Source: an optimization exercise on an open RTL-to-GDS flow (aim: small area and few clock cycles per item). Production flows keep margins and buffers that such runs may drop.
RTL that was checked went through simulation tests only; none was proved equivalent to the original.
Not every run is shown, and edits may drop behaviour that the tests do not exercise.
Function not checked in runs 2 and 7: the RTL went through the layout flow alone.

<file path="design/flow/config.mk">
export PLATFORM = sky130hd
export DESIGN_NAME = md5_pipe
export DESIGN_NICKNAME = md5_pipe
export VERILOG_FILES = /design/flow/design.v
export SDC_FILE = /design/flow/constraint.sdc
export NUM_CORES = 8
export LEC_CHECK = 0
export CAP_MARGIN = 20
export CORE_MARGIN = 2
export CORE_UTILIZATION = 50
export SLEW_MARGIN = 20
</file>
<file path="design/flow/constraint.sdc">
create_clock -name core_clock -period 12.5 [get_ports {clk}]
set_input_delay 2.5000 -clock core_clock [delete_from_list [all_inputs] [get_ports {clk}]]
set_output_delay 2.5000 -clock core_clock [all_outputs]
set_load 0.01 [all_outputs]
</file>
<file path="design/flow/design.v">
    module md5(input [63:0] test, input clk, output[127:0] hash, output [0:63]  out
);
localparam h0 = 32'h67452301,
           h1 = 32'hefcdab89,
           h2 = 32'h98badcfe,
           h3 = 32'h10325476;
reg [0:63] w, w0, w1, w2, w3, w4, w5, w6, w7, w8, w9, w10, w11, w12, w13, w14, w15, w16, w17, w18, w19, w20, w21, w22, w23, w24, w25, w26, w27, w28, w29, w30, w31, w32, w33, w34, w35, w36, w37, w38, w39, w40, w41, w42, w43, w44, w45, w46, w47, w48, w49, w50, w51, w52, w53, w54, w55, w56, w57, w58, w59, w60, w61, w62, w63, w64;
reg [0:31]    A0, A1, A2, A3, A4, A5, A6, A7, A8, A9, A10, A11, A12, A13, A14, A15, A16, A17, A18, A19, A20, A21, A22, A23, A24, A25, A26, A27, A28, A29, A30, A31, A32, A33, A34, A35, A36, A37, A38, A39, A40, A41, A42, A43, A44, A45, A46, A47, A48, A49, A50, A51, A52, A53, A54, A55, A56, A57, A58, A59, A60, A61, A62, A63, A64;
reg [0:31]    B0, B1, B2, B3, B4, B5, B6, B7, B8, B9, B10, B11, B12, B13, B14, B15, B16, B17, B18, B19, B20, B21, B22, B23, B24, B25, B26, B27, B28, B29, B30, B31, B32, B33, B34, B35, B36, B37, B38, B39, B40, B41, B42, B43, B44, B45, B46, B47, B48, B49, B50, B51, B52, B53, B54, B55, B56, B57, B58, B59, B60, B61, B62, B63, B64;
reg [0:31]    C0, C1, C2, C3, C4, C5, C6, C7, C8, C9, C10, C11, C12, C13, C14, C15, C16, C17, C18, C19, C20, C21, C22, C23, C24, C25, C26, C27, C28, C29, C30, C31, C32, C33, C34, C35, C36, C37, C38, C39, C40, C41, C42, C43, C44, C45, C46, C47, C48, C49, C50, C51, C52, C53, C54, C55, C56, C57, C58, C59, C60, C61, C62, C63, C64;
reg [0:31]    D0, D1, D2, D3, D4, D5, D6, D7, D8, D9, D10, D11, D12, D13, D14, D15, D16, D17, D18, D19, D20, D21, D22, D23, D24, D25, D26, D27, D28, D29, D30, D31, D32, D33, D34, D35, D36, D37, D38, D39, D40, D41, D42, D43, D44, D45, D46, D47, D48, D49, D50, D51, D52, D53, D54, D55, D56, D57, D58, D59, D60, D61, D62, D63, D64;
reg [127:0] hash_reg;
reg [0:63] out_reg;
assign hash = hash_reg;
assign out = out_reg;
always@(posedge clk)
begin
    w0<=w;  w1<=w0; w2<=w1; w3<=w2; w4<=w3; w5<=w4; w6<=w5; w7<=w6; w8<=w7; w9 <=w8; w10<=w9;  w11<=w10; w12<=w11; w13<=w12; w14<=w13; w15<=w14; w16<=w15; w17<=w16; w18<=w17; w19<=w18; w20<=w19; w21<=w20; w22<=w21; w23<=w22; w24<=w23; w25<=w24; w26<=w25; w27<=w26; w28<=w27; w29<=w28; w30<=w29; w31<=w30; w32<=w31; w33<=w32; w34<=w33; w35<=w34; w36<=w35; w37<=w36; w38<=w37; w39<=w38; w40<=w39; w41<=w40; w42<=w41; w43<=w42; w44<=w43; w45<=w44; w46<=w45; w47<=w46; w48<=w47; w49<=w48; w50<=w49; w51<=w50; w52<=w51; w53<=w52; w54<=w53; w55<=w54; w56<=w55; w57<=w56; w58<=w57; w59<=w58; w60<=w59; w61<=w60; w62<=w61; w63<=w62;
    A3<=D2; A4<=D3; A5<=D4; A6<=D5; A7<=D6; A8<=D7; A9<=D8; A10<=D9; A11<=D10; A12<=D11; A13<=D12; A14<=D13; A15<=D14; A16<=D15; A17<=D16; A18<=D17; A19<=D18; A20<=D19; A21<=D20; A22<=D21; A23<=D22; A24<=D23; A25<=D24; A26<=D25; A27<=D26; A28<=D27; A29<=D28; A30<=D29; A31<=D30; A32<=D31; A33<=D32; A34<=D33; A35<=D34; A36<=D35; A37<=D36; A38<=D37; A39<=D38; A40<=D39; A41<=D40; A42<=D41; A43<=D42; A44<=D43; A45<=D44; A46<=D45; A47<=D46; A48<=D47; A49<=D48; A50<=D49; A51<=D50; A52<=D51; A53<=D52; A54<=D53; A55<=D54; A56<=D55; A57<=D56; A58<=D57; A59<=D58; A60<=D59; A61<=D60; A62<=D61;
    w[0+:8] <= test[32+:8];
    w[8+:8] <= test[40+:8];
   w[16+:8] <= test[48+:8];
   w[24+:8] <= test[56+:8];
   w[32+:8] <= test[0+:8];
   w[40+:8] <= test[8+:8];
   w[48+:8] <= test[16+:8];
   w[56+:8] <= test[24+:8];
    out_reg[56+:8] <= w63[32+:8];
    out_reg[48+:8] <= w63[40+:8];
   out_reg[40+:8] <= w63[48+:8];
   out_reg[32+:8] <= w63[56+:8];
   out_reg[24+:8] <= w63[0+:8];
   out_reg[16+:8] <= w63[8+:8];
   out_reg[8+:8] <= w63[16+:8];
   out_reg[0+:8] <= w63[24+:8];
     A0 <= h0; A1 <= D0; A2 <= D1; A3 <= D2; A4 <= D3; A5 <= D4; A6 <= D5; A7 <= D6; A8 <= D7; A9 <= D8; A10 <= D9; A11 <= D10; A12 <= D11; A13 <= D12; A14 <= D13; A15 <= D14; A16 <= D15; A17 <= D16; A18 <= D17; A19 <= D18; A20 <= D19; A21 <= D20; A22 <= D21; A23 <= D22; A24 <= D23; A25 <= D24; A26 <= D25; A27 <= D26; A28 <= D27; A29 <= D28; A30 <= D29; A31 <= D30; A32 <= D31; A33 <= D32; A34 <= D33; A35 <= D34; A36 <= D35; A37 <= D36; A38 <= D37; A39 <= D38; A40 <= D39; A41 <= D40; A42 <= D41; A43 <= D42; A44 <= D43; A45 <= D44; A46 <= D45; A47 <= D46; A48 <= D47; A49 <= D48; A50 <= D49; A51 <= D50; A52 <= D51; A53 <= D52; A54 <= D53; A55 <= D54; A56 <= D55; A57 <= D56; A58 <= D57; A59 <= D58; A60 <= D59; A61 <= D60; A62 <= D61; A63 <= D62; A64 <= D63+h0;
    B0 <= h1;
    C0 <= h2; C1 <= B0; C2 <= B1; C3 <= B2; C4 <= B3; C5 <= B4; C6 <= B5; C7 <= B6; C8 <= B7; C9 <= B8; C10 <= B9; C11 <= B10; C12 <= B11; C13 <= B12; C14 <= B13; C15 <= B14; C16 <= B15; C17 <= B16; C18 <= B17; C19 <= B18; C20 <= B19; C21 <= B20; C22 <= B21; C23 <= B22; C24 <= B23; C25 <= B24; C26 <= B25; C27 <= B26; C28 <= B27; C29 <= B28; C30 <= B29; C31 <= B30; C32 <= B31; C33 <= B32; C34 <= B33; C35 <= B34; C36 <= B35; C37 <= B36; C38 <= B37; C39 <= B38; C40 <= B39; C41 <= B40; C42 <= B41; C43 <= B42; C44 <= B43; C45 <= B44; C46 <= B45; C47 <= B46; C48 <= B47; C49 <= B48; C50 <= B49; C51 <= B50; C52 <= B51; C53 <= B52; C54 <= B53; C55 <= B54; C56 <= B55; C57 <= B56; C58 <= B57; C59 <= B58; C60 <= B59; C61 <= B60; C62 <= B61; C63 <= B62; C64 <= B63+h2;
    D0 <= h3; D1 <= C0; D2 <= C1; D3 <= C2; D4 <= C3; D5 <= C4; D6 <= C5; D7 <= C6; D8 <= C7; D9 <= C8; D10 <= C9; D11 <= C10; D12 <= C11; D13 <= C12; D14 <= C13; D15 <= C14; D16 <= C15; D17 <= C16; D18 <= C17; D19 <= C18; D20 <= C19; D21 <= C20; D22 <= C21; D23 <= C22; D24 <= C23; D25 <= C24; D26 <= C25; D27 <= C26; D28 <= C27; D29 <= C28; D30 <= C29; D31 <= C30; D32 <= C31; D33 <= C32; D34 <= C33; D35 <= C34; D36 <= C35; D37 <= C36; D38 <= C37; D39 <= C38; D40 <= C39; D41 <= C40; D42 <= C41; D43 <= C42; D44 <= C43; D45 <= C44; D46 <= C45; D47 <= C46; D48 <= C47; D49 <= C48; D50 <= C49; D51 <= C50; D52 <= C51; D53 <= C52; D54 <= C53; D55 <= C54; D56 <= C55; D57 <= C56; D58 <= C57; D59 <= C58; D60 <= C59; D61 <= C60; D62 <= C61; D63 <= C62; D64 <= C63+h3;
    hash_reg <= {A64[24 +: 8], A64[16 +: 8], A64[ 8 +: 8], A64[ 0 +: 8],
                 B64[24 +: 8], B64[16 +: 8], B64[ 8 +: 8], B64[ 0 +: 8],
                 C64[24 +: 8], C64[16 +: 8], C64[ 8 +: 8], C64[ 0 +: 8],
                 D64[24 +: 8], D64[16 +: 8], D64[ 8 +: 8], D64[ 0 +: 8]};
    B1 <= B0+(((A0+((B0&C0)|((~B0)&D0))+32'hd76aa478+w[0+:32])<<7)|((A0+((B0&C0)|((~B0)&D0))+32'hd76aa478+w[0+:32])>>25));
    B2 <= B1+(((A1+((B1&C1)|((~B1)&D1))+32'he8c7b756+w0[32+:32])<<12)|((A1+((B1&C1)|((~B1)&D1))+32'he8c7b756+w0[32+:32])>>20));
    B3 <= B2+(((A2+((B2&C2)|((~B2)&D2))+32'h242070db+32'h00000080)<<17)|((A2+((B2&C2)|((~B2)&D2))+32'h242070db+32'h00000080)>>15));
    B4 <= B3+(((A3+((B3&C3)|((~B3)&D3))+32'hc1bdceee)<<22)|((A3+((B3&C3)|((~B3)&D3))+32'hc1bdceee)>>10));
    B5 <= B4+(((A4+((B4&C4)|((~B4)&D4))+32'hf57c0faf)<<7)|((A4+((B4&C4)|((~B4)&D4))+32'hf57c0faf)>>25));
    B6 <= B5+(((A5+((B5&C5)|((~B5)&D5))+32'h4787c62a)<<12)|((A5+((B5&C5)|((~B5)&D5))+32'h4787c62a)>>20));
    B7 <= B6+(((A6+((B6&C6)|((~B6)&D6))+32'ha8304613)<<17)|((A6+((B6&C6)|((~B6)&D6))+32'ha8304613)>>15));
    B8 <= B7+(((A7+((B7&C7)|((~B7)&D7))+32'hfd469501)<<22)|((A7+((B7&C7)|((~B7)&D7))+32'hfd469501)>>10));
    B9 <= B8+(((A8+((B8&C8)|((~B8)&D8))+32'h698098d8)<<7)|((A8+((B8&C8)|((~B8)&D8))+32'h698098d8)>>25));
    B10 <= B9+(((A9+((B9&C9)|((~B9)&D9))+32'h8b44f7af)<<12)|((A9+((B9&C9)|((~B9)&D9))+32'h8b44f7af)>>20));
    B11 <= B10+(((A10+((B10&C10)|((~B10)&D10))+32'hffff5bb1)<<17)|((A10+((B10&C10)|((~B10)&D10))+32'hffff5bb1)>>15));
    B12 <= B11+(((A11+((B11&C11)|((~B11)&D11))+32'h895cd7be)<<22)|((A11+((B11&C11)|((~B11)&D11))+32'h895cd7be)>>10));
    B13 <= B12+(((A12+((B12&C12)|((~B12)&D12))+32'h6b901122)<<7)|((A12+((B12&C12)|((~B12)&D12))+32'h6b901122)>>25));
    B14 <= B13+(((A13+((B13&C13)|((~B13)&D13))+32'hfd987193)<<12)|((A13+((B13&C13)|((~B13)&D13))+32'hfd987193)>>20));
    B15 <= B14+(((A14+((B14&C14)|((~B14)&D14))+32'ha679438e+32'h00000040)<<17)|((A14+((B14&C14)|((~B14)&D14))+32'ha679438e+32'h00000040)>>15));
    B16 <= B15+(((A15+((B15&C15)|((~B15)&D15))+32'h49b40821)<<22)|((A15+((B15&C15)|((~B15)&D15))+32'h49b40821)>>10));
    B17 <= B16+(((A16+((B16&D16)|((~D16)&C16))+32'hf61e2562+w15[32+:32])<<5)|((A16+((B16&D16)|((~D16)&C16))+32'hf61e2562+w15[32+:32])>>27));
    B18 <= B17+(((A17+((B17&D17)|((~D17)&C17))+32'hc040b340)<<9)|((A17+((B17&D17)|((~D17)&C17))+32'hc040b340)>>23));
    B19 <= B18+(((A18+((B18&D18)|((~D18)&C18))+32'h265e5a51)<<14)|((A18+((B18&D18)|((~D18)&C18))+32'h265e5a51)>>18));
    B20 <= B19+(((A19+((B19&D19)|((~D19)&C19))+32'he9b6c7aa+w18[0+:32])<<20)|((A19+((B19&D19)|((~D19)&C19))+32'he9b6c7aa+w18[0+:32])>>12));
    B21 <= B20+(((A20+((B20&D20)|((~D20)&C20))+32'hd62f105d)<<5)|((A20+((B20&D20)|((~D20)&C20))+32'hd62f105d)>>27));
    B22 <= B21+(((A21+((B21&D21)|((~D21)&C21))+32'h02441453)<<9)|((A21+((B21&D21)|((~D21)&C21))+32'h02441453)>>23));
    B23 <= B22+(((A22+((B22&D22)|((~D22)&C22))+32'hd8a1e681)<<14)|((A22+((B22&D22)|((~D22)&C22))+32'hd8a1e681)>>18));
    B24 <= B23+(((A23+((B23&D23)|((~D23)&C23))+32'he7d3fbc8)<<20)|((A23+((B23&D23)|((~D23)&C23))+32'he7d3fbc8)>>12));
    B25 <= B24+(((A24+((B24&D24)|((~D24)&C24))+32'h21e1cde6)<<5)|((A24+((B24&D24)|((~D24)&C24))+32'h21e1cde6)>>27));
    B26 <= B25+(((A25+((B25&D25)|((~D25)&C25))+32'hc33707d6+32'h00000040)<<9)|((A25+((B25&D25)|((~D25)&C25))+32'hc33707d6+32'h00000040)>>23));
    B27 <= B26+(((A26+((B26&D26)|((~D26)&C26))+32'hf4d50d87)<<14)|((A26+((B26&D26)|((~D26)&C26))+32'hf4d50d87)>>18));
    B28 <= B27+(((A27+((B27&D27)|((~D27)&C27))+32'h455a14ed)<<20)|((A27+((B27&D27)|((~D27)&C27))+32'h455a14ed)>>12));
    B29 <= B28+(((A28+((B28&D28)|((~D28)&C28))+32'ha9e3e905)<<5)|((A28+((B28&D28)|((~D28)&C28))+32'ha9e3e905)>>27));
    B30 <= B29+(((A29+((B29&D29)|((~D29)&C29))+32'hfcefa3f8+32'h00000080)<<9)|((A29+((B29&D29)|((~D29)&C29))+32'hfcefa3f8+32'h00000080)>>23));
    B31 <= B30+(((A30+((B30&D30)|((~D30)&C30))+32'h676f02d9)<<14)|((A30+((B30&D30)|((~D30)&C30))+32'h676f02d9)>>18));
    B32 <= B31+(((A31+((B31&D31)|((~D31)&C31))+32'h8d2a4c8a)<<20)|((A31+((B31&D31)|((~D31)&C31))+32'h8d2a4c8a)>>12));
    B33 <= B32+(((A32+(B32^C32^D32)+32'hfffa3942)<<4)|((A32+(B32^C32^D32)+32'hfffa3942)>>28));
    B34 <= B33+(((A33+(B33^C33^D33)+32'h8771f681)<<11)|((A33+(B33^C33^D33)+32'h8771f681)>>21));
    B35 <= B34+(((A34+(B34^C34^D34)+32'h6d9d6122)<<16)|((A34+(B34^C34^D34)+32'h6d9d6122)>>16));
    B36 <= B35+(((A35+(B35^C35^D35)+32'hfde5380c+32'h00000040)<<23)|((A35+(B35^C35^D35)+32'hfde5380c+32'h00000040)>>9));
    B37 <= B36+(((A36+(B36^C36^D36)+32'ha4beea44+w35[32+:32])<<4)|((A36+(B36^C36^D36)+32'ha4beea44+w35[32+:32])>>28));
    B38 <= B37+(((A37+(B37^C37^D37)+32'h4bdecfa9)<<11)|((A37+(B37^C37^D37)+32'h4bdecfa9)>>21));
    B39 <= B38+(((A38+(B38^C38^D38)+32'hf6bb4b60)<<16)|((A38+(B38^C38^D38)+32'hf6bb4b60)>>16));
    B40 <= B39+(((A39+(B39^C39^D39)+32'hbebfbc70)<<23)|((A39+(B39^C39^D39)+32'hbebfbc70)>>9));
    B41 <= B40+(((A40+(B40^C40^D40)+32'h289b7ec6)<<4)|((A40+(B40^C40^D40)+32'h289b7ec6)>>28));
    B42 <= B41+(((A41+(B41^C41^D41)+32'heaa127fa+w40[0+:32])<<11)|((A41+(B41^C41^D41)+32'heaa127fa+w40[0+:32])>>21));
    B43 <= B42+(((A42+(B42^C42^D42)+32'hd4ef3085)<<16)|((A42+(B42^C42^D42)+32'hd4ef3085)>>16));
    B44 <= B43+(((A43+(B43^C43^D43)+32'h04881d05)<<23)|((A43+(B43^C43^D43)+32'h04881d05)>>9));
    B45 <= B44+(((A44+(B44^C44^D44)+32'hd9d4d039)<<4)|((A44+(B44^C44^D44)+32'hd9d4d039)>>28));
    B46 <= B45+(((A45+(B45^C45^D45)+32'he6db99e5)<<11)|((A45+(B45^C45^D45)+32'he6db99e5)>>21));
    B47 <= B46+(((A46+(B46^C46^D46)+32'h1fa27cf8)<<16)|((A46+(B46^C46^D46)+32'h1fa27cf8)>>16));
    B48 <= B47+(((A47+(B47^C47^D47)+32'hc4ac5665+32'h00000080)<<23)|((A47+(B47^C47^D47)+32'hc4ac5665+32'h00000080)>>9));
    B49 <= B48+(((A48+(C48^(B48|(~D48)))+32'hf4292244+w47[0+:32])<<6)|((A48+(C48^(B48|(~D48)))+32'hf4292244+w47[0+:32])>>26));
    B50 <= B49+(((A49+(C49^(B49|(~D49)))+32'h432aff97)<<10)|((A49+(C49^(B49|(~D49)))+32'h432aff97)>>22));
    B51 <= B50+(((A50+(C50^(B50|(~D50)))+32'hab9423a7+32'h00000040)<<15)|((A50+(C50^(B50|(~D50)))+32'hab9423a7+32'h00000040)>>17));
    B52 <= B51+(((A51+(C51^(B51|(~D51)))+32'hfc93a039)<<21)|((A51+(C51^(B51|(~D51)))+32'hfc93a039)>>11));
    B53 <= B52+(((A52+(C52^(B52|(~D52)))+32'h655b59c3)<<6)|((A52+(C52^(B52|(~D52)))+32'h655b59c3)>>26));
    B54 <= B53+(((A53+(C53^(B53|(~D53)))+32'h8f0ccc92)<<10)|((A53+(C53^(B53|(~D53)))+32'h8f0ccc92)>>22));
    B55 <= B54+(((A54+(C54^(B54|(~D54)))+32'hffeff47d)<<15)|((A54+(C54^(B54|(~D54)))+32'hffeff47d)>>17));
    B56 <= B55+(((A55+(C55^(B55|(~D55)))+32'h85845dd1+w54[32+:32])<<21)|((A55+(C55^(B55|(~D55)))+32'h85845dd1+w54[32+:32])>>11));
    B57 <= B56+(((A56+(C56^(B56|(~D56)))+32'h6fa87e4f)<<6)|((A56+(C56^(B56|(~D56)))+32'h6fa87e4f)>>26));
    B58 <= B57+(((A57+(C57^(B57|(~D57)))+32'hfe2ce6e0)<<10)|((A57+(C57^(B57|(~D57)))+32'hfe2ce6e0)>>22));
    B59 <= B58+(((A58+(C58^(B58|(~D58)))+32'ha3014314)<<15)|((A58+(C58^(B58|(~D58)))+32'ha3014314)>>17));
    B60 <= B59+(((A59+(C59^(B59|(~D59)))+32'h4e0811a1)<<21)|((A59+(C59^(B59|(~D59)))+32'h4e0811a1)>>11));
    B61 <= B60+(((A60+(C60^(B60|(~D60)))+32'hf7537e82)<<6)|((A60+(C60^(B60|(~D60)))+32'hf7537e82)>>26));
    B62 <= B61+(((A61+(C61^(B61|(~D61)))+32'hbd3af235)<<10)|((A61+(C61^(B61|(~D61)))+32'hbd3af235)>>22));
    B63 <= B62+(((A62+(C62^(B62|(~D62)))+32'h2ad7d2bb+32'h00000080)<<15)|((A62+(C62^(B62|(~D62)))+32'h2ad7d2bb+32'h00000080)>>17));
    B64 <= h1+B63+(((A63+(C63^(B63|(~D63)))+32'heb86d391)<<21)|((A63+(C63^(B63|(~D63)))+32'heb86d391)>>11));
end
endmodule
module md5_pipe (
    input          clk,
    input          rst_n,       
    input          in_valid,
    output         in_ready,
    input  [63:0]  msg,         
    output         out_valid,
    output [127:0] hash,        
    output [63:0]  out_msg      
);
localparam LAT = 66;
reg [LAT-1:0] vpipe;
always @(posedge clk) begin
    if (!rst_n) vpipe <= {LAT{1'b0}};
    else        vpipe <= {vpipe[LAT-2:0], in_valid};
end
assign in_ready  = 1'b1;
assign out_valid = vpipe[LAT-1];
md5 core (
    .test(msg),
    .clk (clk),
    .hash(hash),
    .out (out_msg)
);
endmodule
</file>
<file path="design/flow/run.sh">
#!/bin/bash
# synth_recipe.tcl (not shown) runs the flow's synth.tcl, then flattens the netlist and writes it again
# the make line also repeats each setting of config.mk as NAME=value (left out here)
make -C /OpenROAD-flow-scripts/flow DESIGN_CONFIG=/design/flow/config.mk WORK_HOME=/design/flow/orfs CLKGATE_MAP_FILE= SYNTH_SCRIPT=/design/flow/synth_recipe.tcl finish
</file>
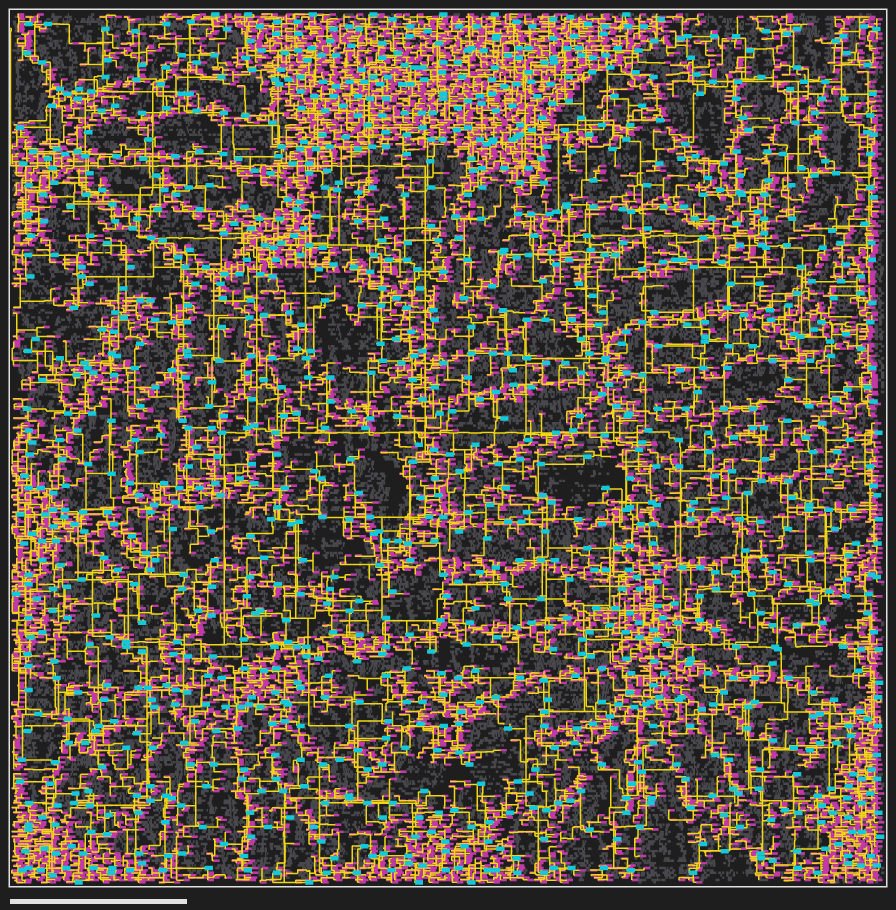
Figure 1: run 1, clock network drawn from the DEF.
The bar under the picture is 200 um long.
[cyan] clock-net drivers | count: 1,265
[yellow] clock wires | length: 140 mm
[magenta] flip-flops | count: 12,418
routed clock nets	1,266

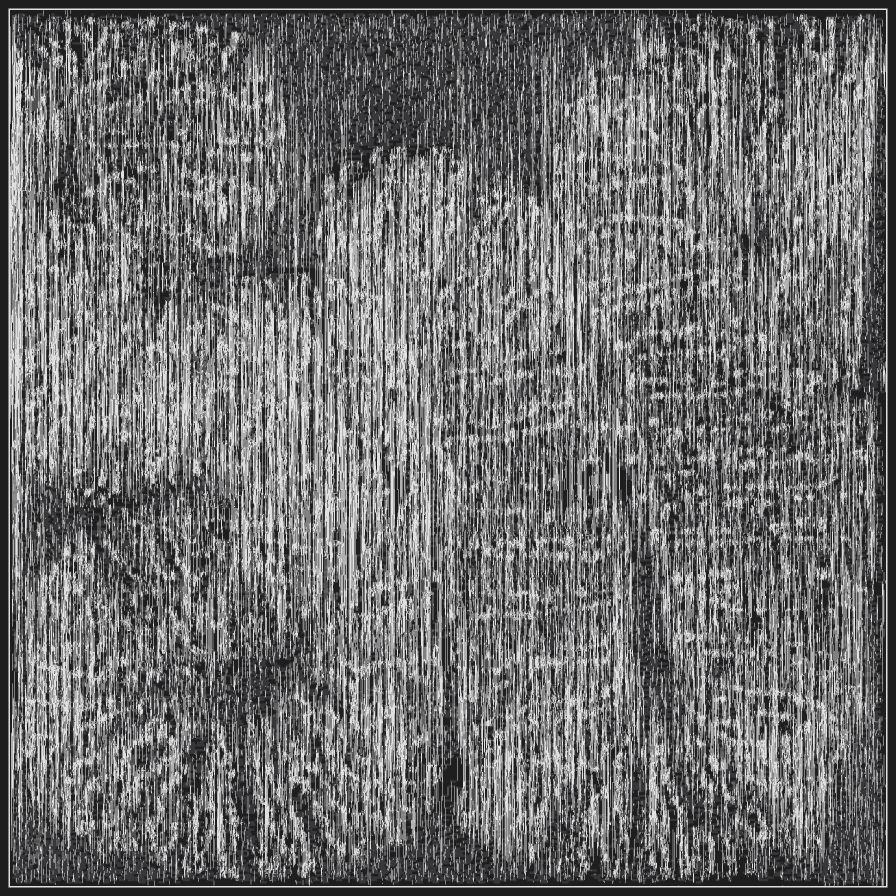
Figure 2: run 1, metal 2.
Cells faint in the background.
share of all routed wire	47%
wire length on this layer	717 mm
main direction	vertical
nets with wire on the layer	44,506
longest straight run	323 um
final WL: 1,528,000 um
GRT met2 Usage: 0.5093

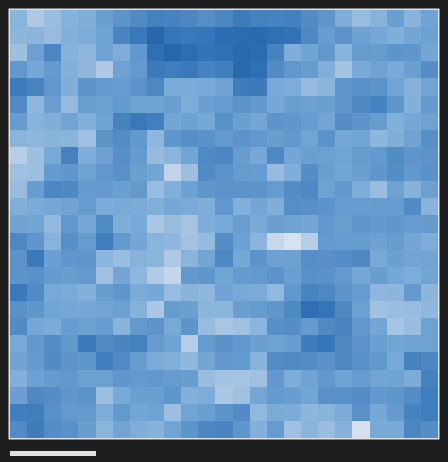
Figure 3: run 1, cell density map.
The bar under the picture is 200 um long. The die is cut into 25 by 25 equal tiles; white is low, dark blue is high, 0 to 100% covered.
tiles over 75% full	1.4%
densest ninth of the die	top middle
fullest tile	78%
mean over tiles	54%

-- run 1: cells in the mapped netlist (all sizes together) (641+ instances only) --
library cell  instances  area, sq um
inv                3960        14860
dfxtp             12418       248600
nand2b              737         4611
xor2               1206        10560
ha                 5692        71220
o21ai              1511         7566
a21oi              2775        13910
nor2               2182         8190
nor2b               696         4354
a21o               1203         9034
o21a                641         4812
xnor2              3954        34640
nand2              1301         4883
-- run 1: metrics by stage --
stage,utilization,worst slack [ns],hold WS [ns]
floorplan,-,5.278,0.3096
global placement,0.5207,3.454,0.3095
detailed placement,0.5207,3.805,0.3121
CTS,0.5664,3.701,0.2579
global route,0.5671,3.039,0.2789
finish,0.5673,3.595,0.2787
-- run 1: logic make-up (layout without fill, tap and decap cells) --
logic type / Yosys count / in the layout / share of synthesized area
other cells: 1 / 356 / 0.000007698
buf+inv: 4025 / 6533 / 0.03103
mux: 939 / 939 / 0.02043
xor+xnor: 5160 / 5160 / 0.09278
fa+ha+maj: 6001 / 6001 / 0.1589
simple gates: 7344 / 7344 / 0.07435
flops: 12418 / 12418 / 0.5103
compound gates: 8515 / 8515 / 0.1122
-- run 1: per-layer routing --
layer	GRT usage	vias to the layer above	wire length (um)
met4	0.1790	56	106500
met1	0.3631	151923	625000
met3	0.04605	2987	79540
li1	-	154983	-
met2	0.5093	9358	716800
met5	0	-	391
-- run 1: area by class of cell --
| cell class | count | share of cell area |
|---|---|---|
| repair buffers | 284 | 0.005044 |
| clock buffers | 1671 | 0.06404 |
| diodes | 355 | 0.001612 |
| clock inverters | 618 | 0.01656 |
| well taps | 12922 | 0.02933 |
| flip-flops and latches | 12418 | 0.4510 |
| inverters | 3960 | 0.02697 |
| multi-input cells | 27960 | 0.4054 |
-- run 1: final timing paths --
| path | cells past startpoint | slack, ns | end |
|---|---|---|---|
| setup reg to reg | 28 | 3.59 | core.B25[1]$_DFF_P_ |
| setup / recovery | 28 | 3.59 | core.B25[1]$_DFF_P_ |
| hold reg to reg | 0 | 0.28 | core.w35[35]$_DFF_P_ |
| hold / removal | 0 | 0.28 | core.w35[35]$_DFF_P_ |
==> results.tsv, run 1 <==
metric	value	unit
status	no timing/DRC/antenna violations	
cts-hold-fix-buffers	0	
synth_cell_types	106	
start_util	0.5014	
fin_crit_sh	0.7124	
dieWidth	991.1	um
cts_root_buffer	clkbuf_16	
synth_flop_cell	dfxtp_1	
gp_congestion	0.9884	
num_io_pins	261	
die_h	991.1	um
fin_crit	8.905	ns
cts_resized	0	
overflow	0	
cts_tree	yes	
core	0.9715	sq mm
synthCells	44403	
slowest_stage	a2111oi_0	
synth-edff-count	0	
drv_cap	0	
die-area	0.9822	sq mm
fillers	82622	
startpoint	core.D24[31]$_DFF_P_	
final_area	0.5512	sq mm
grt_pass1_vias	311738	
nets	51957	
dr.pass1.iters	9	
portBuffers	259	
syn_area_per_cell	10.97	sq um
cp.arrival	9.93	ns
dp_hpwl	1282000	um
tightest_slew	1.212	ns
cp_top_family	compound AO/OA/AOI/OAI gates	
drc_errors	0	
worst-setup-path-type	flip-flop to flip-flop	
crit_top_cell	a21oi_1	
cts_setup_buffers	0	
ys_ff_latch	12418	
viasPerCell	5.305	
ys.warnings.count	2	
largest_reg_flops	128	
first_iter_violations	22191	
maxSlewViolCount	0	
cp_data_required_time	13.52	ns
hold_start	core.w34[35]$_DFF_P_	
tns	0	ns
seq_area	0.2486	sq mm
cts.path.max_buffers	5	
slowest_delay	0.85	ns
path_buf_inv	0	
hold_viol_final	0	
grt_max_degree	67	
grt_setup_unrepaired	no	
row_count	362	
critPathLaunchType	flip-flop	
multi_input_area	0.2235	sq mm
vias	319307	
path_clk_slew	0.07	ns
setup_viol	0	
wl_per_cell	25.39	um
worst_clock_skew	0.09022	ns
antenna_found_initial	197	
syn_nets	50471	
syn2layout_area_growth	13.14	%
grt_pass1_wl	2149000	um
final_common_cell	dfxtp_1	
numCtsBuffers	1265	
htree_levels	7	
dp_cells	57544	
path_max_fanout	3	
seq_area_frac_synth	0.5103	
slew-limit-headroom	0.1819	
ant_nets	0	
rr_startpoint	core.D24[31]$_DFF_P_	
final_cell_mix	dfxtp_1 (12,418), ha_1 (5,692), inv_1 (3,960)	
synth.cell_area	0.4872	sq mm
clk_latency	1.17	ns
layout-drive-gt1-share	0.06071	
cts_sinks	12418	
hold_path.class	flip-flop to flip-flop	
grtUsageTotal	0.3010	
ys_async_sr_fraction	0	
endpoint_kind	flip-flop	
fmax	112.3	MHz
placed_cell_area	0.5059	sq mm
instances_no_fill	60188	
Testbench counts for the RTL of run 1, summed over its fixed seeds: cycles 6,396, items 6,000.
Figure 4. Routing congestion map (run 1).
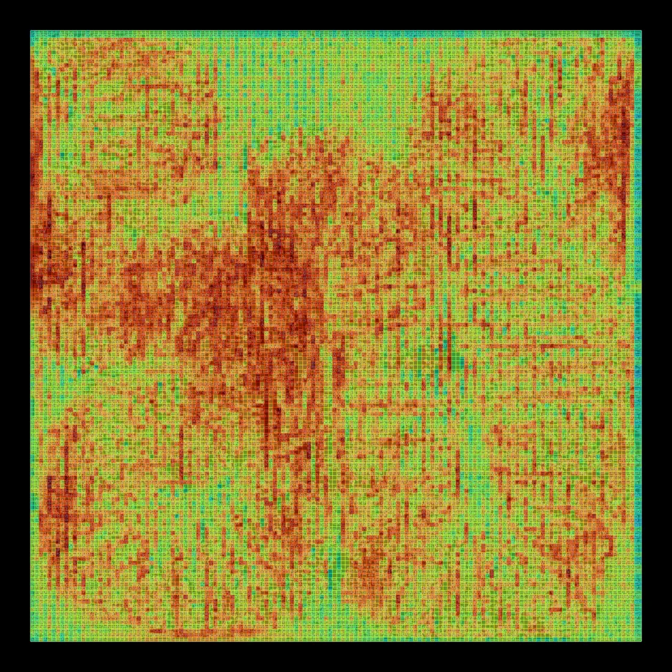

==> run 2: a larger rewrite; changed files in full <==
==> design/flow/design.v <==
module md5 (
    input          clk,
    input          rst_n,
    input          in_valid,
    input  [63:0]  msg,
    output         out_valid,
    output [127:0] hash,
    output [63:0]  out_msg
);
wire [31:0] m0_in = {msg[39:32], msg[47:40], msg[55:48], msg[63:56]};
wire [31:0] m1_in = {msg[7:0], msg[15:8], msg[23:16], msg[31:24]};
wire [31:0] f0 = ((32'hefcdab89 & 32'h98badcfe) | (~32'hefcdab89 & 32'h10325476));
wire [31:0] x0 = 32'h67452301 + 32'hd76aa478 + m0_in;
wire [31:0] t0 = x0 + f0;
wire [31:0] b1 = 32'hefcdab89 + {t0[24:0], t0[31:25]};
wire [31:0] f1 = ((b1 & 32'hefcdab89) | (~b1 & 32'h98badcfe));
wire [31:0] x1 = 32'h10325476 + 32'he8c7b756 + m1_in;
wire [31:0] t1 = x1 + f1;
wire [31:0] b2 = b1 + {t1[19:0], t1[31:20]};
reg [31:0] s1_b1;
reg [31:0] s1_b2;
reg [31:0] s1_m0, s1_m1;
reg        s1_v;
always @(posedge clk) begin
    s1_b1 <= b1;
    s1_b2 <= b2;
    s1_m0 <= m0_in;
    s1_m1 <= m1_in;
    s1_v  <= rst_n & in_valid;
end
wire [31:0] f2 = ((s1_b2 & s1_b1) | (~s1_b2 & 32'hefcdab89));
wire [31:0] x2 = 32'h98badcfe + 32'h2420715b;
wire [31:0] t2 = x2 + f2;
wire [31:0] b3 = s1_b2 + {t2[14:0], t2[31:15]};
wire [31:0] f3 = ((b3 & s1_b2) | (~b3 & s1_b1));
wire [31:0] x3 = 32'hefcdab89 + 32'hc1bdceee;
wire [31:0] t3 = x3 + f3;
wire [31:0] b4 = b3 + {t3[9:0], t3[31:10]};
wire [31:0] f4 = ((b4 & b3) | (~b4 & s1_b2));
wire [31:0] x4 = s1_b1 + 32'hf57c0faf;
wire [31:0] t4 = x4 + f4;
wire [31:0] b5 = b4 + {t4[24:0], t4[31:25]};
reg [31:0] s2_b2;
reg [31:0] s2_b3;
reg [31:0] s2_b4;
reg [31:0] s2_b5;
reg [31:0] s2_m0, s2_m1;
reg        s2_v;
always @(posedge clk) begin
    s2_b2 <= s1_b2;
    s2_b3 <= b3;
    s2_b4 <= b4;
    s2_b5 <= b5;
    s2_m0 <= s1_m0;
    s2_m1 <= s1_m1;
    s2_v  <= rst_n & s1_v;
end
wire [31:0] f5 = ((s2_b5 & s2_b4) | (~s2_b5 & s2_b3));
wire [31:0] x5 = s2_b2 + 32'h4787c62a;
wire [31:0] t5 = x5 + f5;
wire [31:0] b6 = s2_b5 + {t5[19:0], t5[31:20]};
wire [31:0] f6 = ((b6 & s2_b5) | (~b6 & s2_b4));
wire [31:0] x6 = s2_b3 + 32'ha8304613;
wire [31:0] t6 = x6 + f6;
wire [31:0] b7 = b6 + {t6[14:0], t6[31:15]};
wire [31:0] f7 = ((b7 & b6) | (~b7 & s2_b5));
wire [31:0] x7 = s2_b4 + 32'hfd469501;
wire [31:0] t7 = x7 + f7;
wire [31:0] b8 = b7 + {t7[9:0], t7[31:10]};
reg [31:0] s3_b5;
reg [31:0] s3_b6;
reg [31:0] s3_b7;
reg [31:0] s3_b8;
reg [31:0] s3_m0, s3_m1;
reg        s3_v;
always @(posedge clk) begin
    s3_b5 <= s2_b5;
    s3_b6 <= b6;
    s3_b7 <= b7;
    s3_b8 <= b8;
    s3_m0 <= s2_m0;
    s3_m1 <= s2_m1;
    s3_v  <= rst_n & s2_v;
end
wire [31:0] f8 = ((s3_b8 & s3_b7) | (~s3_b8 & s3_b6));
wire [31:0] x8 = s3_b5 + 32'h698098d8;
wire [31:0] t8 = x8 + f8;
wire [31:0] b9 = s3_b8 + {t8[24:0], t8[31:25]};
wire [31:0] f9 = ((b9 & s3_b8) | (~b9 & s3_b7));
wire [31:0] x9 = s3_b6 + 32'h8b44f7af;
wire [31:0] t9 = x9 + f9;
wire [31:0] b10 = b9 + {t9[19:0], t9[31:20]};
wire [31:0] f10 = ((b10 & b9) | (~b10 & s3_b8));
wire [31:0] x10 = s3_b7 + 32'hffff5bb1;
wire [31:0] t10 = x10 + f10;
wire [31:0] b11 = b10 + {t10[14:0], t10[31:15]};
reg [31:0] s4_b8;
reg [31:0] s4_b9;
reg [31:0] s4_b10;
reg [31:0] s4_b11;
reg [31:0] s4_m0, s4_m1;
reg        s4_v;
always @(posedge clk) begin
    s4_b8 <= s3_b8;
    s4_b9 <= b9;
    s4_b10 <= b10;
    s4_b11 <= b11;
    s4_m0 <= s3_m0;
    s4_m1 <= s3_m1;
    s4_v  <= rst_n & s3_v;
end
wire [31:0] f11 = ((s4_b11 & s4_b10) | (~s4_b11 & s4_b9));
wire [31:0] x11 = s4_b8 + 32'h895cd7be;
wire [31:0] t11 = x11 + f11;
wire [31:0] b12 = s4_b11 + {t11[9:0], t11[31:10]};
wire [31:0] f12 = ((b12 & s4_b11) | (~b12 & s4_b10));
wire [31:0] x12 = s4_b9 + 32'h6b901122;
wire [31:0] t12 = x12 + f12;
wire [31:0] b13 = b12 + {t12[24:0], t12[31:25]};
wire [31:0] f13 = ((b13 & b12) | (~b13 & s4_b11));
wire [31:0] x13 = s4_b10 + 32'hfd987193;
wire [31:0] t13 = x13 + f13;
wire [31:0] b14 = b13 + {t13[19:0], t13[31:20]};
reg [31:0] s5_b11;
reg [31:0] s5_b12;
reg [31:0] s5_b13;
reg [31:0] s5_b14;
reg [31:0] s5_m0, s5_m1;
reg        s5_v;
always @(posedge clk) begin
    s5_b11 <= s4_b11;
    s5_b12 <= b12;
    s5_b13 <= b13;
    s5_b14 <= b14;
    s5_m0 <= s4_m0;
    s5_m1 <= s4_m1;
    s5_v  <= rst_n & s4_v;
end
wire [31:0] f14 = ((s5_b14 & s5_b13) | (~s5_b14 & s5_b12));
wire [31:0] x14 = s5_b11 + 32'ha67943ce;
wire [31:0] t14 = x14 + f14;
wire [31:0] b15 = s5_b14 + {t14[14:0], t14[31:15]};
wire [31:0] f15 = ((b15 & s5_b14) | (~b15 & s5_b13));
wire [31:0] x15 = s5_b12 + 32'h49b40821;
wire [31:0] t15 = x15 + f15;
wire [31:0] b16 = b15 + {t15[9:0], t15[31:10]};
wire [31:0] f16 = ((s5_b14 & b16) | (b15 & ~s5_b14));
wire [31:0] x16 = s5_b13 + 32'hf61e2562 + s5_m1;
wire [31:0] t16 = x16 + f16;
wire [31:0] b17 = b16 + {t16[26:0], t16[31:27]};
reg [31:0] s6_b14;
reg [31:0] s6_b15;
reg [31:0] s6_b16;
reg [31:0] s6_b17;
reg [31:0] s6_m0, s6_m1;
reg        s6_v;
always @(posedge clk) begin
    s6_b14 <= s5_b14;
    s6_b15 <= b15;
    s6_b16 <= b16;
    s6_b17 <= b17;
    s6_m0 <= s5_m0;
    s6_m1 <= s5_m1;
    s6_v  <= rst_n & s5_v;
end
wire [31:0] f17 = ((s6_b15 & s6_b17) | (s6_b16 & ~s6_b15));
wire [31:0] x17 = s6_b14 + 32'hc040b340;
wire [31:0] t17 = x17 + f17;
wire [31:0] b18 = s6_b17 + {t17[22:0], t17[31:23]};
wire [31:0] f18 = ((s6_b16 & b18) | (s6_b17 & ~s6_b16));
wire [31:0] x18 = s6_b15 + 32'h265e5a51;
wire [31:0] t18 = x18 + f18;
wire [31:0] b19 = b18 + {t18[17:0], t18[31:18]};
wire [31:0] f19 = ((s6_b17 & b19) | (b18 & ~s6_b17));
wire [31:0] x19 = s6_b16 + 32'he9b6c7aa + s6_m0;
wire [31:0] t19 = x19 + f19;
wire [31:0] b20 = b19 + {t19[11:0], t19[31:12]};
reg [31:0] s7_b17;
reg [31:0] s7_b18;
reg [31:0] s7_b19;
reg [31:0] s7_b20;
reg [31:0] s7_m0, s7_m1;
reg        s7_v;
always @(posedge clk) begin
    s7_b17 <= s6_b17;
    s7_b18 <= b18;
    s7_b19 <= b19;
    s7_b20 <= b20;
    s7_m0 <= s6_m0;
    s7_m1 <= s6_m1;
    s7_v  <= rst_n & s6_v;
end
wire [31:0] f20 = ((s7_b18 & s7_b20) | (s7_b19 & ~s7_b18));
wire [31:0] x20 = s7_b17 + 32'hd62f105d;
wire [31:0] t20 = x20 + f20;
wire [31:0] b21 = s7_b20 + {t20[26:0], t20[31:27]};
wire [31:0] f21 = ((s7_b19 & b21) | (s7_b20 & ~s7_b19));
wire [31:0] x21 = s7_b18 + 32'h02441453;
wire [31:0] t21 = x21 + f21;
wire [31:0] b22 = b21 + {t21[22:0], t21[31:23]};
wire [31:0] f22 = ((s7_b20 & b22) | (b21 & ~s7_b20));
wire [31:0] x22 = s7_b19 + 32'hd8a1e681;
wire [31:0] t22 = x22 + f22;
wire [31:0] b23 = b22 + {t22[17:0], t22[31:18]};
reg [31:0] s8_b20;
reg [31:0] s8_b21;
reg [31:0] s8_b22;
reg [31:0] s8_b23;
reg [31:0] s8_m0, s8_m1;
reg        s8_v;
always @(posedge clk) begin
    s8_b20 <= s7_b20;
    s8_b21 <= b21;
    s8_b22 <= b22;
    s8_b23 <= b23;
    s8_m0 <= s7_m0;
    s8_m1 <= s7_m1;
    s8_v  <= rst_n & s7_v;
end
wire [31:0] f23 = ((s8_b21 & s8_b23) | (s8_b22 & ~s8_b21));
wire [31:0] x23 = s8_b20 + 32'he7d3fbc8;
wire [31:0] t23 = x23 + f23;
wire [31:0] b24 = s8_b23 + {t23[11:0], t23[31:12]};
wire [31:0] f24 = ((s8_b22 & b24) | (s8_b23 & ~s8_b22));
wire [31:0] x24 = s8_b21 + 32'h21e1cde6;
wire [31:0] t24 = x24 + f24;
wire [31:0] b25 = b24 + {t24[26:0], t24[31:27]};
wire [31:0] f25 = ((s8_b23 & b25) | (b24 & ~s8_b23));
wire [31:0] x25 = s8_b22 + 32'hc3370816;
wire [31:0] t25 = x25 + f25;
wire [31:0] b26 = b25 + {t25[22:0], t25[31:23]};
reg [31:0] s9_b23;
reg [31:0] s9_b24;
reg [31:0] s9_b25;
reg [31:0] s9_b26;
reg [31:0] s9_m0, s9_m1;
reg        s9_v;
always @(posedge clk) begin
    s9_b23 <= s8_b23;
    s9_b24 <= b24;
    s9_b25 <= b25;
    s9_b26 <= b26;
    s9_m0 <= s8_m0;
    s9_m1 <= s8_m1;
    s9_v  <= rst_n & s8_v;
end
wire [31:0] f26 = ((s9_b24 & s9_b26) | (s9_b25 & ~s9_b24));
wire [31:0] x26 = s9_b23 + 32'hf4d50d87;
wire [31:0] t26 = x26 + f26;
wire [31:0] b27 = s9_b26 + {t26[17:0], t26[31:18]};
wire [31:0] f27 = ((s9_b25 & b27) | (s9_b26 & ~s9_b25));
wire [31:0] x27 = s9_b24 + 32'h455a14ed;
wire [31:0] t27 = x27 + f27;
wire [31:0] b28 = b27 + {t27[11:0], t27[31:12]};
wire [31:0] f28 = ((s9_b26 & b28) | (b27 & ~s9_b26));
wire [31:0] x28 = s9_b25 + 32'ha9e3e905;
wire [31:0] t28 = x28 + f28;
wire [31:0] b29 = b28 + {t28[26:0], t28[31:27]};
reg [31:0] s10_b26;
reg [31:0] s10_b27;
reg [31:0] s10_b28;
reg [31:0] s10_b29;
reg [31:0] s10_m0, s10_m1;
reg        s10_v;
always @(posedge clk) begin
    s10_b26 <= s9_b26;
    s10_b27 <= b27;
    s10_b28 <= b28;
    s10_b29 <= b29;
    s10_m0 <= s9_m0;
    s10_m1 <= s9_m1;
    s10_v  <= rst_n & s9_v;
end
wire [31:0] f29 = ((s10_b27 & s10_b29) | (s10_b28 & ~s10_b27));
wire [31:0] x29 = s10_b26 + 32'hfcefa478;
wire [31:0] t29 = x29 + f29;
wire [31:0] b30 = s10_b29 + {t29[22:0], t29[31:23]};
wire [31:0] f30 = ((s10_b28 & b30) | (s10_b29 & ~s10_b28));
wire [31:0] x30 = s10_b27 + 32'h676f02d9;
wire [31:0] t30 = x30 + f30;
wire [31:0] b31 = b30 + {t30[17:0], t30[31:18]};
wire [31:0] f31 = ((s10_b29 & b31) | (b30 & ~s10_b29));
wire [31:0] x31 = s10_b28 + 32'h8d2a4c8a;
wire [31:0] t31 = x31 + f31;
wire [31:0] b32 = b31 + {t31[11:0], t31[31:12]};
reg [31:0] s11_b29;
reg [31:0] s11_b30;
reg [31:0] s11_b31;
reg [31:0] s11_b32;
reg [31:0] s11_m0, s11_m1;
reg        s11_v;
always @(posedge clk) begin
    s11_b29 <= s10_b29;
    s11_b30 <= b30;
    s11_b31 <= b31;
    s11_b32 <= b32;
    s11_m0 <= s10_m0;
    s11_m1 <= s10_m1;
    s11_v  <= rst_n & s10_v;
end
wire [31:0] f32 = (s11_b32 ^ s11_b31 ^ s11_b30);
wire [31:0] x32 = s11_b29 + 32'hfffa3942;
wire [31:0] t32 = x32 + f32;
wire [31:0] b33 = s11_b32 + {t32[27:0], t32[31:28]};
wire [31:0] f33 = (b33 ^ s11_b32 ^ s11_b31);
wire [31:0] x33 = s11_b30 + 32'h8771f681;
wire [31:0] t33 = x33 + f33;
wire [31:0] b34 = b33 + {t33[20:0], t33[31:21]};
wire [31:0] f34 = (b34 ^ b33 ^ s11_b32);
wire [31:0] x34 = s11_b31 + 32'h6d9d6122;
wire [31:0] t34 = x34 + f34;
wire [31:0] b35 = b34 + {t34[15:0], t34[31:16]};
reg [31:0] s12_b32;
reg [31:0] s12_b33;
reg [31:0] s12_b34;
reg [31:0] s12_b35;
reg [31:0] s12_m0, s12_m1;
reg        s12_v;
always @(posedge clk) begin
    s12_b32 <= s11_b32;
    s12_b33 <= b33;
    s12_b34 <= b34;
    s12_b35 <= b35;
    s12_m0 <= s11_m0;
    s12_m1 <= s11_m1;
    s12_v  <= rst_n & s11_v;
end
wire [31:0] f35 = (s12_b35 ^ s12_b34 ^ s12_b33);
wire [31:0] x35 = s12_b32 + 32'hfde5384c;
wire [31:0] t35 = x35 + f35;
wire [31:0] b36 = s12_b35 + {t35[8:0], t35[31:9]};
wire [31:0] f36 = (b36 ^ s12_b35 ^ s12_b34);
wire [31:0] x36 = s12_b33 + 32'ha4beea44 + s12_m1;
wire [31:0] t36 = x36 + f36;
wire [31:0] b37 = b36 + {t36[27:0], t36[31:28]};
wire [31:0] f37 = (b37 ^ b36 ^ s12_b35);
wire [31:0] x37 = s12_b34 + 32'h4bdecfa9;
wire [31:0] t37 = x37 + f37;
wire [31:0] b38 = b37 + {t37[20:0], t37[31:21]};
reg [31:0] s13_b35;
reg [31:0] s13_b36;
reg [31:0] s13_b37;
reg [31:0] s13_b38;
reg [31:0] s13_m0, s13_m1;
reg        s13_v;
always @(posedge clk) begin
    s13_b35 <= s12_b35;
    s13_b36 <= b36;
    s13_b37 <= b37;
    s13_b38 <= b38;
    s13_m0 <= s12_m0;
    s13_m1 <= s12_m1;
    s13_v  <= rst_n & s12_v;
end
wire [31:0] f38 = (s13_b38 ^ s13_b37 ^ s13_b36);
wire [31:0] x38 = s13_b35 + 32'hf6bb4b60;
wire [31:0] t38 = x38 + f38;
wire [31:0] b39 = s13_b38 + {t38[15:0], t38[31:16]};
wire [31:0] f39 = (b39 ^ s13_b38 ^ s13_b37);
wire [31:0] x39 = s13_b36 + 32'hbebfbc70;
wire [31:0] t39 = x39 + f39;
wire [31:0] b40 = b39 + {t39[8:0], t39[31:9]};
wire [31:0] f40 = (b40 ^ b39 ^ s13_b38);
wire [31:0] x40 = s13_b37 + 32'h289b7ec6;
wire [31:0] t40 = x40 + f40;
wire [31:0] b41 = b40 + {t40[27:0], t40[31:28]};
reg [31:0] s14_b38;
reg [31:0] s14_b39;
reg [31:0] s14_b40;
reg [31:0] s14_b41;
reg [31:0] s14_m0, s14_m1;
reg        s14_v;
always @(posedge clk) begin
    s14_b38 <= s13_b38;
    s14_b39 <= b39;
    s14_b40 <= b40;
    s14_b41 <= b41;
    s14_m0 <= s13_m0;
    s14_m1 <= s13_m1;
    s14_v  <= rst_n & s13_v;
end
wire [31:0] f41 = (s14_b41 ^ s14_b40 ^ s14_b39);
wire [31:0] x41 = s14_b38 + 32'heaa127fa + s14_m0;
wire [31:0] t41 = x41 + f41;
wire [31:0] b42 = s14_b41 + {t41[20:0], t41[31:21]};
wire [31:0] f42 = (b42 ^ s14_b41 ^ s14_b40);
wire [31:0] x42 = s14_b39 + 32'hd4ef3085;
wire [31:0] t42 = x42 + f42;
wire [31:0] b43 = b42 + {t42[15:0], t42[31:16]};
wire [31:0] f43 = (b43 ^ b42 ^ s14_b41);
wire [31:0] x43 = s14_b40 + 32'h04881d05;
wire [31:0] t43 = x43 + f43;
wire [31:0] b44 = b43 + {t43[8:0], t43[31:9]};
reg [31:0] s15_b41;
reg [31:0] s15_b42;
reg [31:0] s15_b43;
reg [31:0] s15_b44;
reg [31:0] s15_m0, s15_m1;
reg        s15_v;
always @(posedge clk) begin
    s15_b41 <= s14_b41;
    s15_b42 <= b42;
    s15_b43 <= b43;
    s15_b44 <= b44;
    s15_m0 <= s14_m0;
    s15_m1 <= s14_m1;
    s15_v  <= rst_n & s14_v;
end
wire [31:0] f44 = (s15_b44 ^ s15_b43 ^ s15_b42);
wire [31:0] x44 = s15_b41 + 32'hd9d4d039;
wire [31:0] t44 = x44 + f44;
wire [31:0] b45 = s15_b44 + {t44[27:0], t44[31:28]};
wire [31:0] f45 = (b45 ^ s15_b44 ^ s15_b43);
wire [31:0] x45 = s15_b42 + 32'he6db99e5;
wire [31:0] t45 = x45 + f45;
wire [31:0] b46 = b45 + {t45[20:0], t45[31:21]};
wire [31:0] f46 = (b46 ^ b45 ^ s15_b44);
wire [31:0] x46 = s15_b43 + 32'h1fa27cf8;
wire [31:0] t46 = x46 + f46;
wire [31:0] b47 = b46 + {t46[15:0], t46[31:16]};
reg [31:0] s16_b44;
reg [31:0] s16_b45;
reg [31:0] s16_b46;
reg [31:0] s16_b47;
reg [31:0] s16_m0, s16_m1;
reg        s16_v;
always @(posedge clk) begin
    s16_b44 <= s15_b44;
    s16_b45 <= b45;
    s16_b46 <= b46;
    s16_b47 <= b47;
    s16_m0 <= s15_m0;
    s16_m1 <= s15_m1;
    s16_v  <= rst_n & s15_v;
end
wire [31:0] f47 = (s16_b47 ^ s16_b46 ^ s16_b45);
wire [31:0] x47 = s16_b44 + 32'hc4ac56e5;
wire [31:0] t47 = x47 + f47;
wire [31:0] b48 = s16_b47 + {t47[8:0], t47[31:9]};
wire [31:0] f48 = (s16_b47 ^ (b48 | ~s16_b46));
wire [31:0] x48 = s16_b45 + 32'hf4292244 + s16_m0;
wire [31:0] t48 = x48 + f48;
wire [31:0] b49 = b48 + {t48[25:0], t48[31:26]};
wire [31:0] f49 = (b48 ^ (b49 | ~s16_b47));
wire [31:0] x49 = s16_b46 + 32'h432aff97;
wire [31:0] t49 = x49 + f49;
wire [31:0] b50 = b49 + {t49[21:0], t49[31:22]};
reg [31:0] s17_b47;
reg [31:0] s17_b48;
reg [31:0] s17_b49;
reg [31:0] s17_b50;
reg [31:0] s17_m0, s17_m1;
reg        s17_v;
always @(posedge clk) begin
    s17_b47 <= s16_b47;
    s17_b48 <= b48;
    s17_b49 <= b49;
    s17_b50 <= b50;
    s17_m0 <= s16_m0;
    s17_m1 <= s16_m1;
    s17_v  <= rst_n & s16_v;
end
wire [31:0] f50 = (s17_b49 ^ (s17_b50 | ~s17_b48));
wire [31:0] x50 = s17_b47 + 32'hab9423e7;
wire [31:0] t50 = x50 + f50;
wire [31:0] b51 = s17_b50 + {t50[16:0], t50[31:17]};
wire [31:0] f51 = (s17_b50 ^ (b51 | ~s17_b49));
wire [31:0] x51 = s17_b48 + 32'hfc93a039;
wire [31:0] t51 = x51 + f51;
wire [31:0] b52 = b51 + {t51[10:0], t51[31:11]};
wire [31:0] f52 = (b51 ^ (b52 | ~s17_b50));
wire [31:0] x52 = s17_b49 + 32'h655b59c3;
wire [31:0] t52 = x52 + f52;
wire [31:0] b53 = b52 + {t52[25:0], t52[31:26]};
reg [31:0] s18_b50;
reg [31:0] s18_b51;
reg [31:0] s18_b52;
reg [31:0] s18_b53;
reg [31:0] s18_m0, s18_m1;
reg        s18_v;
always @(posedge clk) begin
    s18_b50 <= s17_b50;
    s18_b51 <= b51;
    s18_b52 <= b52;
    s18_b53 <= b53;
    s18_m0 <= s17_m0;
    s18_m1 <= s17_m1;
    s18_v  <= rst_n & s17_v;
end
wire [31:0] f53 = (s18_b52 ^ (s18_b53 | ~s18_b51));
wire [31:0] x53 = s18_b50 + 32'h8f0ccc92;
wire [31:0] t53 = x53 + f53;
wire [31:0] b54 = s18_b53 + {t53[21:0], t53[31:22]};
wire [31:0] f54 = (s18_b53 ^ (b54 | ~s18_b52));
wire [31:0] x54 = s18_b51 + 32'hffeff47d;
wire [31:0] t54 = x54 + f54;
wire [31:0] b55 = b54 + {t54[16:0], t54[31:17]};
wire [31:0] f55 = (b54 ^ (b55 | ~s18_b53));
wire [31:0] x55 = s18_b52 + 32'h85845dd1 + s18_m1;
wire [31:0] t55 = x55 + f55;
wire [31:0] b56 = b55 + {t55[10:0], t55[31:11]};
reg [31:0] s19_b53;
reg [31:0] s19_b54;
reg [31:0] s19_b55;
reg [31:0] s19_b56;
reg [31:0] s19_m0, s19_m1;
reg        s19_v;
always @(posedge clk) begin
    s19_b53 <= s18_b53;
    s19_b54 <= b54;
    s19_b55 <= b55;
    s19_b56 <= b56;
    s19_m0 <= s18_m0;
    s19_m1 <= s18_m1;
    s19_v  <= rst_n & s18_v;
end
wire [31:0] f56 = (s19_b55 ^ (s19_b56 | ~s19_b54));
wire [31:0] x56 = s19_b53 + 32'h6fa87e4f;
wire [31:0] t56 = x56 + f56;
wire [31:0] b57 = s19_b56 + {t56[25:0], t56[31:26]};
wire [31:0] f57 = (s19_b56 ^ (b57 | ~s19_b55));
wire [31:0] x57 = s19_b54 + 32'hfe2ce6e0;
wire [31:0] t57 = x57 + f57;
wire [31:0] b58 = b57 + {t57[21:0], t57[31:22]};
wire [31:0] f58 = (b57 ^ (b58 | ~s19_b56));
wire [31:0] x58 = s19_b55 + 32'ha3014314;
wire [31:0] t58 = x58 + f58;
wire [31:0] b59 = b58 + {t58[16:0], t58[31:17]};
reg [31:0] s20_b56;
reg [31:0] s20_b57;
reg [31:0] s20_b58;
reg [31:0] s20_b59;
reg [31:0] s20_m0, s20_m1;
reg        s20_v;
always @(posedge clk) begin
    s20_b56 <= s19_b56;
    s20_b57 <= b57;
    s20_b58 <= b58;
    s20_b59 <= b59;
    s20_m0 <= s19_m0;
    s20_m1 <= s19_m1;
    s20_v  <= rst_n & s19_v;
end
wire [31:0] f59 = (s20_b58 ^ (s20_b59 | ~s20_b57));
wire [31:0] x59 = s20_b56 + 32'h4e0811a1;
wire [31:0] t59 = x59 + f59;
wire [31:0] b60 = s20_b59 + {t59[10:0], t59[31:11]};
wire [31:0] f60 = (s20_b59 ^ (b60 | ~s20_b58));
wire [31:0] x60 = s20_b57 + 32'hf7537e82;
wire [31:0] t60 = x60 + f60;
wire [31:0] b61 = b60 + {t60[25:0], t60[31:26]};
wire [31:0] f61 = (b60 ^ (b61 | ~s20_b59));
wire [31:0] x61 = s20_b58 + 32'hbd3af235;
wire [31:0] t61 = x61 + f61;
wire [31:0] b62 = b61 + {t61[21:0], t61[31:22]};
reg [31:0] s21_b59;
reg [31:0] s21_b60;
reg [31:0] s21_b61;
reg [31:0] s21_b62;
reg [31:0] s21_m0, s21_m1;
reg        s21_v;
always @(posedge clk) begin
    s21_b59 <= s20_b59;
    s21_b60 <= b60;
    s21_b61 <= b61;
    s21_b62 <= b62;
    s21_m0 <= s20_m0;
    s21_m1 <= s20_m1;
    s21_v  <= rst_n & s20_v;
end
wire [31:0] f62 = (s21_b61 ^ (s21_b62 | ~s21_b60));
wire [31:0] x62 = s21_b59 + 32'h2ad7d33b;
wire [31:0] t62 = x62 + f62;
wire [31:0] b63 = s21_b62 + {t62[16:0], t62[31:17]};
wire [31:0] f63 = (s21_b62 ^ (b63 | ~s21_b61));
wire [31:0] x63 = s21_b60 + 32'heb86d391;
wire [31:0] t63 = x63 + f63;
wire [31:0] b64 = b63 + {t63[10:0], t63[31:11]};
wire [31:0] ha = s21_b61 + 32'h67452301;
wire [31:0] hb = b64 + 32'hefcdab89;
wire [31:0] hc = b63 + 32'h98badcfe;
wire [31:0] hd = s21_b62 + 32'h10325476;
assign hash = {{ha[7:0], ha[15:8], ha[23:16], ha[31:24]}, {hb[7:0], hb[15:8], hb[23:16], hb[31:24]}, {hc[7:0], hc[15:8], hc[23:16], hc[31:24]}, {hd[7:0], hd[15:8], hd[23:16], hd[31:24]}};
assign out_msg = {s21_m0[7:0], s21_m0[15:8], s21_m0[23:16], s21_m0[31:24], s21_m1[7:0], s21_m1[15:8], s21_m1[23:16], s21_m1[31:24]};
assign out_valid = s21_v;
endmodule
module md5_pipe (
    input          clk,
    input          rst_n,       
    input          in_valid,
    output         in_ready,
    input  [63:0]  msg,         
    output         out_valid,
    output [127:0] hash,        
    output [63:0]  out_msg      
);
assign in_ready = 1'b1;
md5 core (
    .clk      (clk),
    .rst_n    (rst_n),
    .in_valid (in_valid),
    .msg      (msg),
    .out_valid(out_valid),
    .hash     (hash),
    .out_msg  (out_msg)
);
endmodule
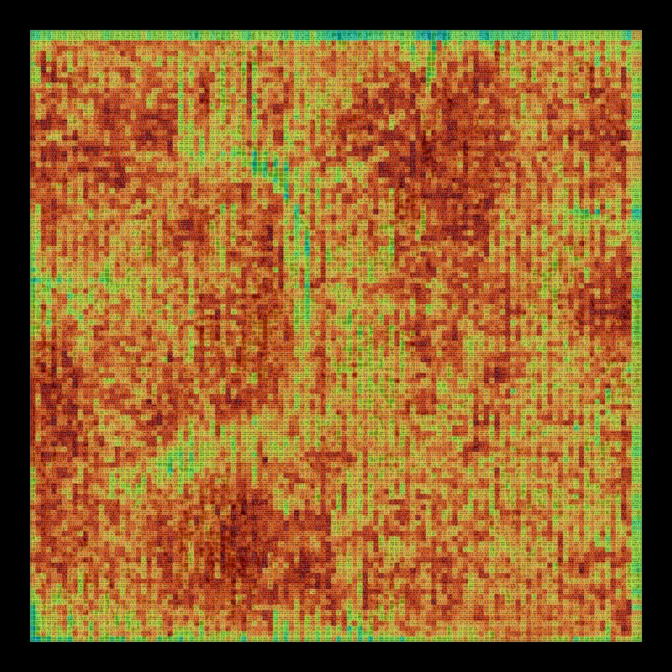
Figure 5: run 2, routing congestion map.
GRT met3 Usage: 0.08051
Tot GR Track Use: 0.4173

==> run 2 against run 1 <==
Now fails the layout checks on negative setup slack. Worst hold slack worse by 0.044 ns. Critical path depth up 52. Via count up 1.7%. First-iteration DRC count up 18%. Largest cell class is now multi-input gates.
==> results.tsv, run 2 <==
metric	value	unit	change
seq_area_frac_synth	0.2526		-0.2577
wl_per_cell	23.82	um	-6.2%
num_io_pins	261		unchanged
grt_pass1_wl	2013000	um	-6.3%
ys.warnings.count	1		-1
status	finished with violations		
layout-drive-gt1-share	0.3566		+0.2959
dieWidth	799.2	um	-19%
final_area	0.4673	sq mm	-15%
cts_sinks	3989		-68%
slew-limit-headroom	0.1446		-0.03727
maxSlewViolCount	0		unchanged
setup_ws	-3.630	ns	-7.225 ns
endpoint_kind	flip-flop		
synth_area_leaders	dfxtp_1 (25%), ha_1 (23%), xnor2_1 (10%), inv_1 (5.1%), a21oi_1 (4.5%)		
row_count	292		-19%
grt_pass1_vias	326598		+4.8%
clk_latency	1.13	ns	-0.04 ns
utilization	0.7402		+0.1728
grt_use_met1	0.4922		+0.1290
first_iter_violations	26238		+18%
cts_root_buffer	clkbuf_16		
placed_cell_area	0.4319	sq mm	-15%
die_h	799.2	um	-19%
grt_max_degree	24		-64%
cts.path.max_buffers	4		-1
slowest_stage	or4b_4		
tns	-1180.18	ns	-1180.18 ns
synth.cell_area	0.3162	sq mm	-35%
cts_tree	yes		
final_cell_mix	buf_4 (13,447), ha_1 (5,243), inv_1 (4,228)		
tightest_slew	1.274	ns	+0.06213 ns
portBuffers	259		unchanged
synth_cell_types	130		+23%
start_util	0.5008		-0.0006480
slowest_delay	0.58	ns	-0.27 ns
synth_flop_cell	dfxtp_1		
drc_errors	0		unchanged
numCtsBuffers	424		-66%
ys_ff_latch	3989		-68%
cts-hold-fix-buffers	0		unchanged
cp_data_required_time	13.40	ns	-0.12 ns
routed.top_layer	met5		
dr.pass1.iters	11		+2
wl_met1	541900	um	-13%
drv_cap	0		unchanged
fin_crit	16.13	ns	+7.225 ns
yosysMostFrequentCell	ha_1		
core	0.6313	sq mm	-35%
fin_crit_sh	1.290		+0.5780
grt-busiest-layer	met2		
dp_hpwl	1174000	um	-8.4%
nets	56106		+8.0%
grt_setup_unrepaired	yes		
overflow	0		unchanged
syn_area_per_cell	8.815	sq um	-20%
die-area	0.6387	sq mm	-35%
yosysTopAreaCell	dfxtp_1		
synth_commonest_cells	ha_1 (5,693), inv_1 (4,311), dfxtp_1 (3,989)		
ant_nets	0		unchanged
setup_viol	643		+643
crit_top_cell	a21oi_2		
htree_levels	5		-2
ys_async_sr_fraction	0		unchanged
antenna_found_initial	112		-43%
cts_setup_buffers	611		+611
synthCells	35865		-19%
fmax	62.00	MHz	-45%
synth-edff-count	0		unchanged
worst-setup-path-type	flip-flop to flip-flop		
syn_nets	41934		-17%
worst_clock_skew	0.1368	ns	+0.04655 ns
final_common_cell	buf_4		
critPathLaunchType	flip-flop		
cp_top_family	compound AO/OA/AOI/OAI gates		
synth_top_area_share	0.2526		-0.2577
hold_path.class	flip-flop to flip-flop		
wl_met3	112800	um	+42%
path_max_fanout	5		+2
hold_viol_final	0		unchanged
cts_resized	1369		+1,369
path_buf_inv	5		+5
path_clk_slew	0.07	ns	about the same
syn2layout_area_growth	47.80	%	
so.violations	negative setup slack		
gp_congestion	1.071		+8.3%
viasPerCell	5.517		+4.0%
cp.arrival	17.03	ns	+7.10 ns
wl_met2	614400	um	-14%
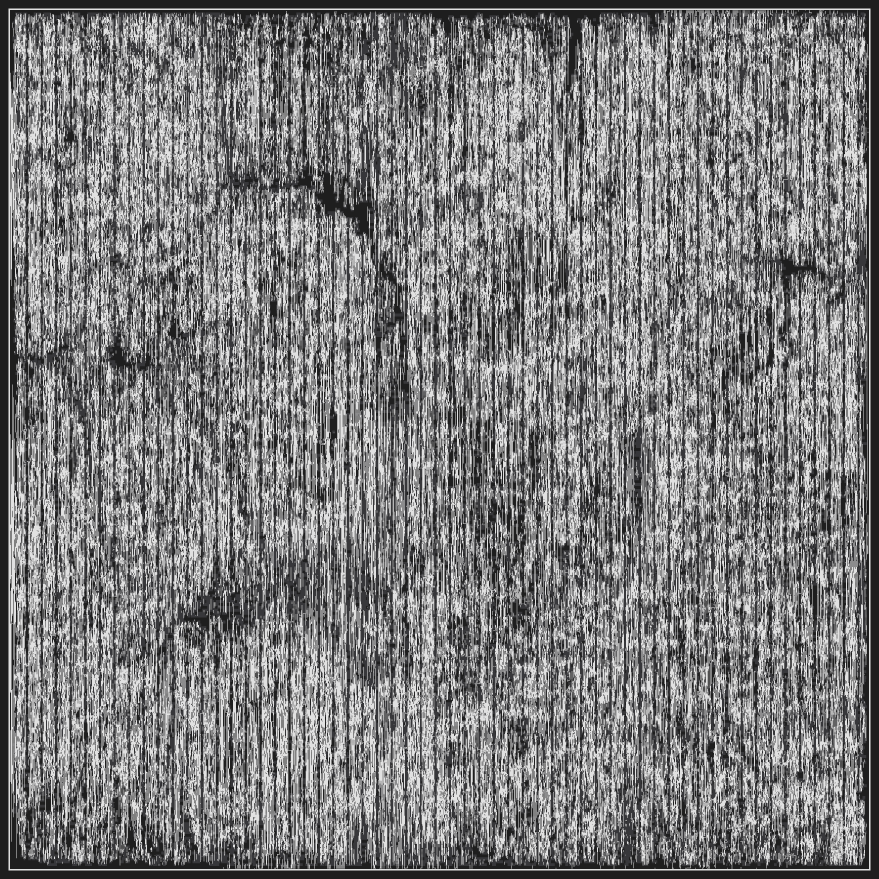
Figure 6: run 2, metal 2.
Cells faint in the background.
share of all routed wire	44%
nets with wire on the layer	49,750
vias post-DR: 324,823
GRT met2 Usage: 0.6714
final WL: 1,403,000 um

==> run 2: changes by cell type after synthesis, moves of 97 or more <==
cell and change:
a21o_1 +220, nand2_1 +157, dfxtp_1 -8429, inv_1 +351, nor2_1 -161, mux2_2 -133, nor2b_1 -100, xnor2_1 -213
xor2_1 +97, o21a_1 -102
==> run 2: logic make-up (layout without fill, tap and decap cells) <==
logic type / Yosys count / count (layout) / share of synthesized area
other: 1 / 84 / 0.00001186
buffers and inverters: 4389 / 18935 / 0.05222
DFF: 3989 / 3989 / 0.2526
and+or+nand+nor: 6976 / 6976 / 0.1079
AOI/OAI and AO/OA: 8649 / 8649 / 0.1752
xor gates and xnor gates: 5060 / 5060 / 0.1407
adders and majority gates: 6006 / 6006 / 0.2450
muxes: 795 / 795 / 0.02639
==> run 2: final cells by class <==
class                           instances  area (sq um)
Multi-Input combinational cell      27487        239900
Fill cell                           46311        164000
Timing Repair Buffer                13824        105300
Sequential cell                      3989         79970
Inverter                             4311         16180
Clock buffer                          537         11760
Tap cell                             8379         10480
Clock inverter                        263          3460
Antenna cell                           83         207.7
==> run 2: path summary, 6_finish.rpt <==
check | slack, ns | endpoint | from | cells past startpoint
worst max-delay path | -3.63 | core.s12_b35[31]$_DFF_P_ | core.s11_b32[1]$_DFF_P_ | 80
worst min-delay path | 0.23 | core.s7_m1[4]$_DFF_P_ | core.s6_m1[4]$_DFF_P_ | 0
worst max register to register | -3.63 | core.s12_b35[31]$_DFF_P_ | core.s11_b32[1]$_DFF_P_ | 80
worst min register to register | 0.23 | core.s7_m1[4]$_DFF_P_ | core.s6_m1[4]$_DFF_P_ | 0
==> run 2: per-stage QoR <==
| step | hold slack, ns | std cells | setup slack, ns |
|---|---|---|---|
| 6_report | 0.2343 | 58873 | -3.630 |
| 5_1_grt | 0.2376 | 58828 | -4.352 |
| 4_1_cts | 0.2403 | 58534 | -3.319 |
| 3_5_place_dp | 0.3121 | 57145 | -4.086 |
| 3_3_place_gp | 0.3095 | 57145 | -3.812 |
| 2_1_floorplan | 0.3096 | 35865 | -1.887 |
Figure 7. Clock network drawn from the DEF (run 2).
The bar under the picture is 200 um long.
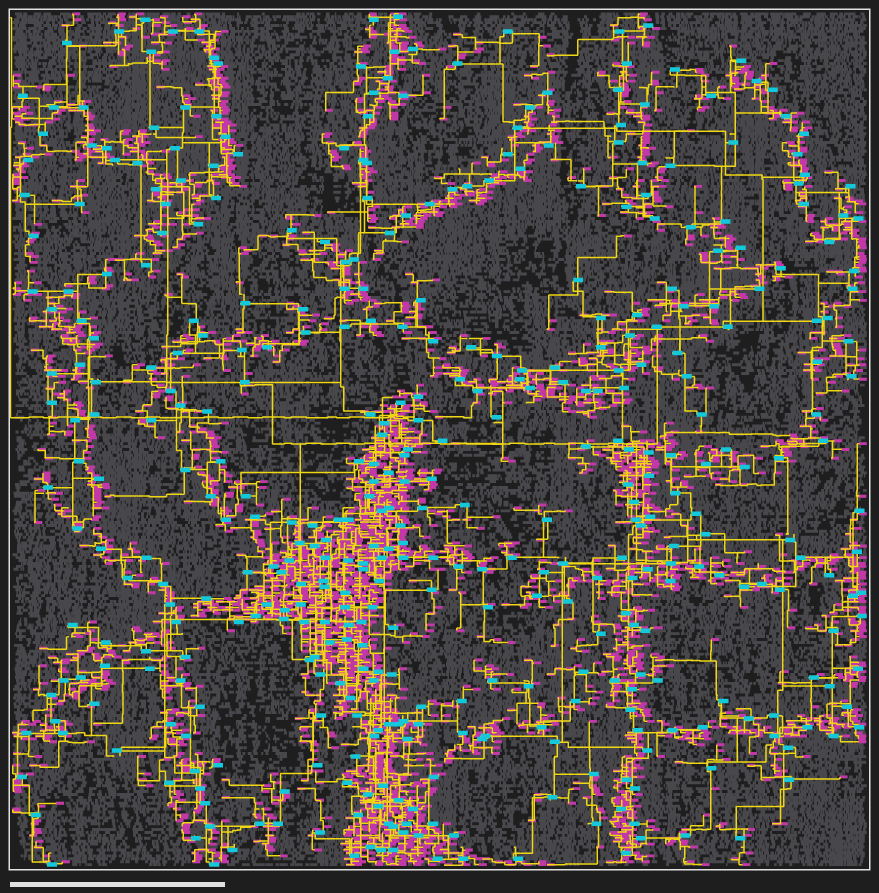

--- run 3: outline of the changes from run 2 ---
design/flow/design.v: 607 -> 989 lines; modules unchanged: 1
  md5: edited, 586 -> 872 lines
  add_pfx: new, 82 lines
  add_const: new, 14 lines
==> module add_const as of run 3 <==
module add_const #(parameter [31:0] C = 32'h0) (input [31:0] a, output [31:0] s);
  wire [32:0] c;
  assign c[0] = 1'b0;
  genvar i;
  generate for (i = 0; i < 32; i = i + 1) begin : g
    if (C[i]) begin
      assign s[i] = ~(a[i] ^ c[i]);
      assign c[i+1] = a[i] | c[i];
    end else begin
      assign s[i] = a[i] ^ c[i];
      assign c[i+1] = a[i] & c[i];
    end
  end endgenerate
endmodule
==> module add_pfx as of run 3 <==
module add_pfx #(parameter TYPE = 0) (input [31:0] a, input [31:0] b, output [31:0] s);
  wire [31:0] p0 = a ^ b;
  wire [31:0] g0 = a & b;
  wire [31:0] G [0:10];
  wire [31:0] P [0:10];
  assign G[0] = g0;
  assign P[0] = p0;
  genvar l, i;
  generate
    if (TYPE == 2) begin : ks
      for (l = 0; l < 5; l = l + 1) begin : lv
        for (i = 0; i < 32; i = i + 1) begin : b
          if (i >= (1 << l)) begin
            assign G[l+1][i] = G[l][i] | (P[l][i] & G[l][i - (1 << l)]);
            assign P[l+1][i] = P[l][i] & P[l][i - (1 << l)];
          end else begin
            assign G[l+1][i] = G[l][i];
            assign P[l+1][i] = P[l][i];
          end
        end
      end
      assign s = p0 ^ {G[5][30:0], 1'b0};
    end else if (TYPE == 1) begin : sk
      for (l = 0; l < 5; l = l + 1) begin : lv
        for (i = 0; i < 32; i = i + 1) begin : b
          if ((i >> l) & 1) begin
            assign G[l+1][i] = G[l][i] | (P[l][i] & G[l][((i >> l) << l) - 1]);
            assign P[l+1][i] = P[l][i] & P[l][((i >> l) << l) - 1];
          end else begin
            assign G[l+1][i] = G[l][i];
            assign P[l+1][i] = P[l][i];
          end
        end
      end
      assign s = p0 ^ {G[5][30:0], 1'b0};
    end else if (TYPE == 0) begin : bk
      for (l = 0; l < 5; l = l + 1) begin : up
        for (i = 0; i < 32; i = i + 1) begin : b
          if (((i + 1) % (2 << l)) == 0) begin
            assign G[l+1][i] = G[l][i] | (P[l][i] & G[l][i - (1 << l)]);
            assign P[l+1][i] = P[l][i] & P[l][i - (1 << l)];
          end else begin
            assign G[l+1][i] = G[l][i];
            assign P[l+1][i] = P[l][i];
          end
        end
      end
      for (l = 3; l >= 0; l = l - 1) begin : dn
        for (i = 0; i < 32; i = i + 1) begin : b
          if (((i + 1) % (2 << l)) == (1 << l) && i >= (2 << l)) begin
            assign G[9-l][i] = G[8-l][i] | (P[8-l][i] & G[8-l][i - (1 << l)]);
            assign P[9-l][i] = P[8-l][i] & P[8-l][i - (1 << l)];
          end else begin
            assign G[9-l][i] = G[8-l][i];
            assign P[9-l][i] = P[8-l][i];
          end
        end
      end
      assign s = p0 ^ {G[9][30:0], 1'b0};
    end else begin : hc
      for (l = 0; l < 5; l = l + 1) begin : lv
        for (i = 0; i < 32; i = i + 1) begin : b
          if ((i % 2 == 1) && (l == 0 ? 1 : (i >= (1 << l)))) begin
            assign G[l+1][i] = G[l][i] | (P[l][i] & G[l][i - (1 << l)]);
            assign P[l+1][i] = P[l][i] & P[l][i - (1 << l)];
          end else begin
            assign G[l+1][i] = G[l][i];
            assign P[l+1][i] = P[l][i];
          end
        end
      end
      for (i = 0; i < 32; i = i + 1) begin : fin
        if (i % 2 == 0 && i > 0) begin
          assign G[6][i] = G[5][i] | (P[5][i] & G[5][i-1]);
        end else begin
          assign G[6][i] = G[5][i];
        end
      end
      assign s = p0 ^ {G[6][30:0], 1'b0};
    end
  endgenerate
endmodule
--- a/design/flow/config.mk
+++ b/design/flow/config.mk
@@ -6,6 +6,6 @@
 export NUM_CORES = 8
 export LEC_CHECK = 0
-export CAP_MARGIN = 20
+export CAP_MARGIN = 5
 export CORE_MARGIN = 2
 export CORE_UTILIZATION = 50
-export SLEW_MARGIN = 20
+export SLEW_MARGIN = 5
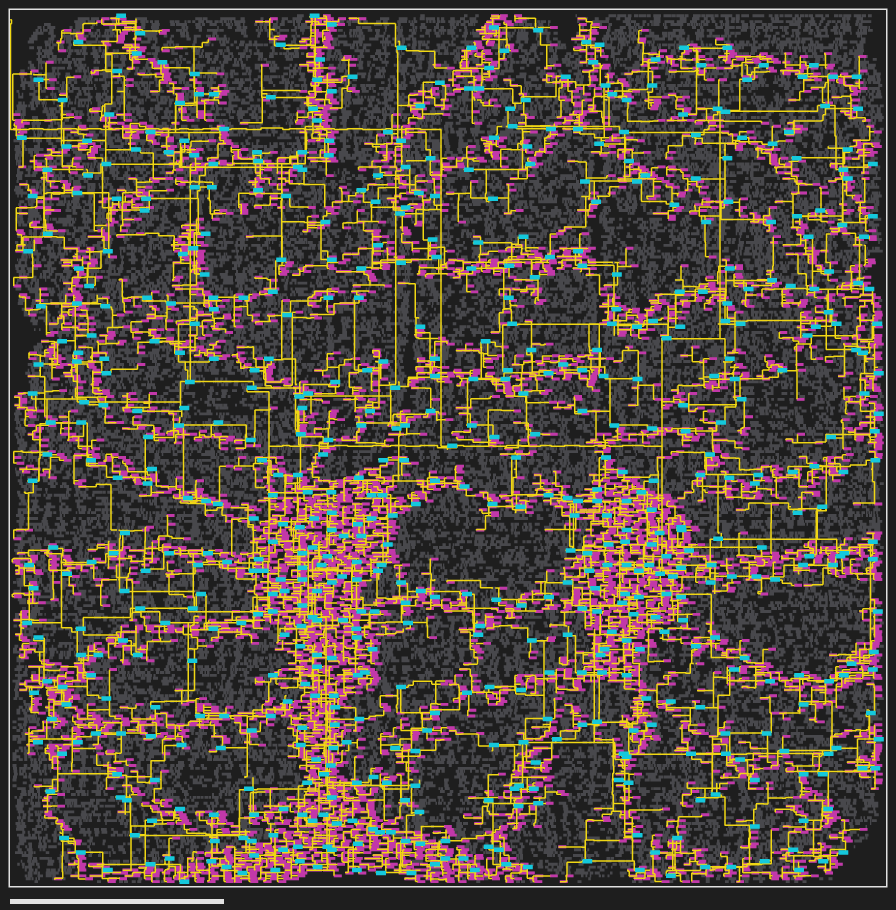
Figure 8: run 3, clock network drawn from the DEF.
The bar under the picture is 200 um long.
[magenta] flip-flops | count: 6,078
[yellow] clock wires | length: 73.8 mm
[cyan] clock-net drivers | count: 647
routed clock nets	648

==> run 3 against run 2 <==
The run now finishes clean. Critical endpoint is now core.s30_b59[31]$_DFF_P_. Clock-buffer cell count rose by 319. Cell count fell by 23%. Synthesized cell count fell by 6.5%. Global-route usage fell by 8.2 points. Sequential cell count rose by 2089. Via count fell by 22%. Worst hold slack improved by 0.049 ns. First-iteration DRC count fell by 23%. Die area rose by 5.3%.
==> results.tsv, run 3 <==
metric	value	unit	change
status	no timing/DRC/antenna violations		
final_cell_mix	dfxtp_1 (6,064), ha_1 (4,148), xnor2_1 (4,065)		
viasPerCell	5.557		+0.71%
synth_top_area_share	0.3654		+0.1128
cp.arrival	13.15	ns	-3.88 ns
crit_end	core.s30_b59[31]$_DFF_P_		
slowest_delay	0.48	ns	-0.10 ns
dr.pass1.iters	6		-5
htree_levels	6		+1
grtUsageTotal	0.3348		-0.08248
syn_area_per_cell	9.929	sq um	+13%
hold_start	core.s9_m1[3]$_DFF_P_		
ys_async_sr_fraction	0		unchanged
die-area	0.6725	sq mm	+5.3%
cts_sinks	6078		+52%
grt_pass1_wl	1654000	um	-18%
core	0.6633	sq mm	+5.1%
start_util	0.5020		+0.001246
yosysTopAreaCell	dfxtp_1		
final_common_cell	dfxtp_1		
ff2ff_setup_slack	0.31	ns	+3.94 ns
drv_cap	0		unchanged
dieWidth	820.1	um	+2.6%
fin_crit	12.19	ns	-3.937 ns
ys_ff_latch	6078		+52%
drc_errors	0		unchanged
synth-edff-count	0		unchanged
rr_startpoint	core.s29_b55[0]$_DFF_P_		
ys.warnings.count	2		+1
min_to	core.s10_m1[3]$_DFF_P_		
row_count	299		+2.4%
seq_area_frac_synth	0.3654		+0.1128
portBuffers	259		unchanged
overflow	0		unchanged
synth_commonest_cells	dfxtp_1 (6,078), ha_1 (4,151), xnor2_1 (4,129)		
wl_per_cell	25.69	um	+7.8%
path_clk_slew	0.06	ns	about the same
syn_nets	38383		-8.5%
ant_nets	0		unchanged
dp_hpwl	994700	um	-15%
slowest_stage	or4_4		
grt_pass1_vias	243067		-26%
endpoint_kind	flip-flop		
Testbench counts for the RTL of run 3, summed over its fixed seeds: cycles 6,192, items 6,000.
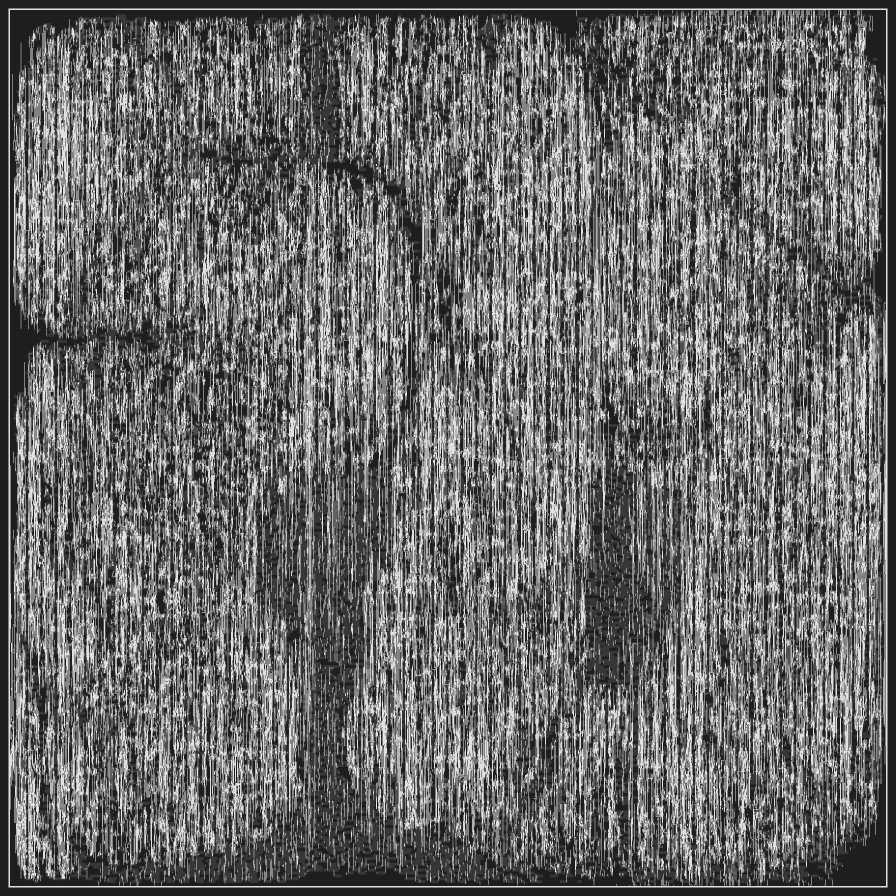
Figure 9: run 3, metal 2.
Cells faint in the background.
vias post-DR: 252,189
final WL: 1,166,000 um
GRT met2 Usage: 0.5239

## run 3: cell types whose count changed after synthesis, moves of 389 or more
cell     before   now
a21o_1     1421   938
dfxtp_1    3989  6078
ha_1       5693  4151
xnor2_1    3740  4129
a21oi_1    2813  1618
o21ai_0    1579   977
nor2_1     2021  2729
mux2_2      308   741
inv_1      4311  1847
xor2_1     1303  1797
## run 3: per-stage QoR
stage | std cells | setup slack, ns | utilization | setup TNS, ns | hold slack [ns]
floorplan | 33539 | 0.7956 | - | 0 | 0.3096
global placement | 43940 | -0.7292 | 0.5374 | -3.122 | 0.3095
detailed placement | 43940 | -0.7189 | 0.5374 | -4.151 | 0.3121
CTS | 45134 | 0.007812 | 0.5724 | 0 | 0.2842
global route | 45314 | -0.1741 | 0.5771 | -1.339 | 0.2761
finish | 45385 | 0.3067 | 0.5774 | 0 | 0.2833
## run 3: timing repair
item,4_1_cts,5_1_grt
gates resized for setup,49,564
gates cloned,0,0
pin swaps,6,123
setup buffers,2,35
endpoints found under the setup margin,45,335
hold buffers,0,0
## run 3: layout make-up
cell class | instances | area [sq um]
Antenna cell | 217 | 543.0
Multi-Input combinational cell | 25534 | 206700
Inverter | 1847 | 6933
Sequential cell | 6078 | 121700
Tap cell | 8879 | 11110
Clock buffer | 856 | 18220
Clock inverter | 336 | 4781
Fill cell | 58046 | 280300
Timing Repair Buffer | 1638 | 12990
## run 3: cell families after synthesis
kind of cell,after synthesis,synth area share
other cells,1,0.00001126
xor+xnor,5935,0.1565
mux,861,0.02867
fa+ha+maj,4777,0.1936
compound gates,5825,0.1150
buf+inv,1927,0.02182
flops,6078,0.3654
simple gates,8135,0.1190
## run 3: layer usage
| layer | global-route usage | up-vias | part of all wire |
|---|---|---|---|
| met5 | 0 | - | 0.00021 |
| met4 | 0.1407 | 38 | 0.048 |
| met3 | 0.04816 | 1824 | 0.068 |
| met2 | 0.5239 | 8085 | 0.43 |
| met1 | 0.4627 | 121575 | 0.45 |
| li1 | - | 120667 | - |
## run 3: critical path, delay by kind of cell, from the launching register on
family | cells | cell delay, ns
AOI/OAI and AO/OA | 29 | 6.17
adders and majority gates | 6 | 1.85
DFF | 1 | 0.31
buffers and inverters | 4 | 0.68
and+or+nand+nor | 14 | 2.03
xor gates and xnor gates | 6 | 0.97
Figure 10. Cell density map (run 3).
The bar under the picture is 200 um long. The die is cut into 21 by 21 equal tiles; white is low, dark blue is high, 0 to 100% covered.
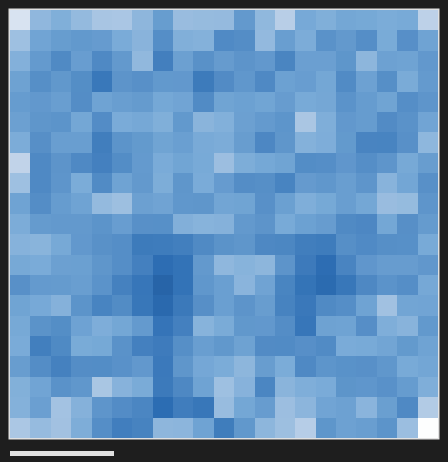

==> run 4, diff against run 3 <==
--- a/design/flow/config.mk
+++ b/design/flow/config.mk
@@ -5,7 +5,7 @@
 export SDC_FILE = /design/flow/constraint.sdc
 export NUM_CORES = 8
 export LEC_CHECK = 0
-export CAP_MARGIN = 5
+export CAP_MARGIN = 20
 export CORE_MARGIN = 2
 export CORE_UTILIZATION = 50
-export SLEW_MARGIN = 5
+export SLEW_MARGIN = 20
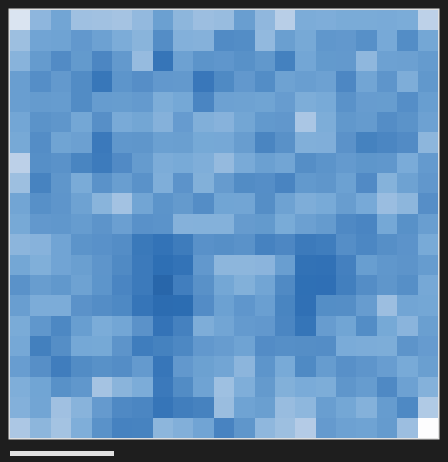
Figure 11: run 4, cell density map.
The bar under the picture is 200 um long. The die is cut into 21 by 21 equal tiles; white is low, dark blue is high, 0 to 100% covered.
mean over tiles	55%
nearly empty tiles	0.20%
tiles over 75% full	0.70%
fullest tile	78%

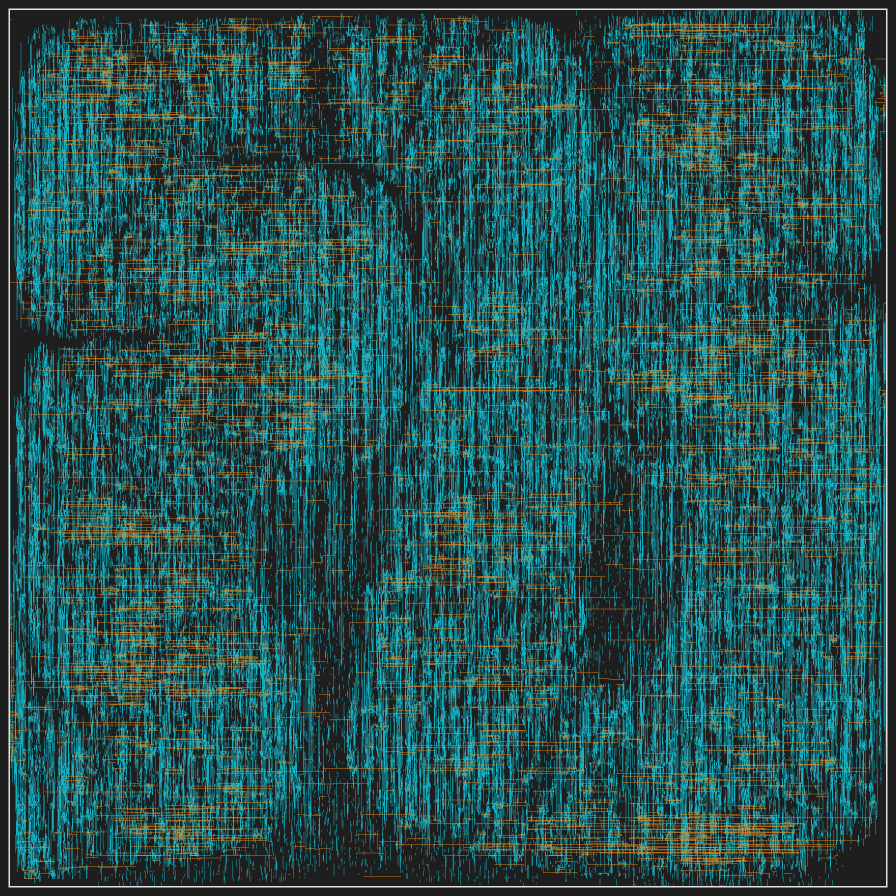
Figure 12: run 4, metal layers overlaid.
Only two layers are drawn.
colour	layer	wire length
cyan	M2	509 mm
orange	M3	80.7 mm

==> run 4 against run 3 <==
Synthesized cell count did not move. Register-to-register slack improved by 0.07 ns. Synthesized area did not move.
==> results.tsv, run 4 <==
metric	value	unit	change
cts.path.max_buffers	4		
clk_latency	1.17	ns	
slowest_stage	or4_4		
utilization	0.5781		+0.0006640
num_io_pins	261		
syn2layout_area_growth	15.15	%	
overflow	0		unchanged
setup_viol	0		
worst-setup-path-type	flip-flop to flip-flop		
synth_area_leaders	dfxtp_1 (37%), ha_1 (16%), xnor2_1 (11%), xor2_1 (4.7%), fa_1 (3.8%)		
cp_top_family	compound AO/OA/AOI/OAI gates		
tightest_slew	1.296	ns	
grtUsageTotal	0.3348		about the same
start_util	0.5020		unchanged
fmax	82.49	MHz	
seq_area_frac_synth	0.3654		unchanged
critPathLaunchType	flip-flop		
dp_hpwl	995000	um	about the same
fin_crit	12.12	ns	-0.07087 ns
path_clk_slew	0.06	ns	about the same
yosysMostFrequentCell	dfxtp_1		
synth_commonest_cells	dfxtp_1 (6,078), ha_1 (4,151), xnor2_1 (4,129)		
totalWireLength	1165000	um	-0.11%
viasPerCell	5.560		about the same
fin_crit_sh	0.9698		
grt_setup_unrepaired	yes		
first_iter_violations	20322		
instances_no_fill	45381		-0.0088%
cp.arrival	13.09	ns	-0.06 ns
synth_cell_types	102		
synth_flop_cell	dfxtp_1		
cts_tree	yes		
ys.warnings.count	2		unchanged
final_common_cell	dfxtp_1		
slowest_delay	0.48	ns	about the same
hold_viol_final	0		
slew-limit-headroom	0.1299		
ys_async_sr_fraction	0		unchanged
maxSlewViolCount	0		
ys_ff_latch	6078		unchanged
synth_top_area_share	0.3654		unchanged
vias	252331		+0.056%
gp_congestion	1.004		
grt_max_degree	33		
synthCells	33539		
path_max_fanout	5		
hold_path.class	flip-flop to flip-flop		
ant_nets	0		unchanged
numCtsBuffers	652		
portBuffers	259		unchanged
drv_cap	0		unchanged
cp_data_required_time	13.47	ns	
endpoint_kind	flip-flop		
grt_pass1_vias	243352		+0.12%
status	no timing/DRC/antenna violations		
grt_pass1_wl	1654000	um	about the same
dieWidth	820.1	um	unchanged
antenna_found_initial	134		
crit_top_cell	buf_4		
final_cell_mix	dfxtp_1 (6,064), ha_1 (4,147), xnor2_1 (4,067)		
worst_clock_skew	0.08138	ns	
synth.cell_area	0.3330	sq mm	
layout-drive-gt1-share	0.1085		
yosysTopAreaCell	dfxtp_1		
dp_cells	43940		unchanged
drc_errors	0		unchanged
die-area	0.6725	sq mm	unchanged
cts_root_buffer	clkbuf_16		
core	0.6633	sq mm	unchanged
wl_per_cell	25.67	um	about the same
cts_sinks	6078		unchanged
syn_area_per_cell	9.929	sq um	unchanged
path_buf_inv	5		+1
dr.pass1.iters	6		unchanged
htree_levels	6		unchanged
row_count	299		unchanged
synth-edff-count	0		unchanged
nets	40595		
syn_nets	38383		unchanged
whs	0.2462	ns	-0.03717 ns
die_h	820.1	um	
-- run 4: cell counts after synthesis --
No cell type changed its count.
-- run 4: path summary, 6_finish.rpt --
path,start,endpoint,slack (ns),cells after the start
worst max-delay path,core.s29_b55[0]$_DFF_P_,core.s30_b59[31]$_DFF_P_,0.38,60
worst min-delay path,core.s9_m1[3]$_DFF_P_,core.s10_m1[3]$_DFF_P_,0.25,0
worst max register to register,core.s29_b55[0]$_DFF_P_,core.s30_b59[31]$_DFF_P_,0.38,60
worst min register to register,core.s9_m1[3]$_DFF_P_,core.s10_m1[3]$_DFF_P_,0.25,0
-- run 4: what timing repair did --
action,CTS,global route
endpoints found under the setup margin,46,349
buffers inserted,1,36
resized for setup,48,571
pin swaps,6,114
cloned,0,0
hold buffers,0,0
-- run 4: area by class of cell --
class,instances,area [sq um]
clock inverters,339,5107
well taps,8879,11110
repair buffers,1638,12970
flip-flops and latches,6078,121700
clock buffers,861,18360
diodes,205,513.0
inverters,1847,6933
fillers,58012,279900
multi-input cells,25534,206700
-- run 4: kinds of logic (layout without fill, tap and decap cells) --
family                   Yosys count  after routing  share of synthesized area
XOR/XNOR                        5935           5935                     0.1565
buffers and inverters           1927           4685                    0.02182
AND/OR/NAND/NOR                 8135           8135                     0.1190
multiplexers                     861            861                    0.02867
flip-flops                      6078           6078                     0.3654
adder cells (fa/ha/maj)         4777           4777                     0.1936
AO/OA/AOI/OAI                   5825           5825                     0.1150
other                              1            206                 0.00001126
-- run 4: through the flow --
stage	setup TNS, ns	setup WS [ns]	area, sq um
floorplan	0	0.7956	333000
global placement	-3.122	-0.7292	356500
detailed placement	-4.139	-0.7325	356500
CTS	0	0.009682	380100
global route	-1.067	-0.1942	383300
finish	0	0.3776	383400
-- run 4: metal layers --
metal	part of all wire	vias up	GRT usage
met3	0.069	1848	0.04955
met5	0.00020	-	0
met4	0.046	36	0.1377
met1	0.45	121707	0.4622
li1	-	120636	-
met2	0.44	8104	0.5248
Figure 13. Metal 2 (run 4).
Cells faint in the background.
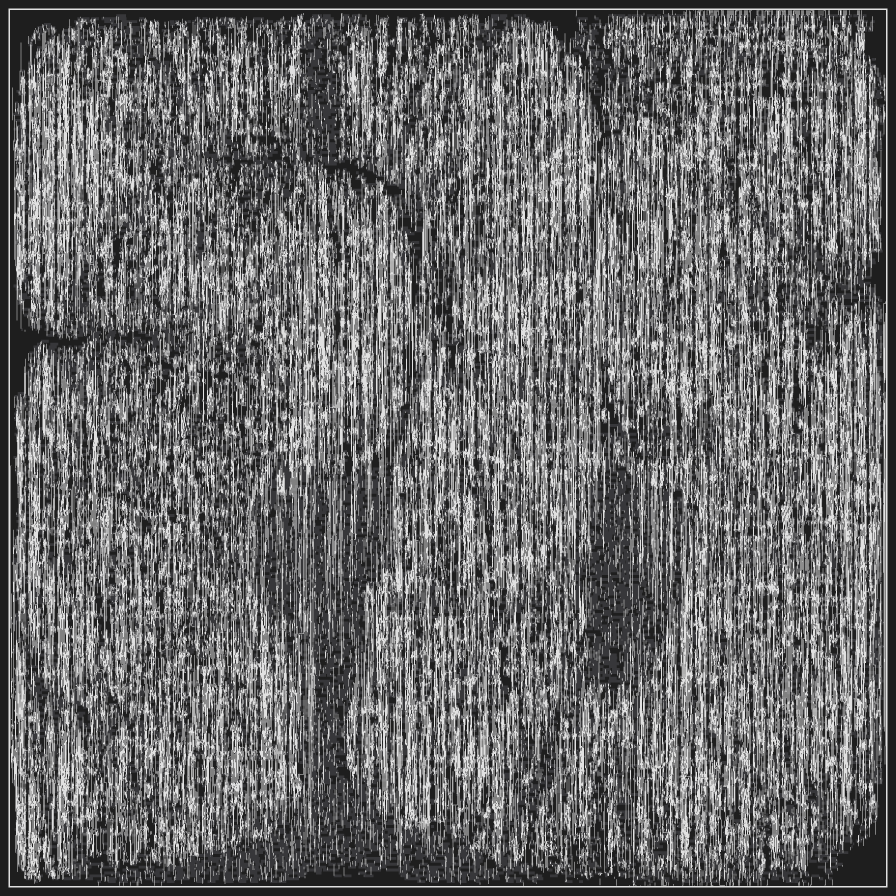

==> run 5, diff against run 4 <==
--- a/design/flow/config.mk
+++ b/design/flow/config.mk
@@ -8,4 +8,7 @@
 export CAP_MARGIN = 20
 export CORE_MARGIN = 2
 export CORE_UTILIZATION = 50
+export CTS_BUF_LIST = sky130_fd_sc_hd__clkbuf_8
+export CTS_CLUSTER_DIAMETER = 60
+export CTS_CLUSTER_SIZE = 16
 export SLEW_MARGIN = 20
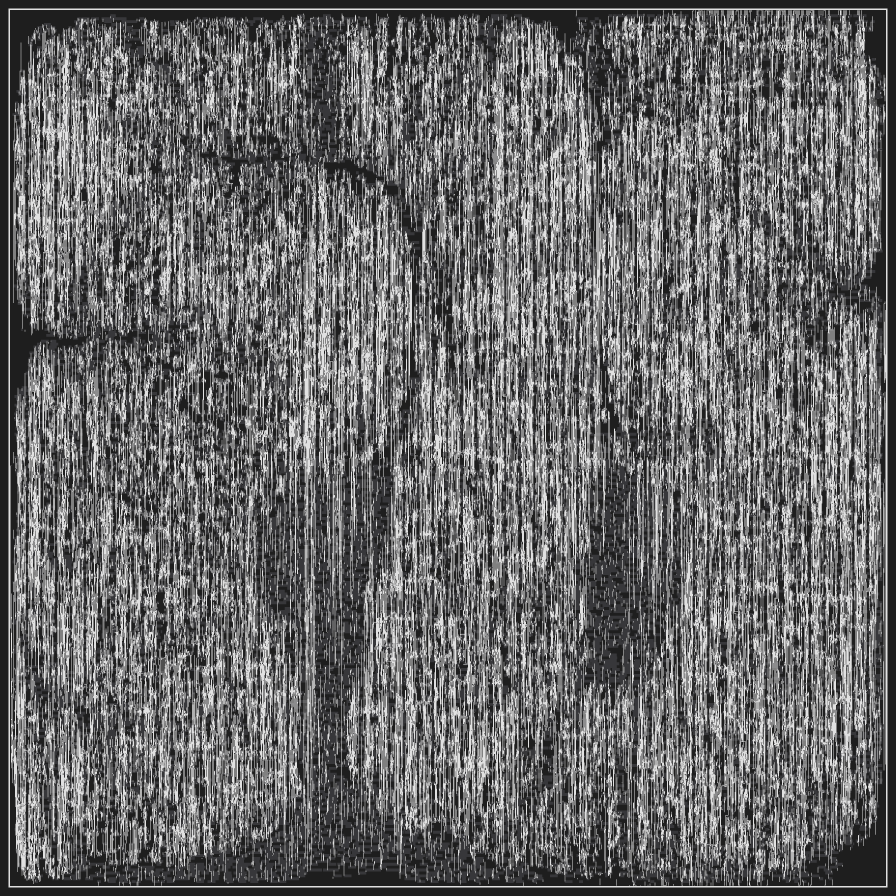
Figure 14: run 5, metal 2.
Cells faint in the background.
main direction	vertical
wire length on this layer	505 mm
share of all routed wire	44%
nets with wire on the layer	34,782
longest straight run	552 um

==> run 5 against run 4 <==
Still clean. First-iteration DRC count grew 1.4%. Critical path depth is 3 lower. Sequential cell count unchanged. Final area fell by 3.0%. Largest cell class unchanged. Highest routed layer unchanged.
==> results.tsv, run 5 <==
metric	value	unit	change
status	no timing/DRC/antenna violations		
synth_top_area_share	0.3654		unchanged
cts_root_buffer	clkbuf_8		
ys_ff_latch	6078		unchanged
portBuffers	259		unchanged
final_area	0.3721	sq mm	-3.0%
ys.warnings.count	2		unchanged
first_iter_violations	20600		+1.4%
cts-hold-fix-buffers	0		unchanged
tightest_slew	1.266	ns	-0.02966 ns
worst_clock_skew	0.09319	ns	+0.01181 ns
gp_congestion	1.004		unchanged
synth_commonest_cells	dfxtp_1 (6,078), ha_1 (4,151), xnor2_1 (4,129)		
numCtsBuffers	577		-12%
overflow	0		unchanged
syn_nets	38383		unchanged
grt_setup_unrepaired	yes		
path_buf_inv	3		-2
grt_max_degree	33		unchanged
final_common_cell	dfxtp_1		
fin_crit	12.10	ns	-0.02140 ns
critPathLaunchType	flip-flop		
hold_viol_final	0		unchanged
slowest_delay	0.48	ns	about the same
synth_area_leaders	dfxtp_1 (37%), ha_1 (16%), xnor2_1 (11%), xor2_1 (4.7%), fa_1 (3.8%)		
fmax	82.64	MHz	+0.18%
nets	40519		-0.19%
drv_cap	0		unchanged
totalWireLength	1159000	um	-0.52%
cts_sinks	6078		unchanged
dieWidth	820.1	um	unchanged
ant_nets	0		unchanged
antenna_found_initial	129		-3.7%
synthCells	33539		unchanged
endpoint_kind	flip-flop		
ff2ff_setup_slack	0.40	ns	+0.02 ns
worst-setup-path-type	flip-flop to flip-flop		
path_clk_slew	0.10	ns	+0.04 ns
drc_errors	0		unchanged
wl_per_cell	25.69	um	about the same
synth_flop_cell	dfxtp_1		
die-area	0.6725	sq mm	unchanged
synth.cell_area	0.3330	sq mm	unchanged
yosysMostFrequentCell	dfxtp_1		
whs	0.2667	ns	+0.02055 ns
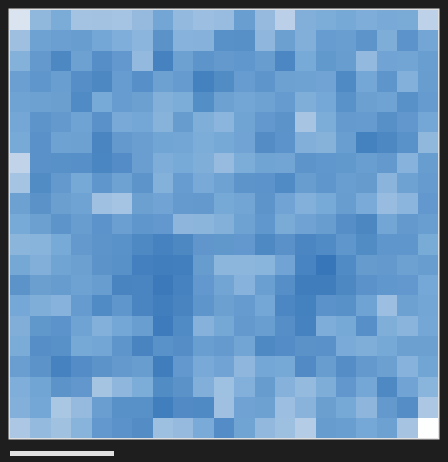
Figure 15: run 5, cell density map.
The bar under the picture is 200 um long. The die is cut into 21 by 21 equal tiles; white is low, dark blue is high, 0 to 100% covered.
Initial Util: 0.5020
core area: 0.6633 sq mm

run 5: cell counts after synthesis:
No cell type changed its count.
run 5: cell families after synthesis:
logic type	Yosys count	share of synthesized area
fa+ha+maj	4777	0.1936
other cells	1	0.00001126
buf+inv	1927	0.02182
mux	861	0.02867
simple gates	8135	0.1190
flops	6078	0.3654
compound gates	5825	0.1150
xor+xnor	5935	0.1565
run 5: cell type report:
cell class	count	area, sq um	share of cell area
Sequential cell	6078	121700	0.3271
Timing Repair Buffer	1637	12970	0.03486
Clock inverter	335	3766	0.01012
Multi-Input combinational cell	25534	206800	0.5557
Inverter	1847	6933	0.01863
Antenna cell	193	483.0	0.001298
Clock buffer	606	8341	0.02242
Tap cell	8879	11110	0.02986
run 5: worst paths after layout:
check	cells after the start	startpoint	to
min	0	core.s17_m1[7]$_DFF_P_	core.s18_m1[7]$_DFF_P_
min reg2reg	0	core.s17_m1[7]$_DFF_P_	core.s18_m1[7]$_DFF_P_
max reg2reg	57	core.s29_b55[0]$_DFF_P_	core.s30_b59[31]$_DFF_P_
max	57	core.s29_b55[0]$_DFF_P_	core.s30_b59[31]$_DFF_P_
run 5: per-layer routing:
metal / share of wire / GRT usage
met4: 0.047 / 0.1344
met5: 0.00021 / 0
met3: 0.068 / 0.04706
met1: 0.45 / 0.4616
met2: 0.44 / 0.5226
run 5: timing repair:
item / in CTS / in global routing
endpoints found under the hold margin: 0 / 0
gates resized for setup: 53 / 584
setup endpoints to repair: 47 / 348
pin swaps: 6 / 111
setup buffers: 2 / 34
run 5: per-stage QoR:
step	instances	util	setup WS [ns]
floorplan	33539	-	0.7956
global placement	43940	0.5374	-0.7292
detailed placement	43940	0.5374	-0.7325
CTS	44883	0.5560	0.003451
global route	45051	0.5607	-0.1539
finish	45109	0.5610	0.3990
Figure 16. Routing congestion map (run 5).
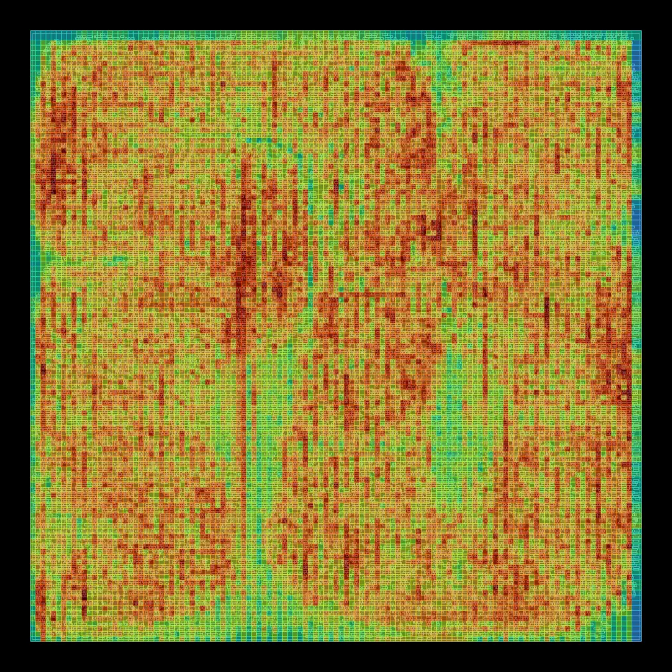

==> run 6, diff against run 5 <==
--- a/design/flow/config.mk
+++ b/design/flow/config.mk
@@ -11,4 +11,5 @@
 export CTS_BUF_LIST = sky130_fd_sc_hd__clkbuf_8
 export CTS_CLUSTER_DIAMETER = 60
 export CTS_CLUSTER_SIZE = 16
+export GPL_TIMING_DRIVEN = 0
 export SLEW_MARGIN = 20
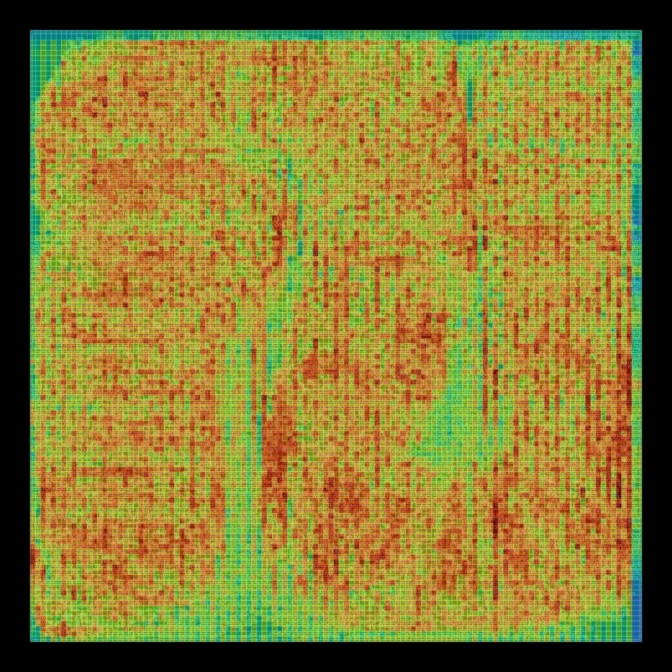
Figure 17: run 6, routing congestion map.
Tot GR Track Use: 0.3161
GRT met2 Usage: 0.4980
final core occ: 0.5560

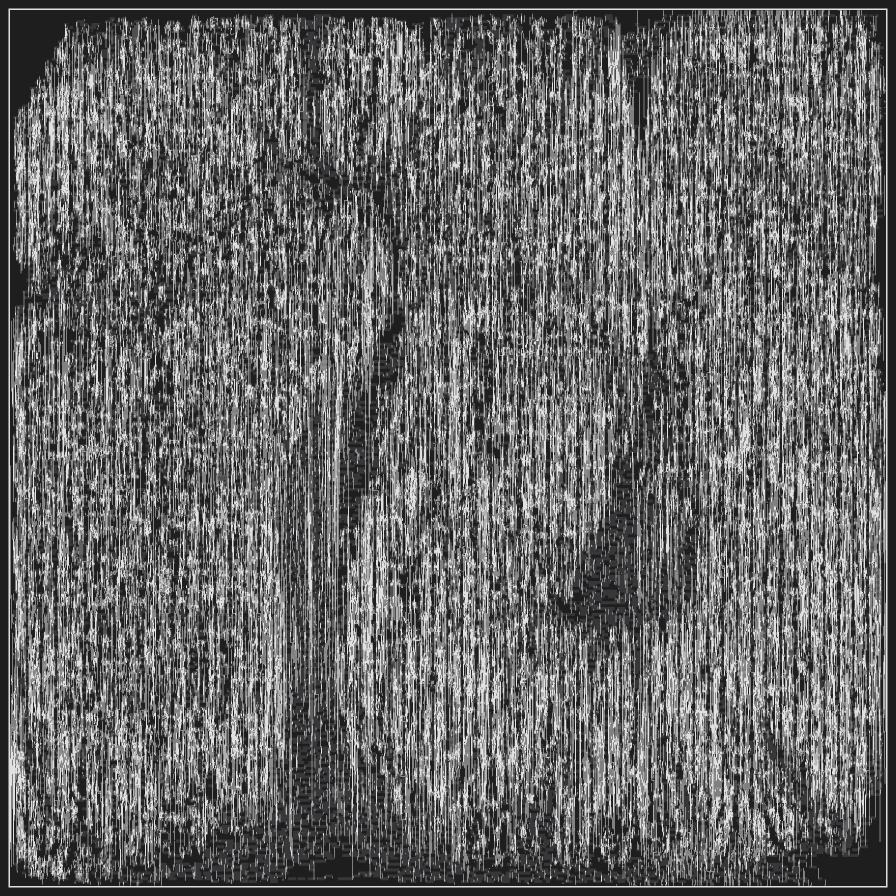
Figure 18: run 6, metal 2.
Cells faint in the background.
longest straight run	546 um
share of all routed wire	44%
nets with wire on the layer	33,824
main direction	vertical
vias post-DR: 244,813
final WL: 1,103,000 um

==> run 6 against run 5 <==
Clock-buffer cell count increased by 13. Synthesized area unchanged. Via count decreased by 2.4%. Sequential share of layout area increased by 0.30 points. Critical path type unchanged.
==> results.tsv, run 6 <==
metric	value	unit	change
status	no timing/DRC/antenna violations		
syn_area_per_cell	9.929	sq um	
synth-edff-count	0		
synth_commonest_cells	dfxtp_1 (6,078), ha_1 (4,151), xnor2_1 (4,129)		
tightest_slew	1.243	ns	-0.02352 ns
worst_clock_skew	0.08109	ns	-0.01210 ns
overflow	0		unchanged
fin_crit_sh	0.9765		
synthCells	33539		unchanged
synth.cell_area	0.3330	sq mm	unchanged
slowest_stage	a2111oi_2		
ys.warnings.count	2		unchanged
die-area	0.6725	sq mm	unchanged
fin_crit	12.21	ns	+0.1058 ns
final_cell_mix	dfxtp_1 (6,043), ha_1 (4,129), xnor2_1 (3,925)		
seq_area	0.1217	sq mm	about the same
setup_viol	0		
worst-setup-path-type	flip-flop to flip-flop		
synth_area_leaders	dfxtp_1 (37%), ha_1 (16%), xnor2_1 (11%), xor2_1 (4.7%), fa_1 (3.8%)		
numCtsBuffers	583		+1.0%
gp_congestion	1.000		-0.37%
yosysTopAreaCell	dfxtp_1		
critPathLaunchType	flip-flop		
htree_levels	6		
dp_hpwl	941900	um	
syn_nets	38383		unchanged
hold_viol_final	0		unchanged
cp_data_required_time	13.70	ns	
antenna_found_initial	158		+22%
slowest_delay	0.44	ns	-0.04 ns
ff2ff_setup_slack	0.29	ns	-0.11 ns
wl_per_cell	25.06	um	-2.5%
maxSlewViolCount	0		
cts_sinks	6078		unchanged
core	0.6633	sq mm	unchanged
ys_ff_latch	6078		unchanged
yosysMostFrequentCell	dfxtp_1		
nets	39447		-2.6%
fmax	81.92	MHz	-0.87%
preCtsSetupSlack	-2.780	ns	-2.048 ns
path_clk_slew	0.09	ns	about the same
synth_flop_cell	dfxtp_1		
grt_max_degree	17		-48%
synth_top_area_share	0.3654		unchanged
ant_nets	0		unchanged
dieWidth	820.1	um	unchanged
multi_input_area	0.2115	sq mm	+2.3%
hold_path.class	flip-flop to flip-flop		
endpoint_kind	flip-flop		
syn2layout_area_growth	10.75	%	
grt_pass1_wl	1569000	um	
drv_cap	0		unchanged
slew-limit-headroom	0.1688		
cts-hold-fix-buffers	0		unchanged
path_max_fanout	5		
portBuffers	259		unchanged
start_util	0.5020		unchanged
cts_root_buffer	clkbuf_8		
final_area	0.3688	sq mm	-0.88%
final_common_cell	dfxtp_1		
setup_ws	0.2932	ns	-0.1058 ns
first_iter_violations	19514		-5.3%
drc_errors	0		unchanged
run 6: area by class of cell:
type / count / area share
plain buffers: 77 / 0.0008719
multi-input cells: 25534 / 0.5734
clock buffers: 619 / 0.02310
diodes: 199 / 0.001350
inverters: 1847 / 0.01880
repair buffers: 482 / 0.01168
clock inverters: 321 / 0.01060
flip-flops and latches: 6078 / 0.3301
well taps: 8879 / 0.03012
run 6: metal layers:
layer / global-route usage / share of wire / vias up
met5: 0 / 0.00041 / -
met3: 0.04748 / 0.069 / 1464
met4: 0.1061 / 0.034 / 68
met2: 0.4980 / 0.44 / 7088
li1: - / - / 117991
met1: 0.4433 / 0.46 / 118202
run 6: what timing repair did:
item,4_1_cts,5_1_grt
resized for setup,602,786
endpoints found under the setup margin,478,381
pin swaps,81,299
setup buffers,55,165
run 6: final timing paths:
path,from,to,depth (start not counted)
worst max-delay path,core.s9_b15[0]$_DFF_P_,core.s10_b19[31]$_DFF_P_,55
worst min-delay path,core.s15_m0[0]$_DFF_P_,core.s16_m0[0]$_DFF_P_,0
worst max register to register,core.s9_b15[0]$_DFF_P_,core.s10_b19[31]$_DFF_P_,55
worst min register to register,core.s15_m0[0]$_DFF_P_,core.s16_m0[0]$_DFF_P_,0
run 6: stage by stage:
stage,hold WS [ns],util,instances
finish,0.2863,0.5560,44036
detailed placement,0.3121,0.5228,42679
global placement,0.3095,0.5227,42677
CTS,0.2817,0.5472,43673
global route,0.2913,0.5558,43990
floorplan,0.3096,-,33539
run 6: worst max-delay path, delay by kind of cell, from the launching register on:
family	cells	cell delay, ns
DFF	1	0.39
adders and majority gates	5	1.34
xor gates and xnor gates	5	1.07
AOI/OAI and AO/OA	30	7.12
buffers and inverters	2	0.26
and+or+nand+nor	11	1.20
muxes	2	0.64
run 6: logic make-up after synthesis:
group | share of synthesized area
buffers and inverters | 0.02182
multiplexers | 0.02867
AND/OR/NAND/NOR | 0.1190
XOR/XNOR | 0.1565
other | 0.00001126
flip-flops | 0.3654
adder cells (fa/ha/maj) | 0.1936
AO/OA/AOI/OAI | 0.1150
Figure 19. Metal layers overlaid (run 6).
Only two layers are drawn.
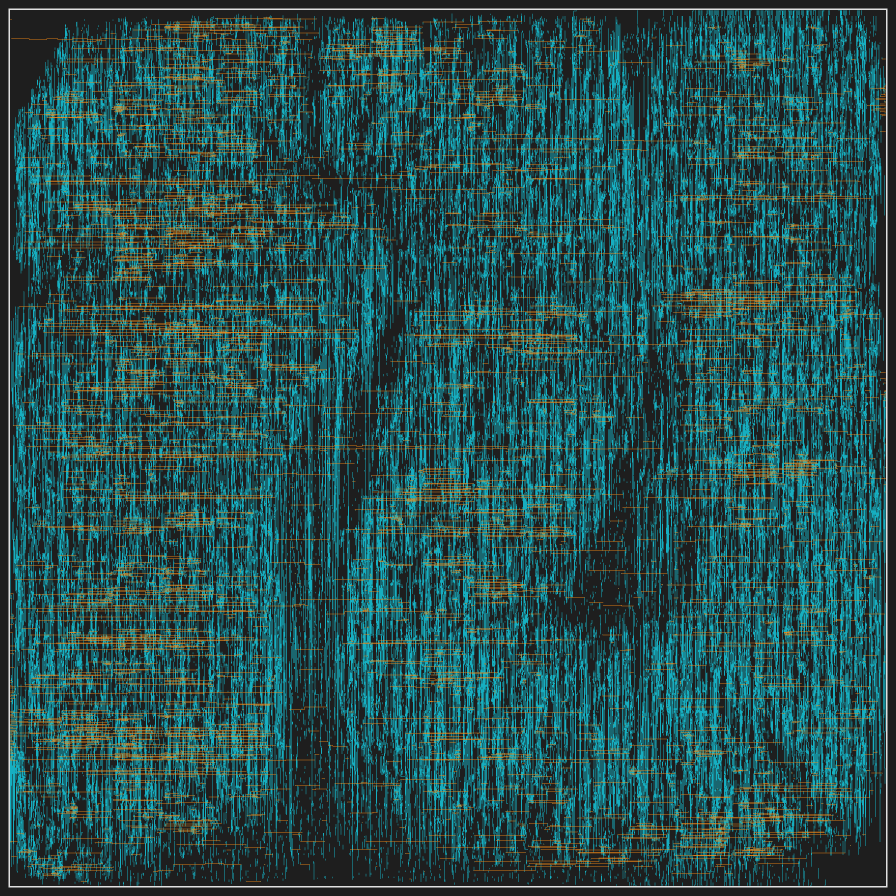

--- run 7: outline of the changes from run 6 ---
design/flow/design.v: 989 -> 602 lines; modules unchanged: 1
  md5: edited, 872 -> 581 lines
  removed: add_pfx, add_const
--- a/design/flow/config.mk
+++ b/design/flow/config.mk
@@ -9,7 +9,7 @@
 export CORE_MARGIN = 2
 export CORE_UTILIZATION = 50
-export CTS_BUF_LIST = sky130_fd_sc_hd__clkbuf_8
-export CTS_CLUSTER_DIAMETER = 60
-export CTS_CLUSTER_SIZE = 16
+export CTS_BUF_LIST = sky130_fd_sc_hd__clkbuf_16
+export CTS_CLUSTER_DIAMETER = 100
+export CTS_CLUSTER_SIZE = 24
 export GPL_TIMING_DRIVEN = 0
 export SLEW_MARGIN = 20
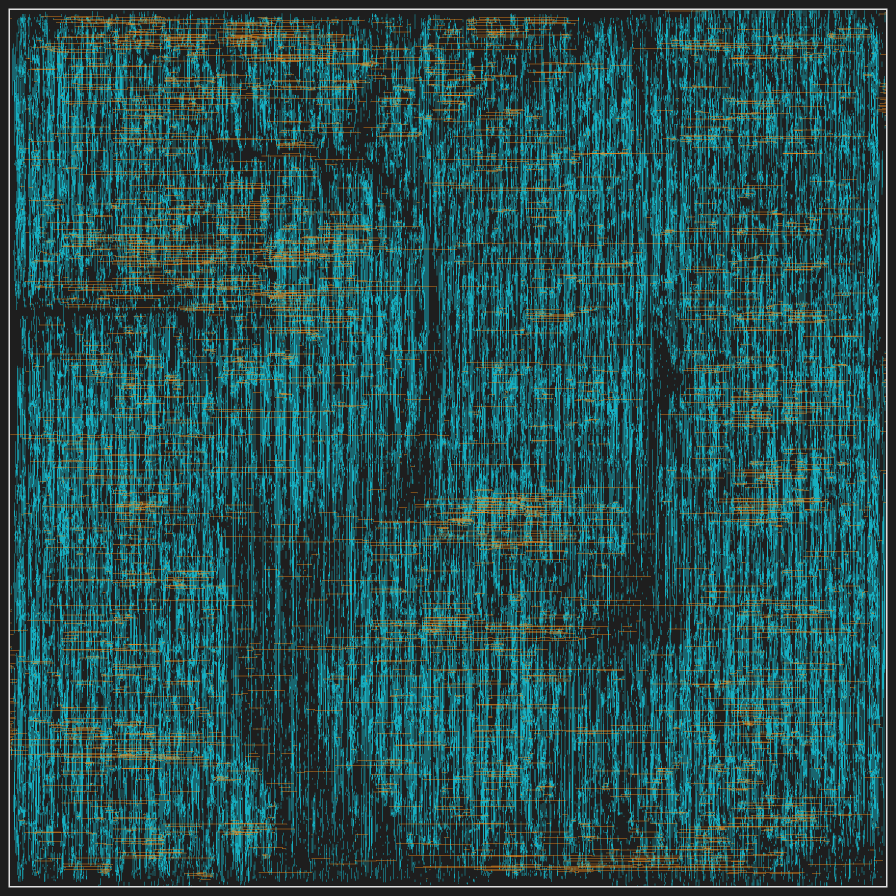
Figure 20: run 7, metal layers overlaid.
Only two layers are drawn.
Tot GR Track Use: 0.3243
vias post-DR: 244,494
wire per inst: 26.09 um

==> run 7 against run 6 <==
Core utilization shrank 0.94 points. Final area shrank 1.2%. Synthesized cell count rose by 0.32%. Cell count is 1.1% lower.
==> results.tsv, run 7 <==
metric	value	unit	change
slew-limit-headroom	0.2541		+0.08531
yosys.area_share.simple	0.1152		-0.003894
synth_flop_cell	dfxtp_1		
status	no timing/DRC/antenna violations		
cts_sinks	6078		unchanged
grt_max_degree	25		+8
hold-path-cell-count	0		unchanged
setup_viol	0		unchanged
syn2layout_area_growth	9.086	%	
synth.cell_area	0.3340	sq mm	+0.31%
instances_no_fill	43573		-1.1%
antenna_found_initial	116		-27%
dp_hpwl	976200	um	+3.7%
drc_errors	0		unchanged
gp_congestion	0.9940		-0.61%
min_to	core.s27_m1[23]$_DFF_P_		
totalWireLength	1137000	um	+3.0%
ys.warnings.count	1		-1
maxSlewViolCount	0		unchanged
start_util	0.5011		-0.0009477
dieWidth	821.4	um	+0.16%
cp_top_family	compound AO/OA/AOI/OAI gates		
dp_cells	42820		+0.33%
path_clk_slew	0.09	ns	about the same
hold_start	core.s26_m1[23]$_DFF_P_		
htree_levels	5		-1
cp_data_required_time	13.44	ns	-0.26 ns
syn_nets	38490		+0.28%
drv_cap	0		unchanged
synth_area_leaders	dfxtp_1 (36%), ha_1 (16%), xnor2_1 (11%), xor2_1 (4.8%), fa_1 (3.8%)		
reg2reg_to	core.s10_b19[31]$_DFF_P_		
whs	0.2937	ns	+0.007313 ns
worst-setup-path-type	flip-flop to flip-flop		
die-area	0.6746	sq mm	+0.31%
crit_cells	55		unchanged
slowest_delay	0.54	ns	+0.10 ns
first_iter_violations	19845		+1.7%
portBuffers	259		unchanged
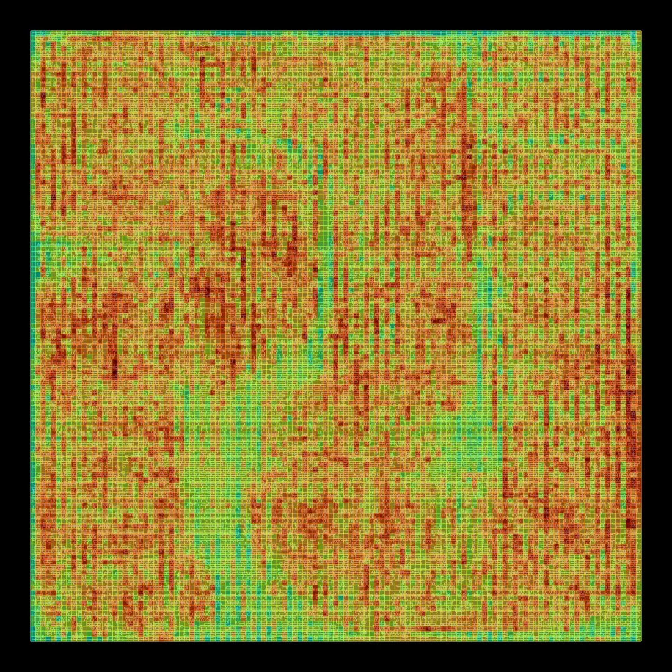
Figure 21: run 7, routing congestion map.
GRT met2 Usage: 0.5264
final core occ: 0.5466
most used routing layer: met2
GRT met3 Usage: 0.03767

[run 7: repair_timing]
item / in CTS / in global routing
resized for setup: 441 / 633
setup buffers: 38 / 117
pin swaps: 58 / 219
setup endpoints to repair: 366 / 312
endpoints found under the hold margin: 0 / 0
[run 7: cell type report]
| class | instances | area (sq um) | share of cell area |
|---|---|---|---|
| Multi-Input combinational cell | 25587 | 210400 | 0.5773 |
| Sequential cell | 6078 | 121800 | 0.3341 |
| Tap cell | 8909 | 11150 | 0.03059 |
| Clock buffer | 323 | 8083 | 0.02218 |
| Inverter | 1901 | 7136 | 0.01958 |
| Timing Repair Buffer | 420 | 3812 | 0.01046 |
| Clock inverter | 103 | 1349 | 0.003701 |
| Antenna cell | 175 | 437.9 | 0.001202 |
| Buffer | 77 | 319.1 | 0.0008756 |
[run 7: worst register-to-register path, delay by kind of cell, from the launching register on]
family,cells,cell delay [ns]
AOI/OAI and AO/OA,34,7.15
xor gates and xnor gates,2,0.38
adders and majority gates,7,2.12
buffers and inverters,4,0.31
DFF,1,0.36
muxes,1,0.31
and+or+nand+nor,7,1.65
[run 7: logic make-up (layout without fill, tap and decap cells)]
group	Yosys count	count (layout)
AO/OA/AOI/OAI	6106	6106
XOR/XNOR	5952	5952
adder cells (fa/ha/maj)	4779	4779
buffers and inverters	1981	2824
flip-flops	6078	6078
multiplexers	857	857
other	1	176
AND/OR/NAND/NOR	7892	7892
[run 7: stage by stage]
step | utilization | setup TNS (ns)
after floorplan | - | 0
after global placement | 0.5217 | -291.44
after detailed placement | 0.5218 | -262.90
after CTS | 0.5398 | 0
after global routing | 0.5464 | -0.9390
final | 0.5466 | 0
[run 7: metal layers]
metal  global-route usage  up-vias  routed length (um)
met4               0.1165       38               48540
li1                     -   117743                   -
met1               0.4461   118554              510600
met5                    0        -                 215
met2               0.5264     6735              510600
met3              0.03767     1424               66890

## Gallery

Cell density map.
shot_01.png
The bar under the picture is 200 um long. The die is cut into 21 by 21 equal tiles; white is low, dark blue is high, 0 to 100% covered.
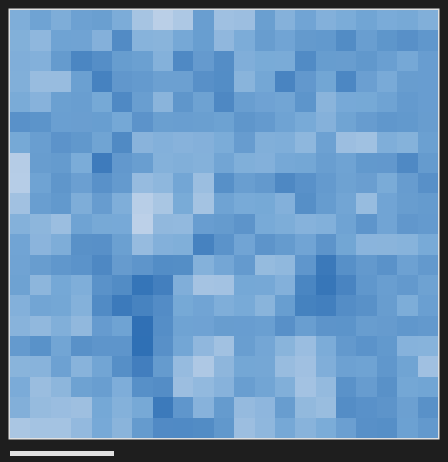
shot_02.png
The bar under the picture is 200 um long. The die is cut into 21 by 21 equal tiles; white is low, dark blue is high, 0 to 100% covered.
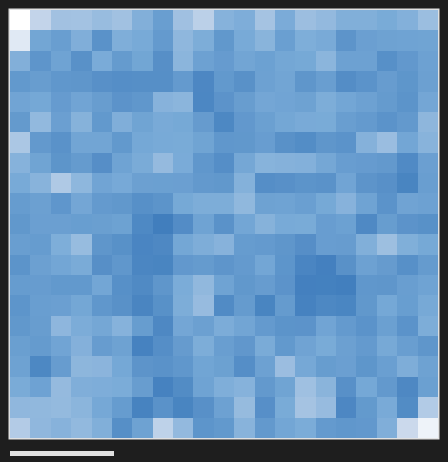
shot_03.png
The bar under the picture is 200 um long. The die is cut into 40 by 40 equal tiles; white is low, dark blue is high, 0 to 100% covered.
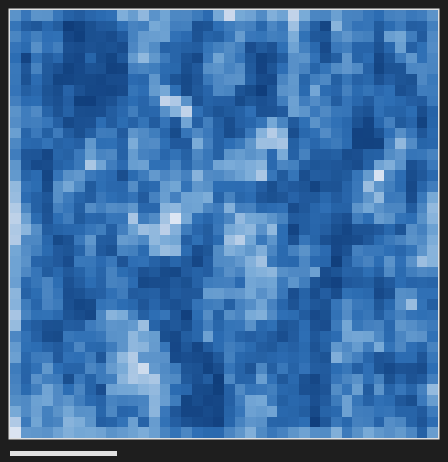
shot_01.png -> run 7
shot_03.png -> run 2
shot_02.png -> run 6
- highest utilization: shot_03.png

Key to shot_02.png:
fullest tile	68%
mean over tiles	53%
nearly empty tiles	0.20%


==> notes/layouts.md <==
Pictures saved along the way, in no particular order.

Metal layers overlaid.
Only two layers are drawn.
image #1
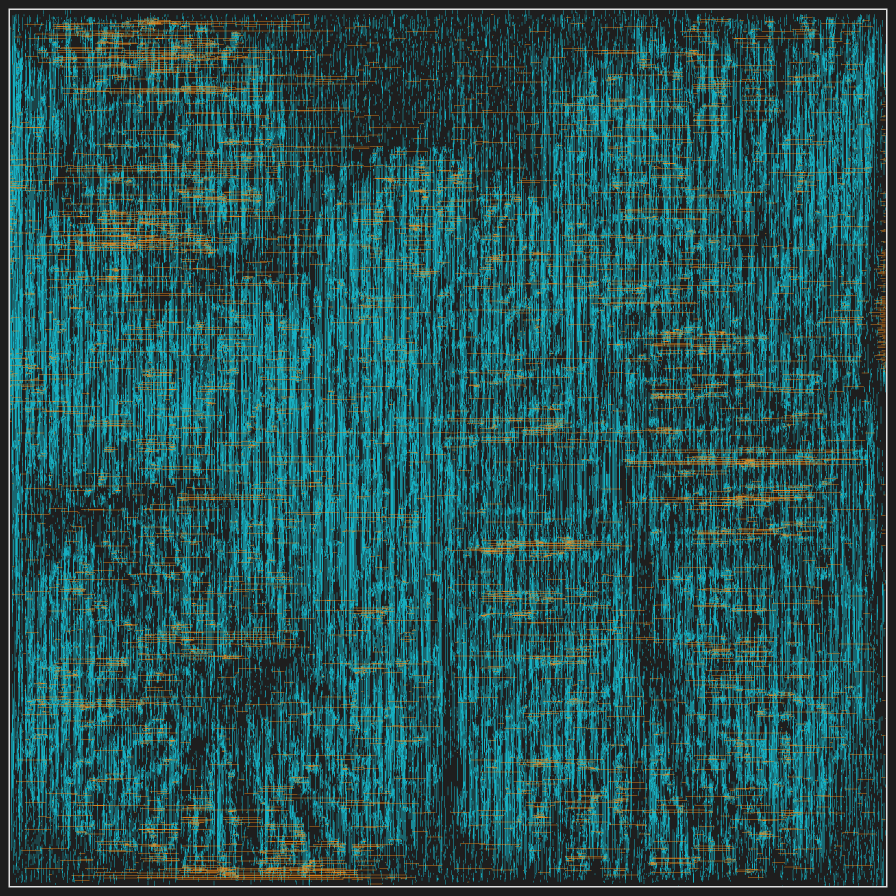
image #2
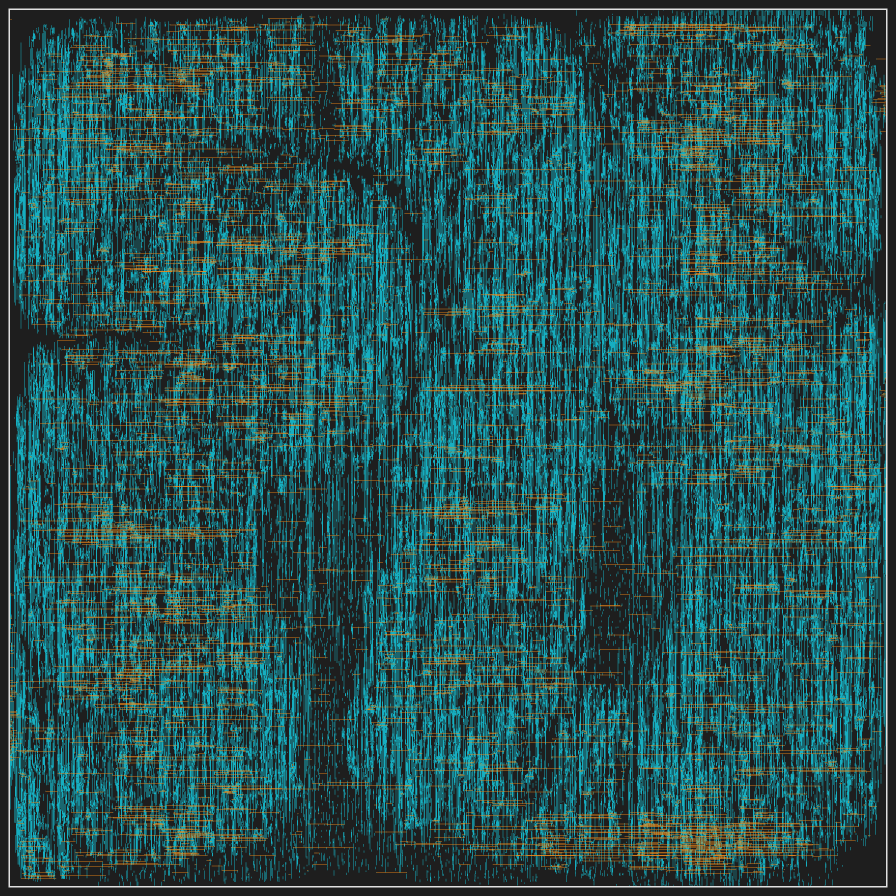
Of these, most wire: image #1
- image #2 = run 3
- image #1 = run 1

Key to image #1:
colour	layer	wire length
orange	M3	79.5 mm
cyan	M2	717 mm

[separate check: timing with driven ports]
The flow's constraints put no driver on any port. The routed layouts listed below were extracted and timed again, unchanged, in two steps.
Step 1, drivers: a clkbuf_16 drives clk and a buf_2 each remaining input, both assumed.
Step 2 also shifts input and output timing later by t, the mid clock arrival at the registers, as if the neighbouring blocks saw the same clock.
Slacks: no drivers / after step 1 / after step 2; pairs: no drivers / after step 1.
run	t (ns)	setup WS [ns]	worst setup path at the end	slew at the worst register clock pin (ns)	pins driven straight from the clock port
run 1	1.308	3.595 / 3.595 / 3.595	register to register	0.07 / 0.07	1
run 2	1.205	-3.630 / -3.630 / -3.630	register to register	0.08 / 0.08	1
run 3	1.260	0.307 / 0.307 / 0.307	register to register	0.07 / 0.07	1
run 4	1.268	0.378 / 0.378 / 0.378	register to register	0.07 / 0.07	1
run 5	1.464	0.399 / 0.399 / 0.399	register to register	0.11 / 0.11	1
run 6	1.453	0.293 / 0.293 / 0.293	register to register	0.11 / 0.11	1
run 7	1.179	0.166 / 0.166 / 0.166	register to register	0.11 / 0.11	1
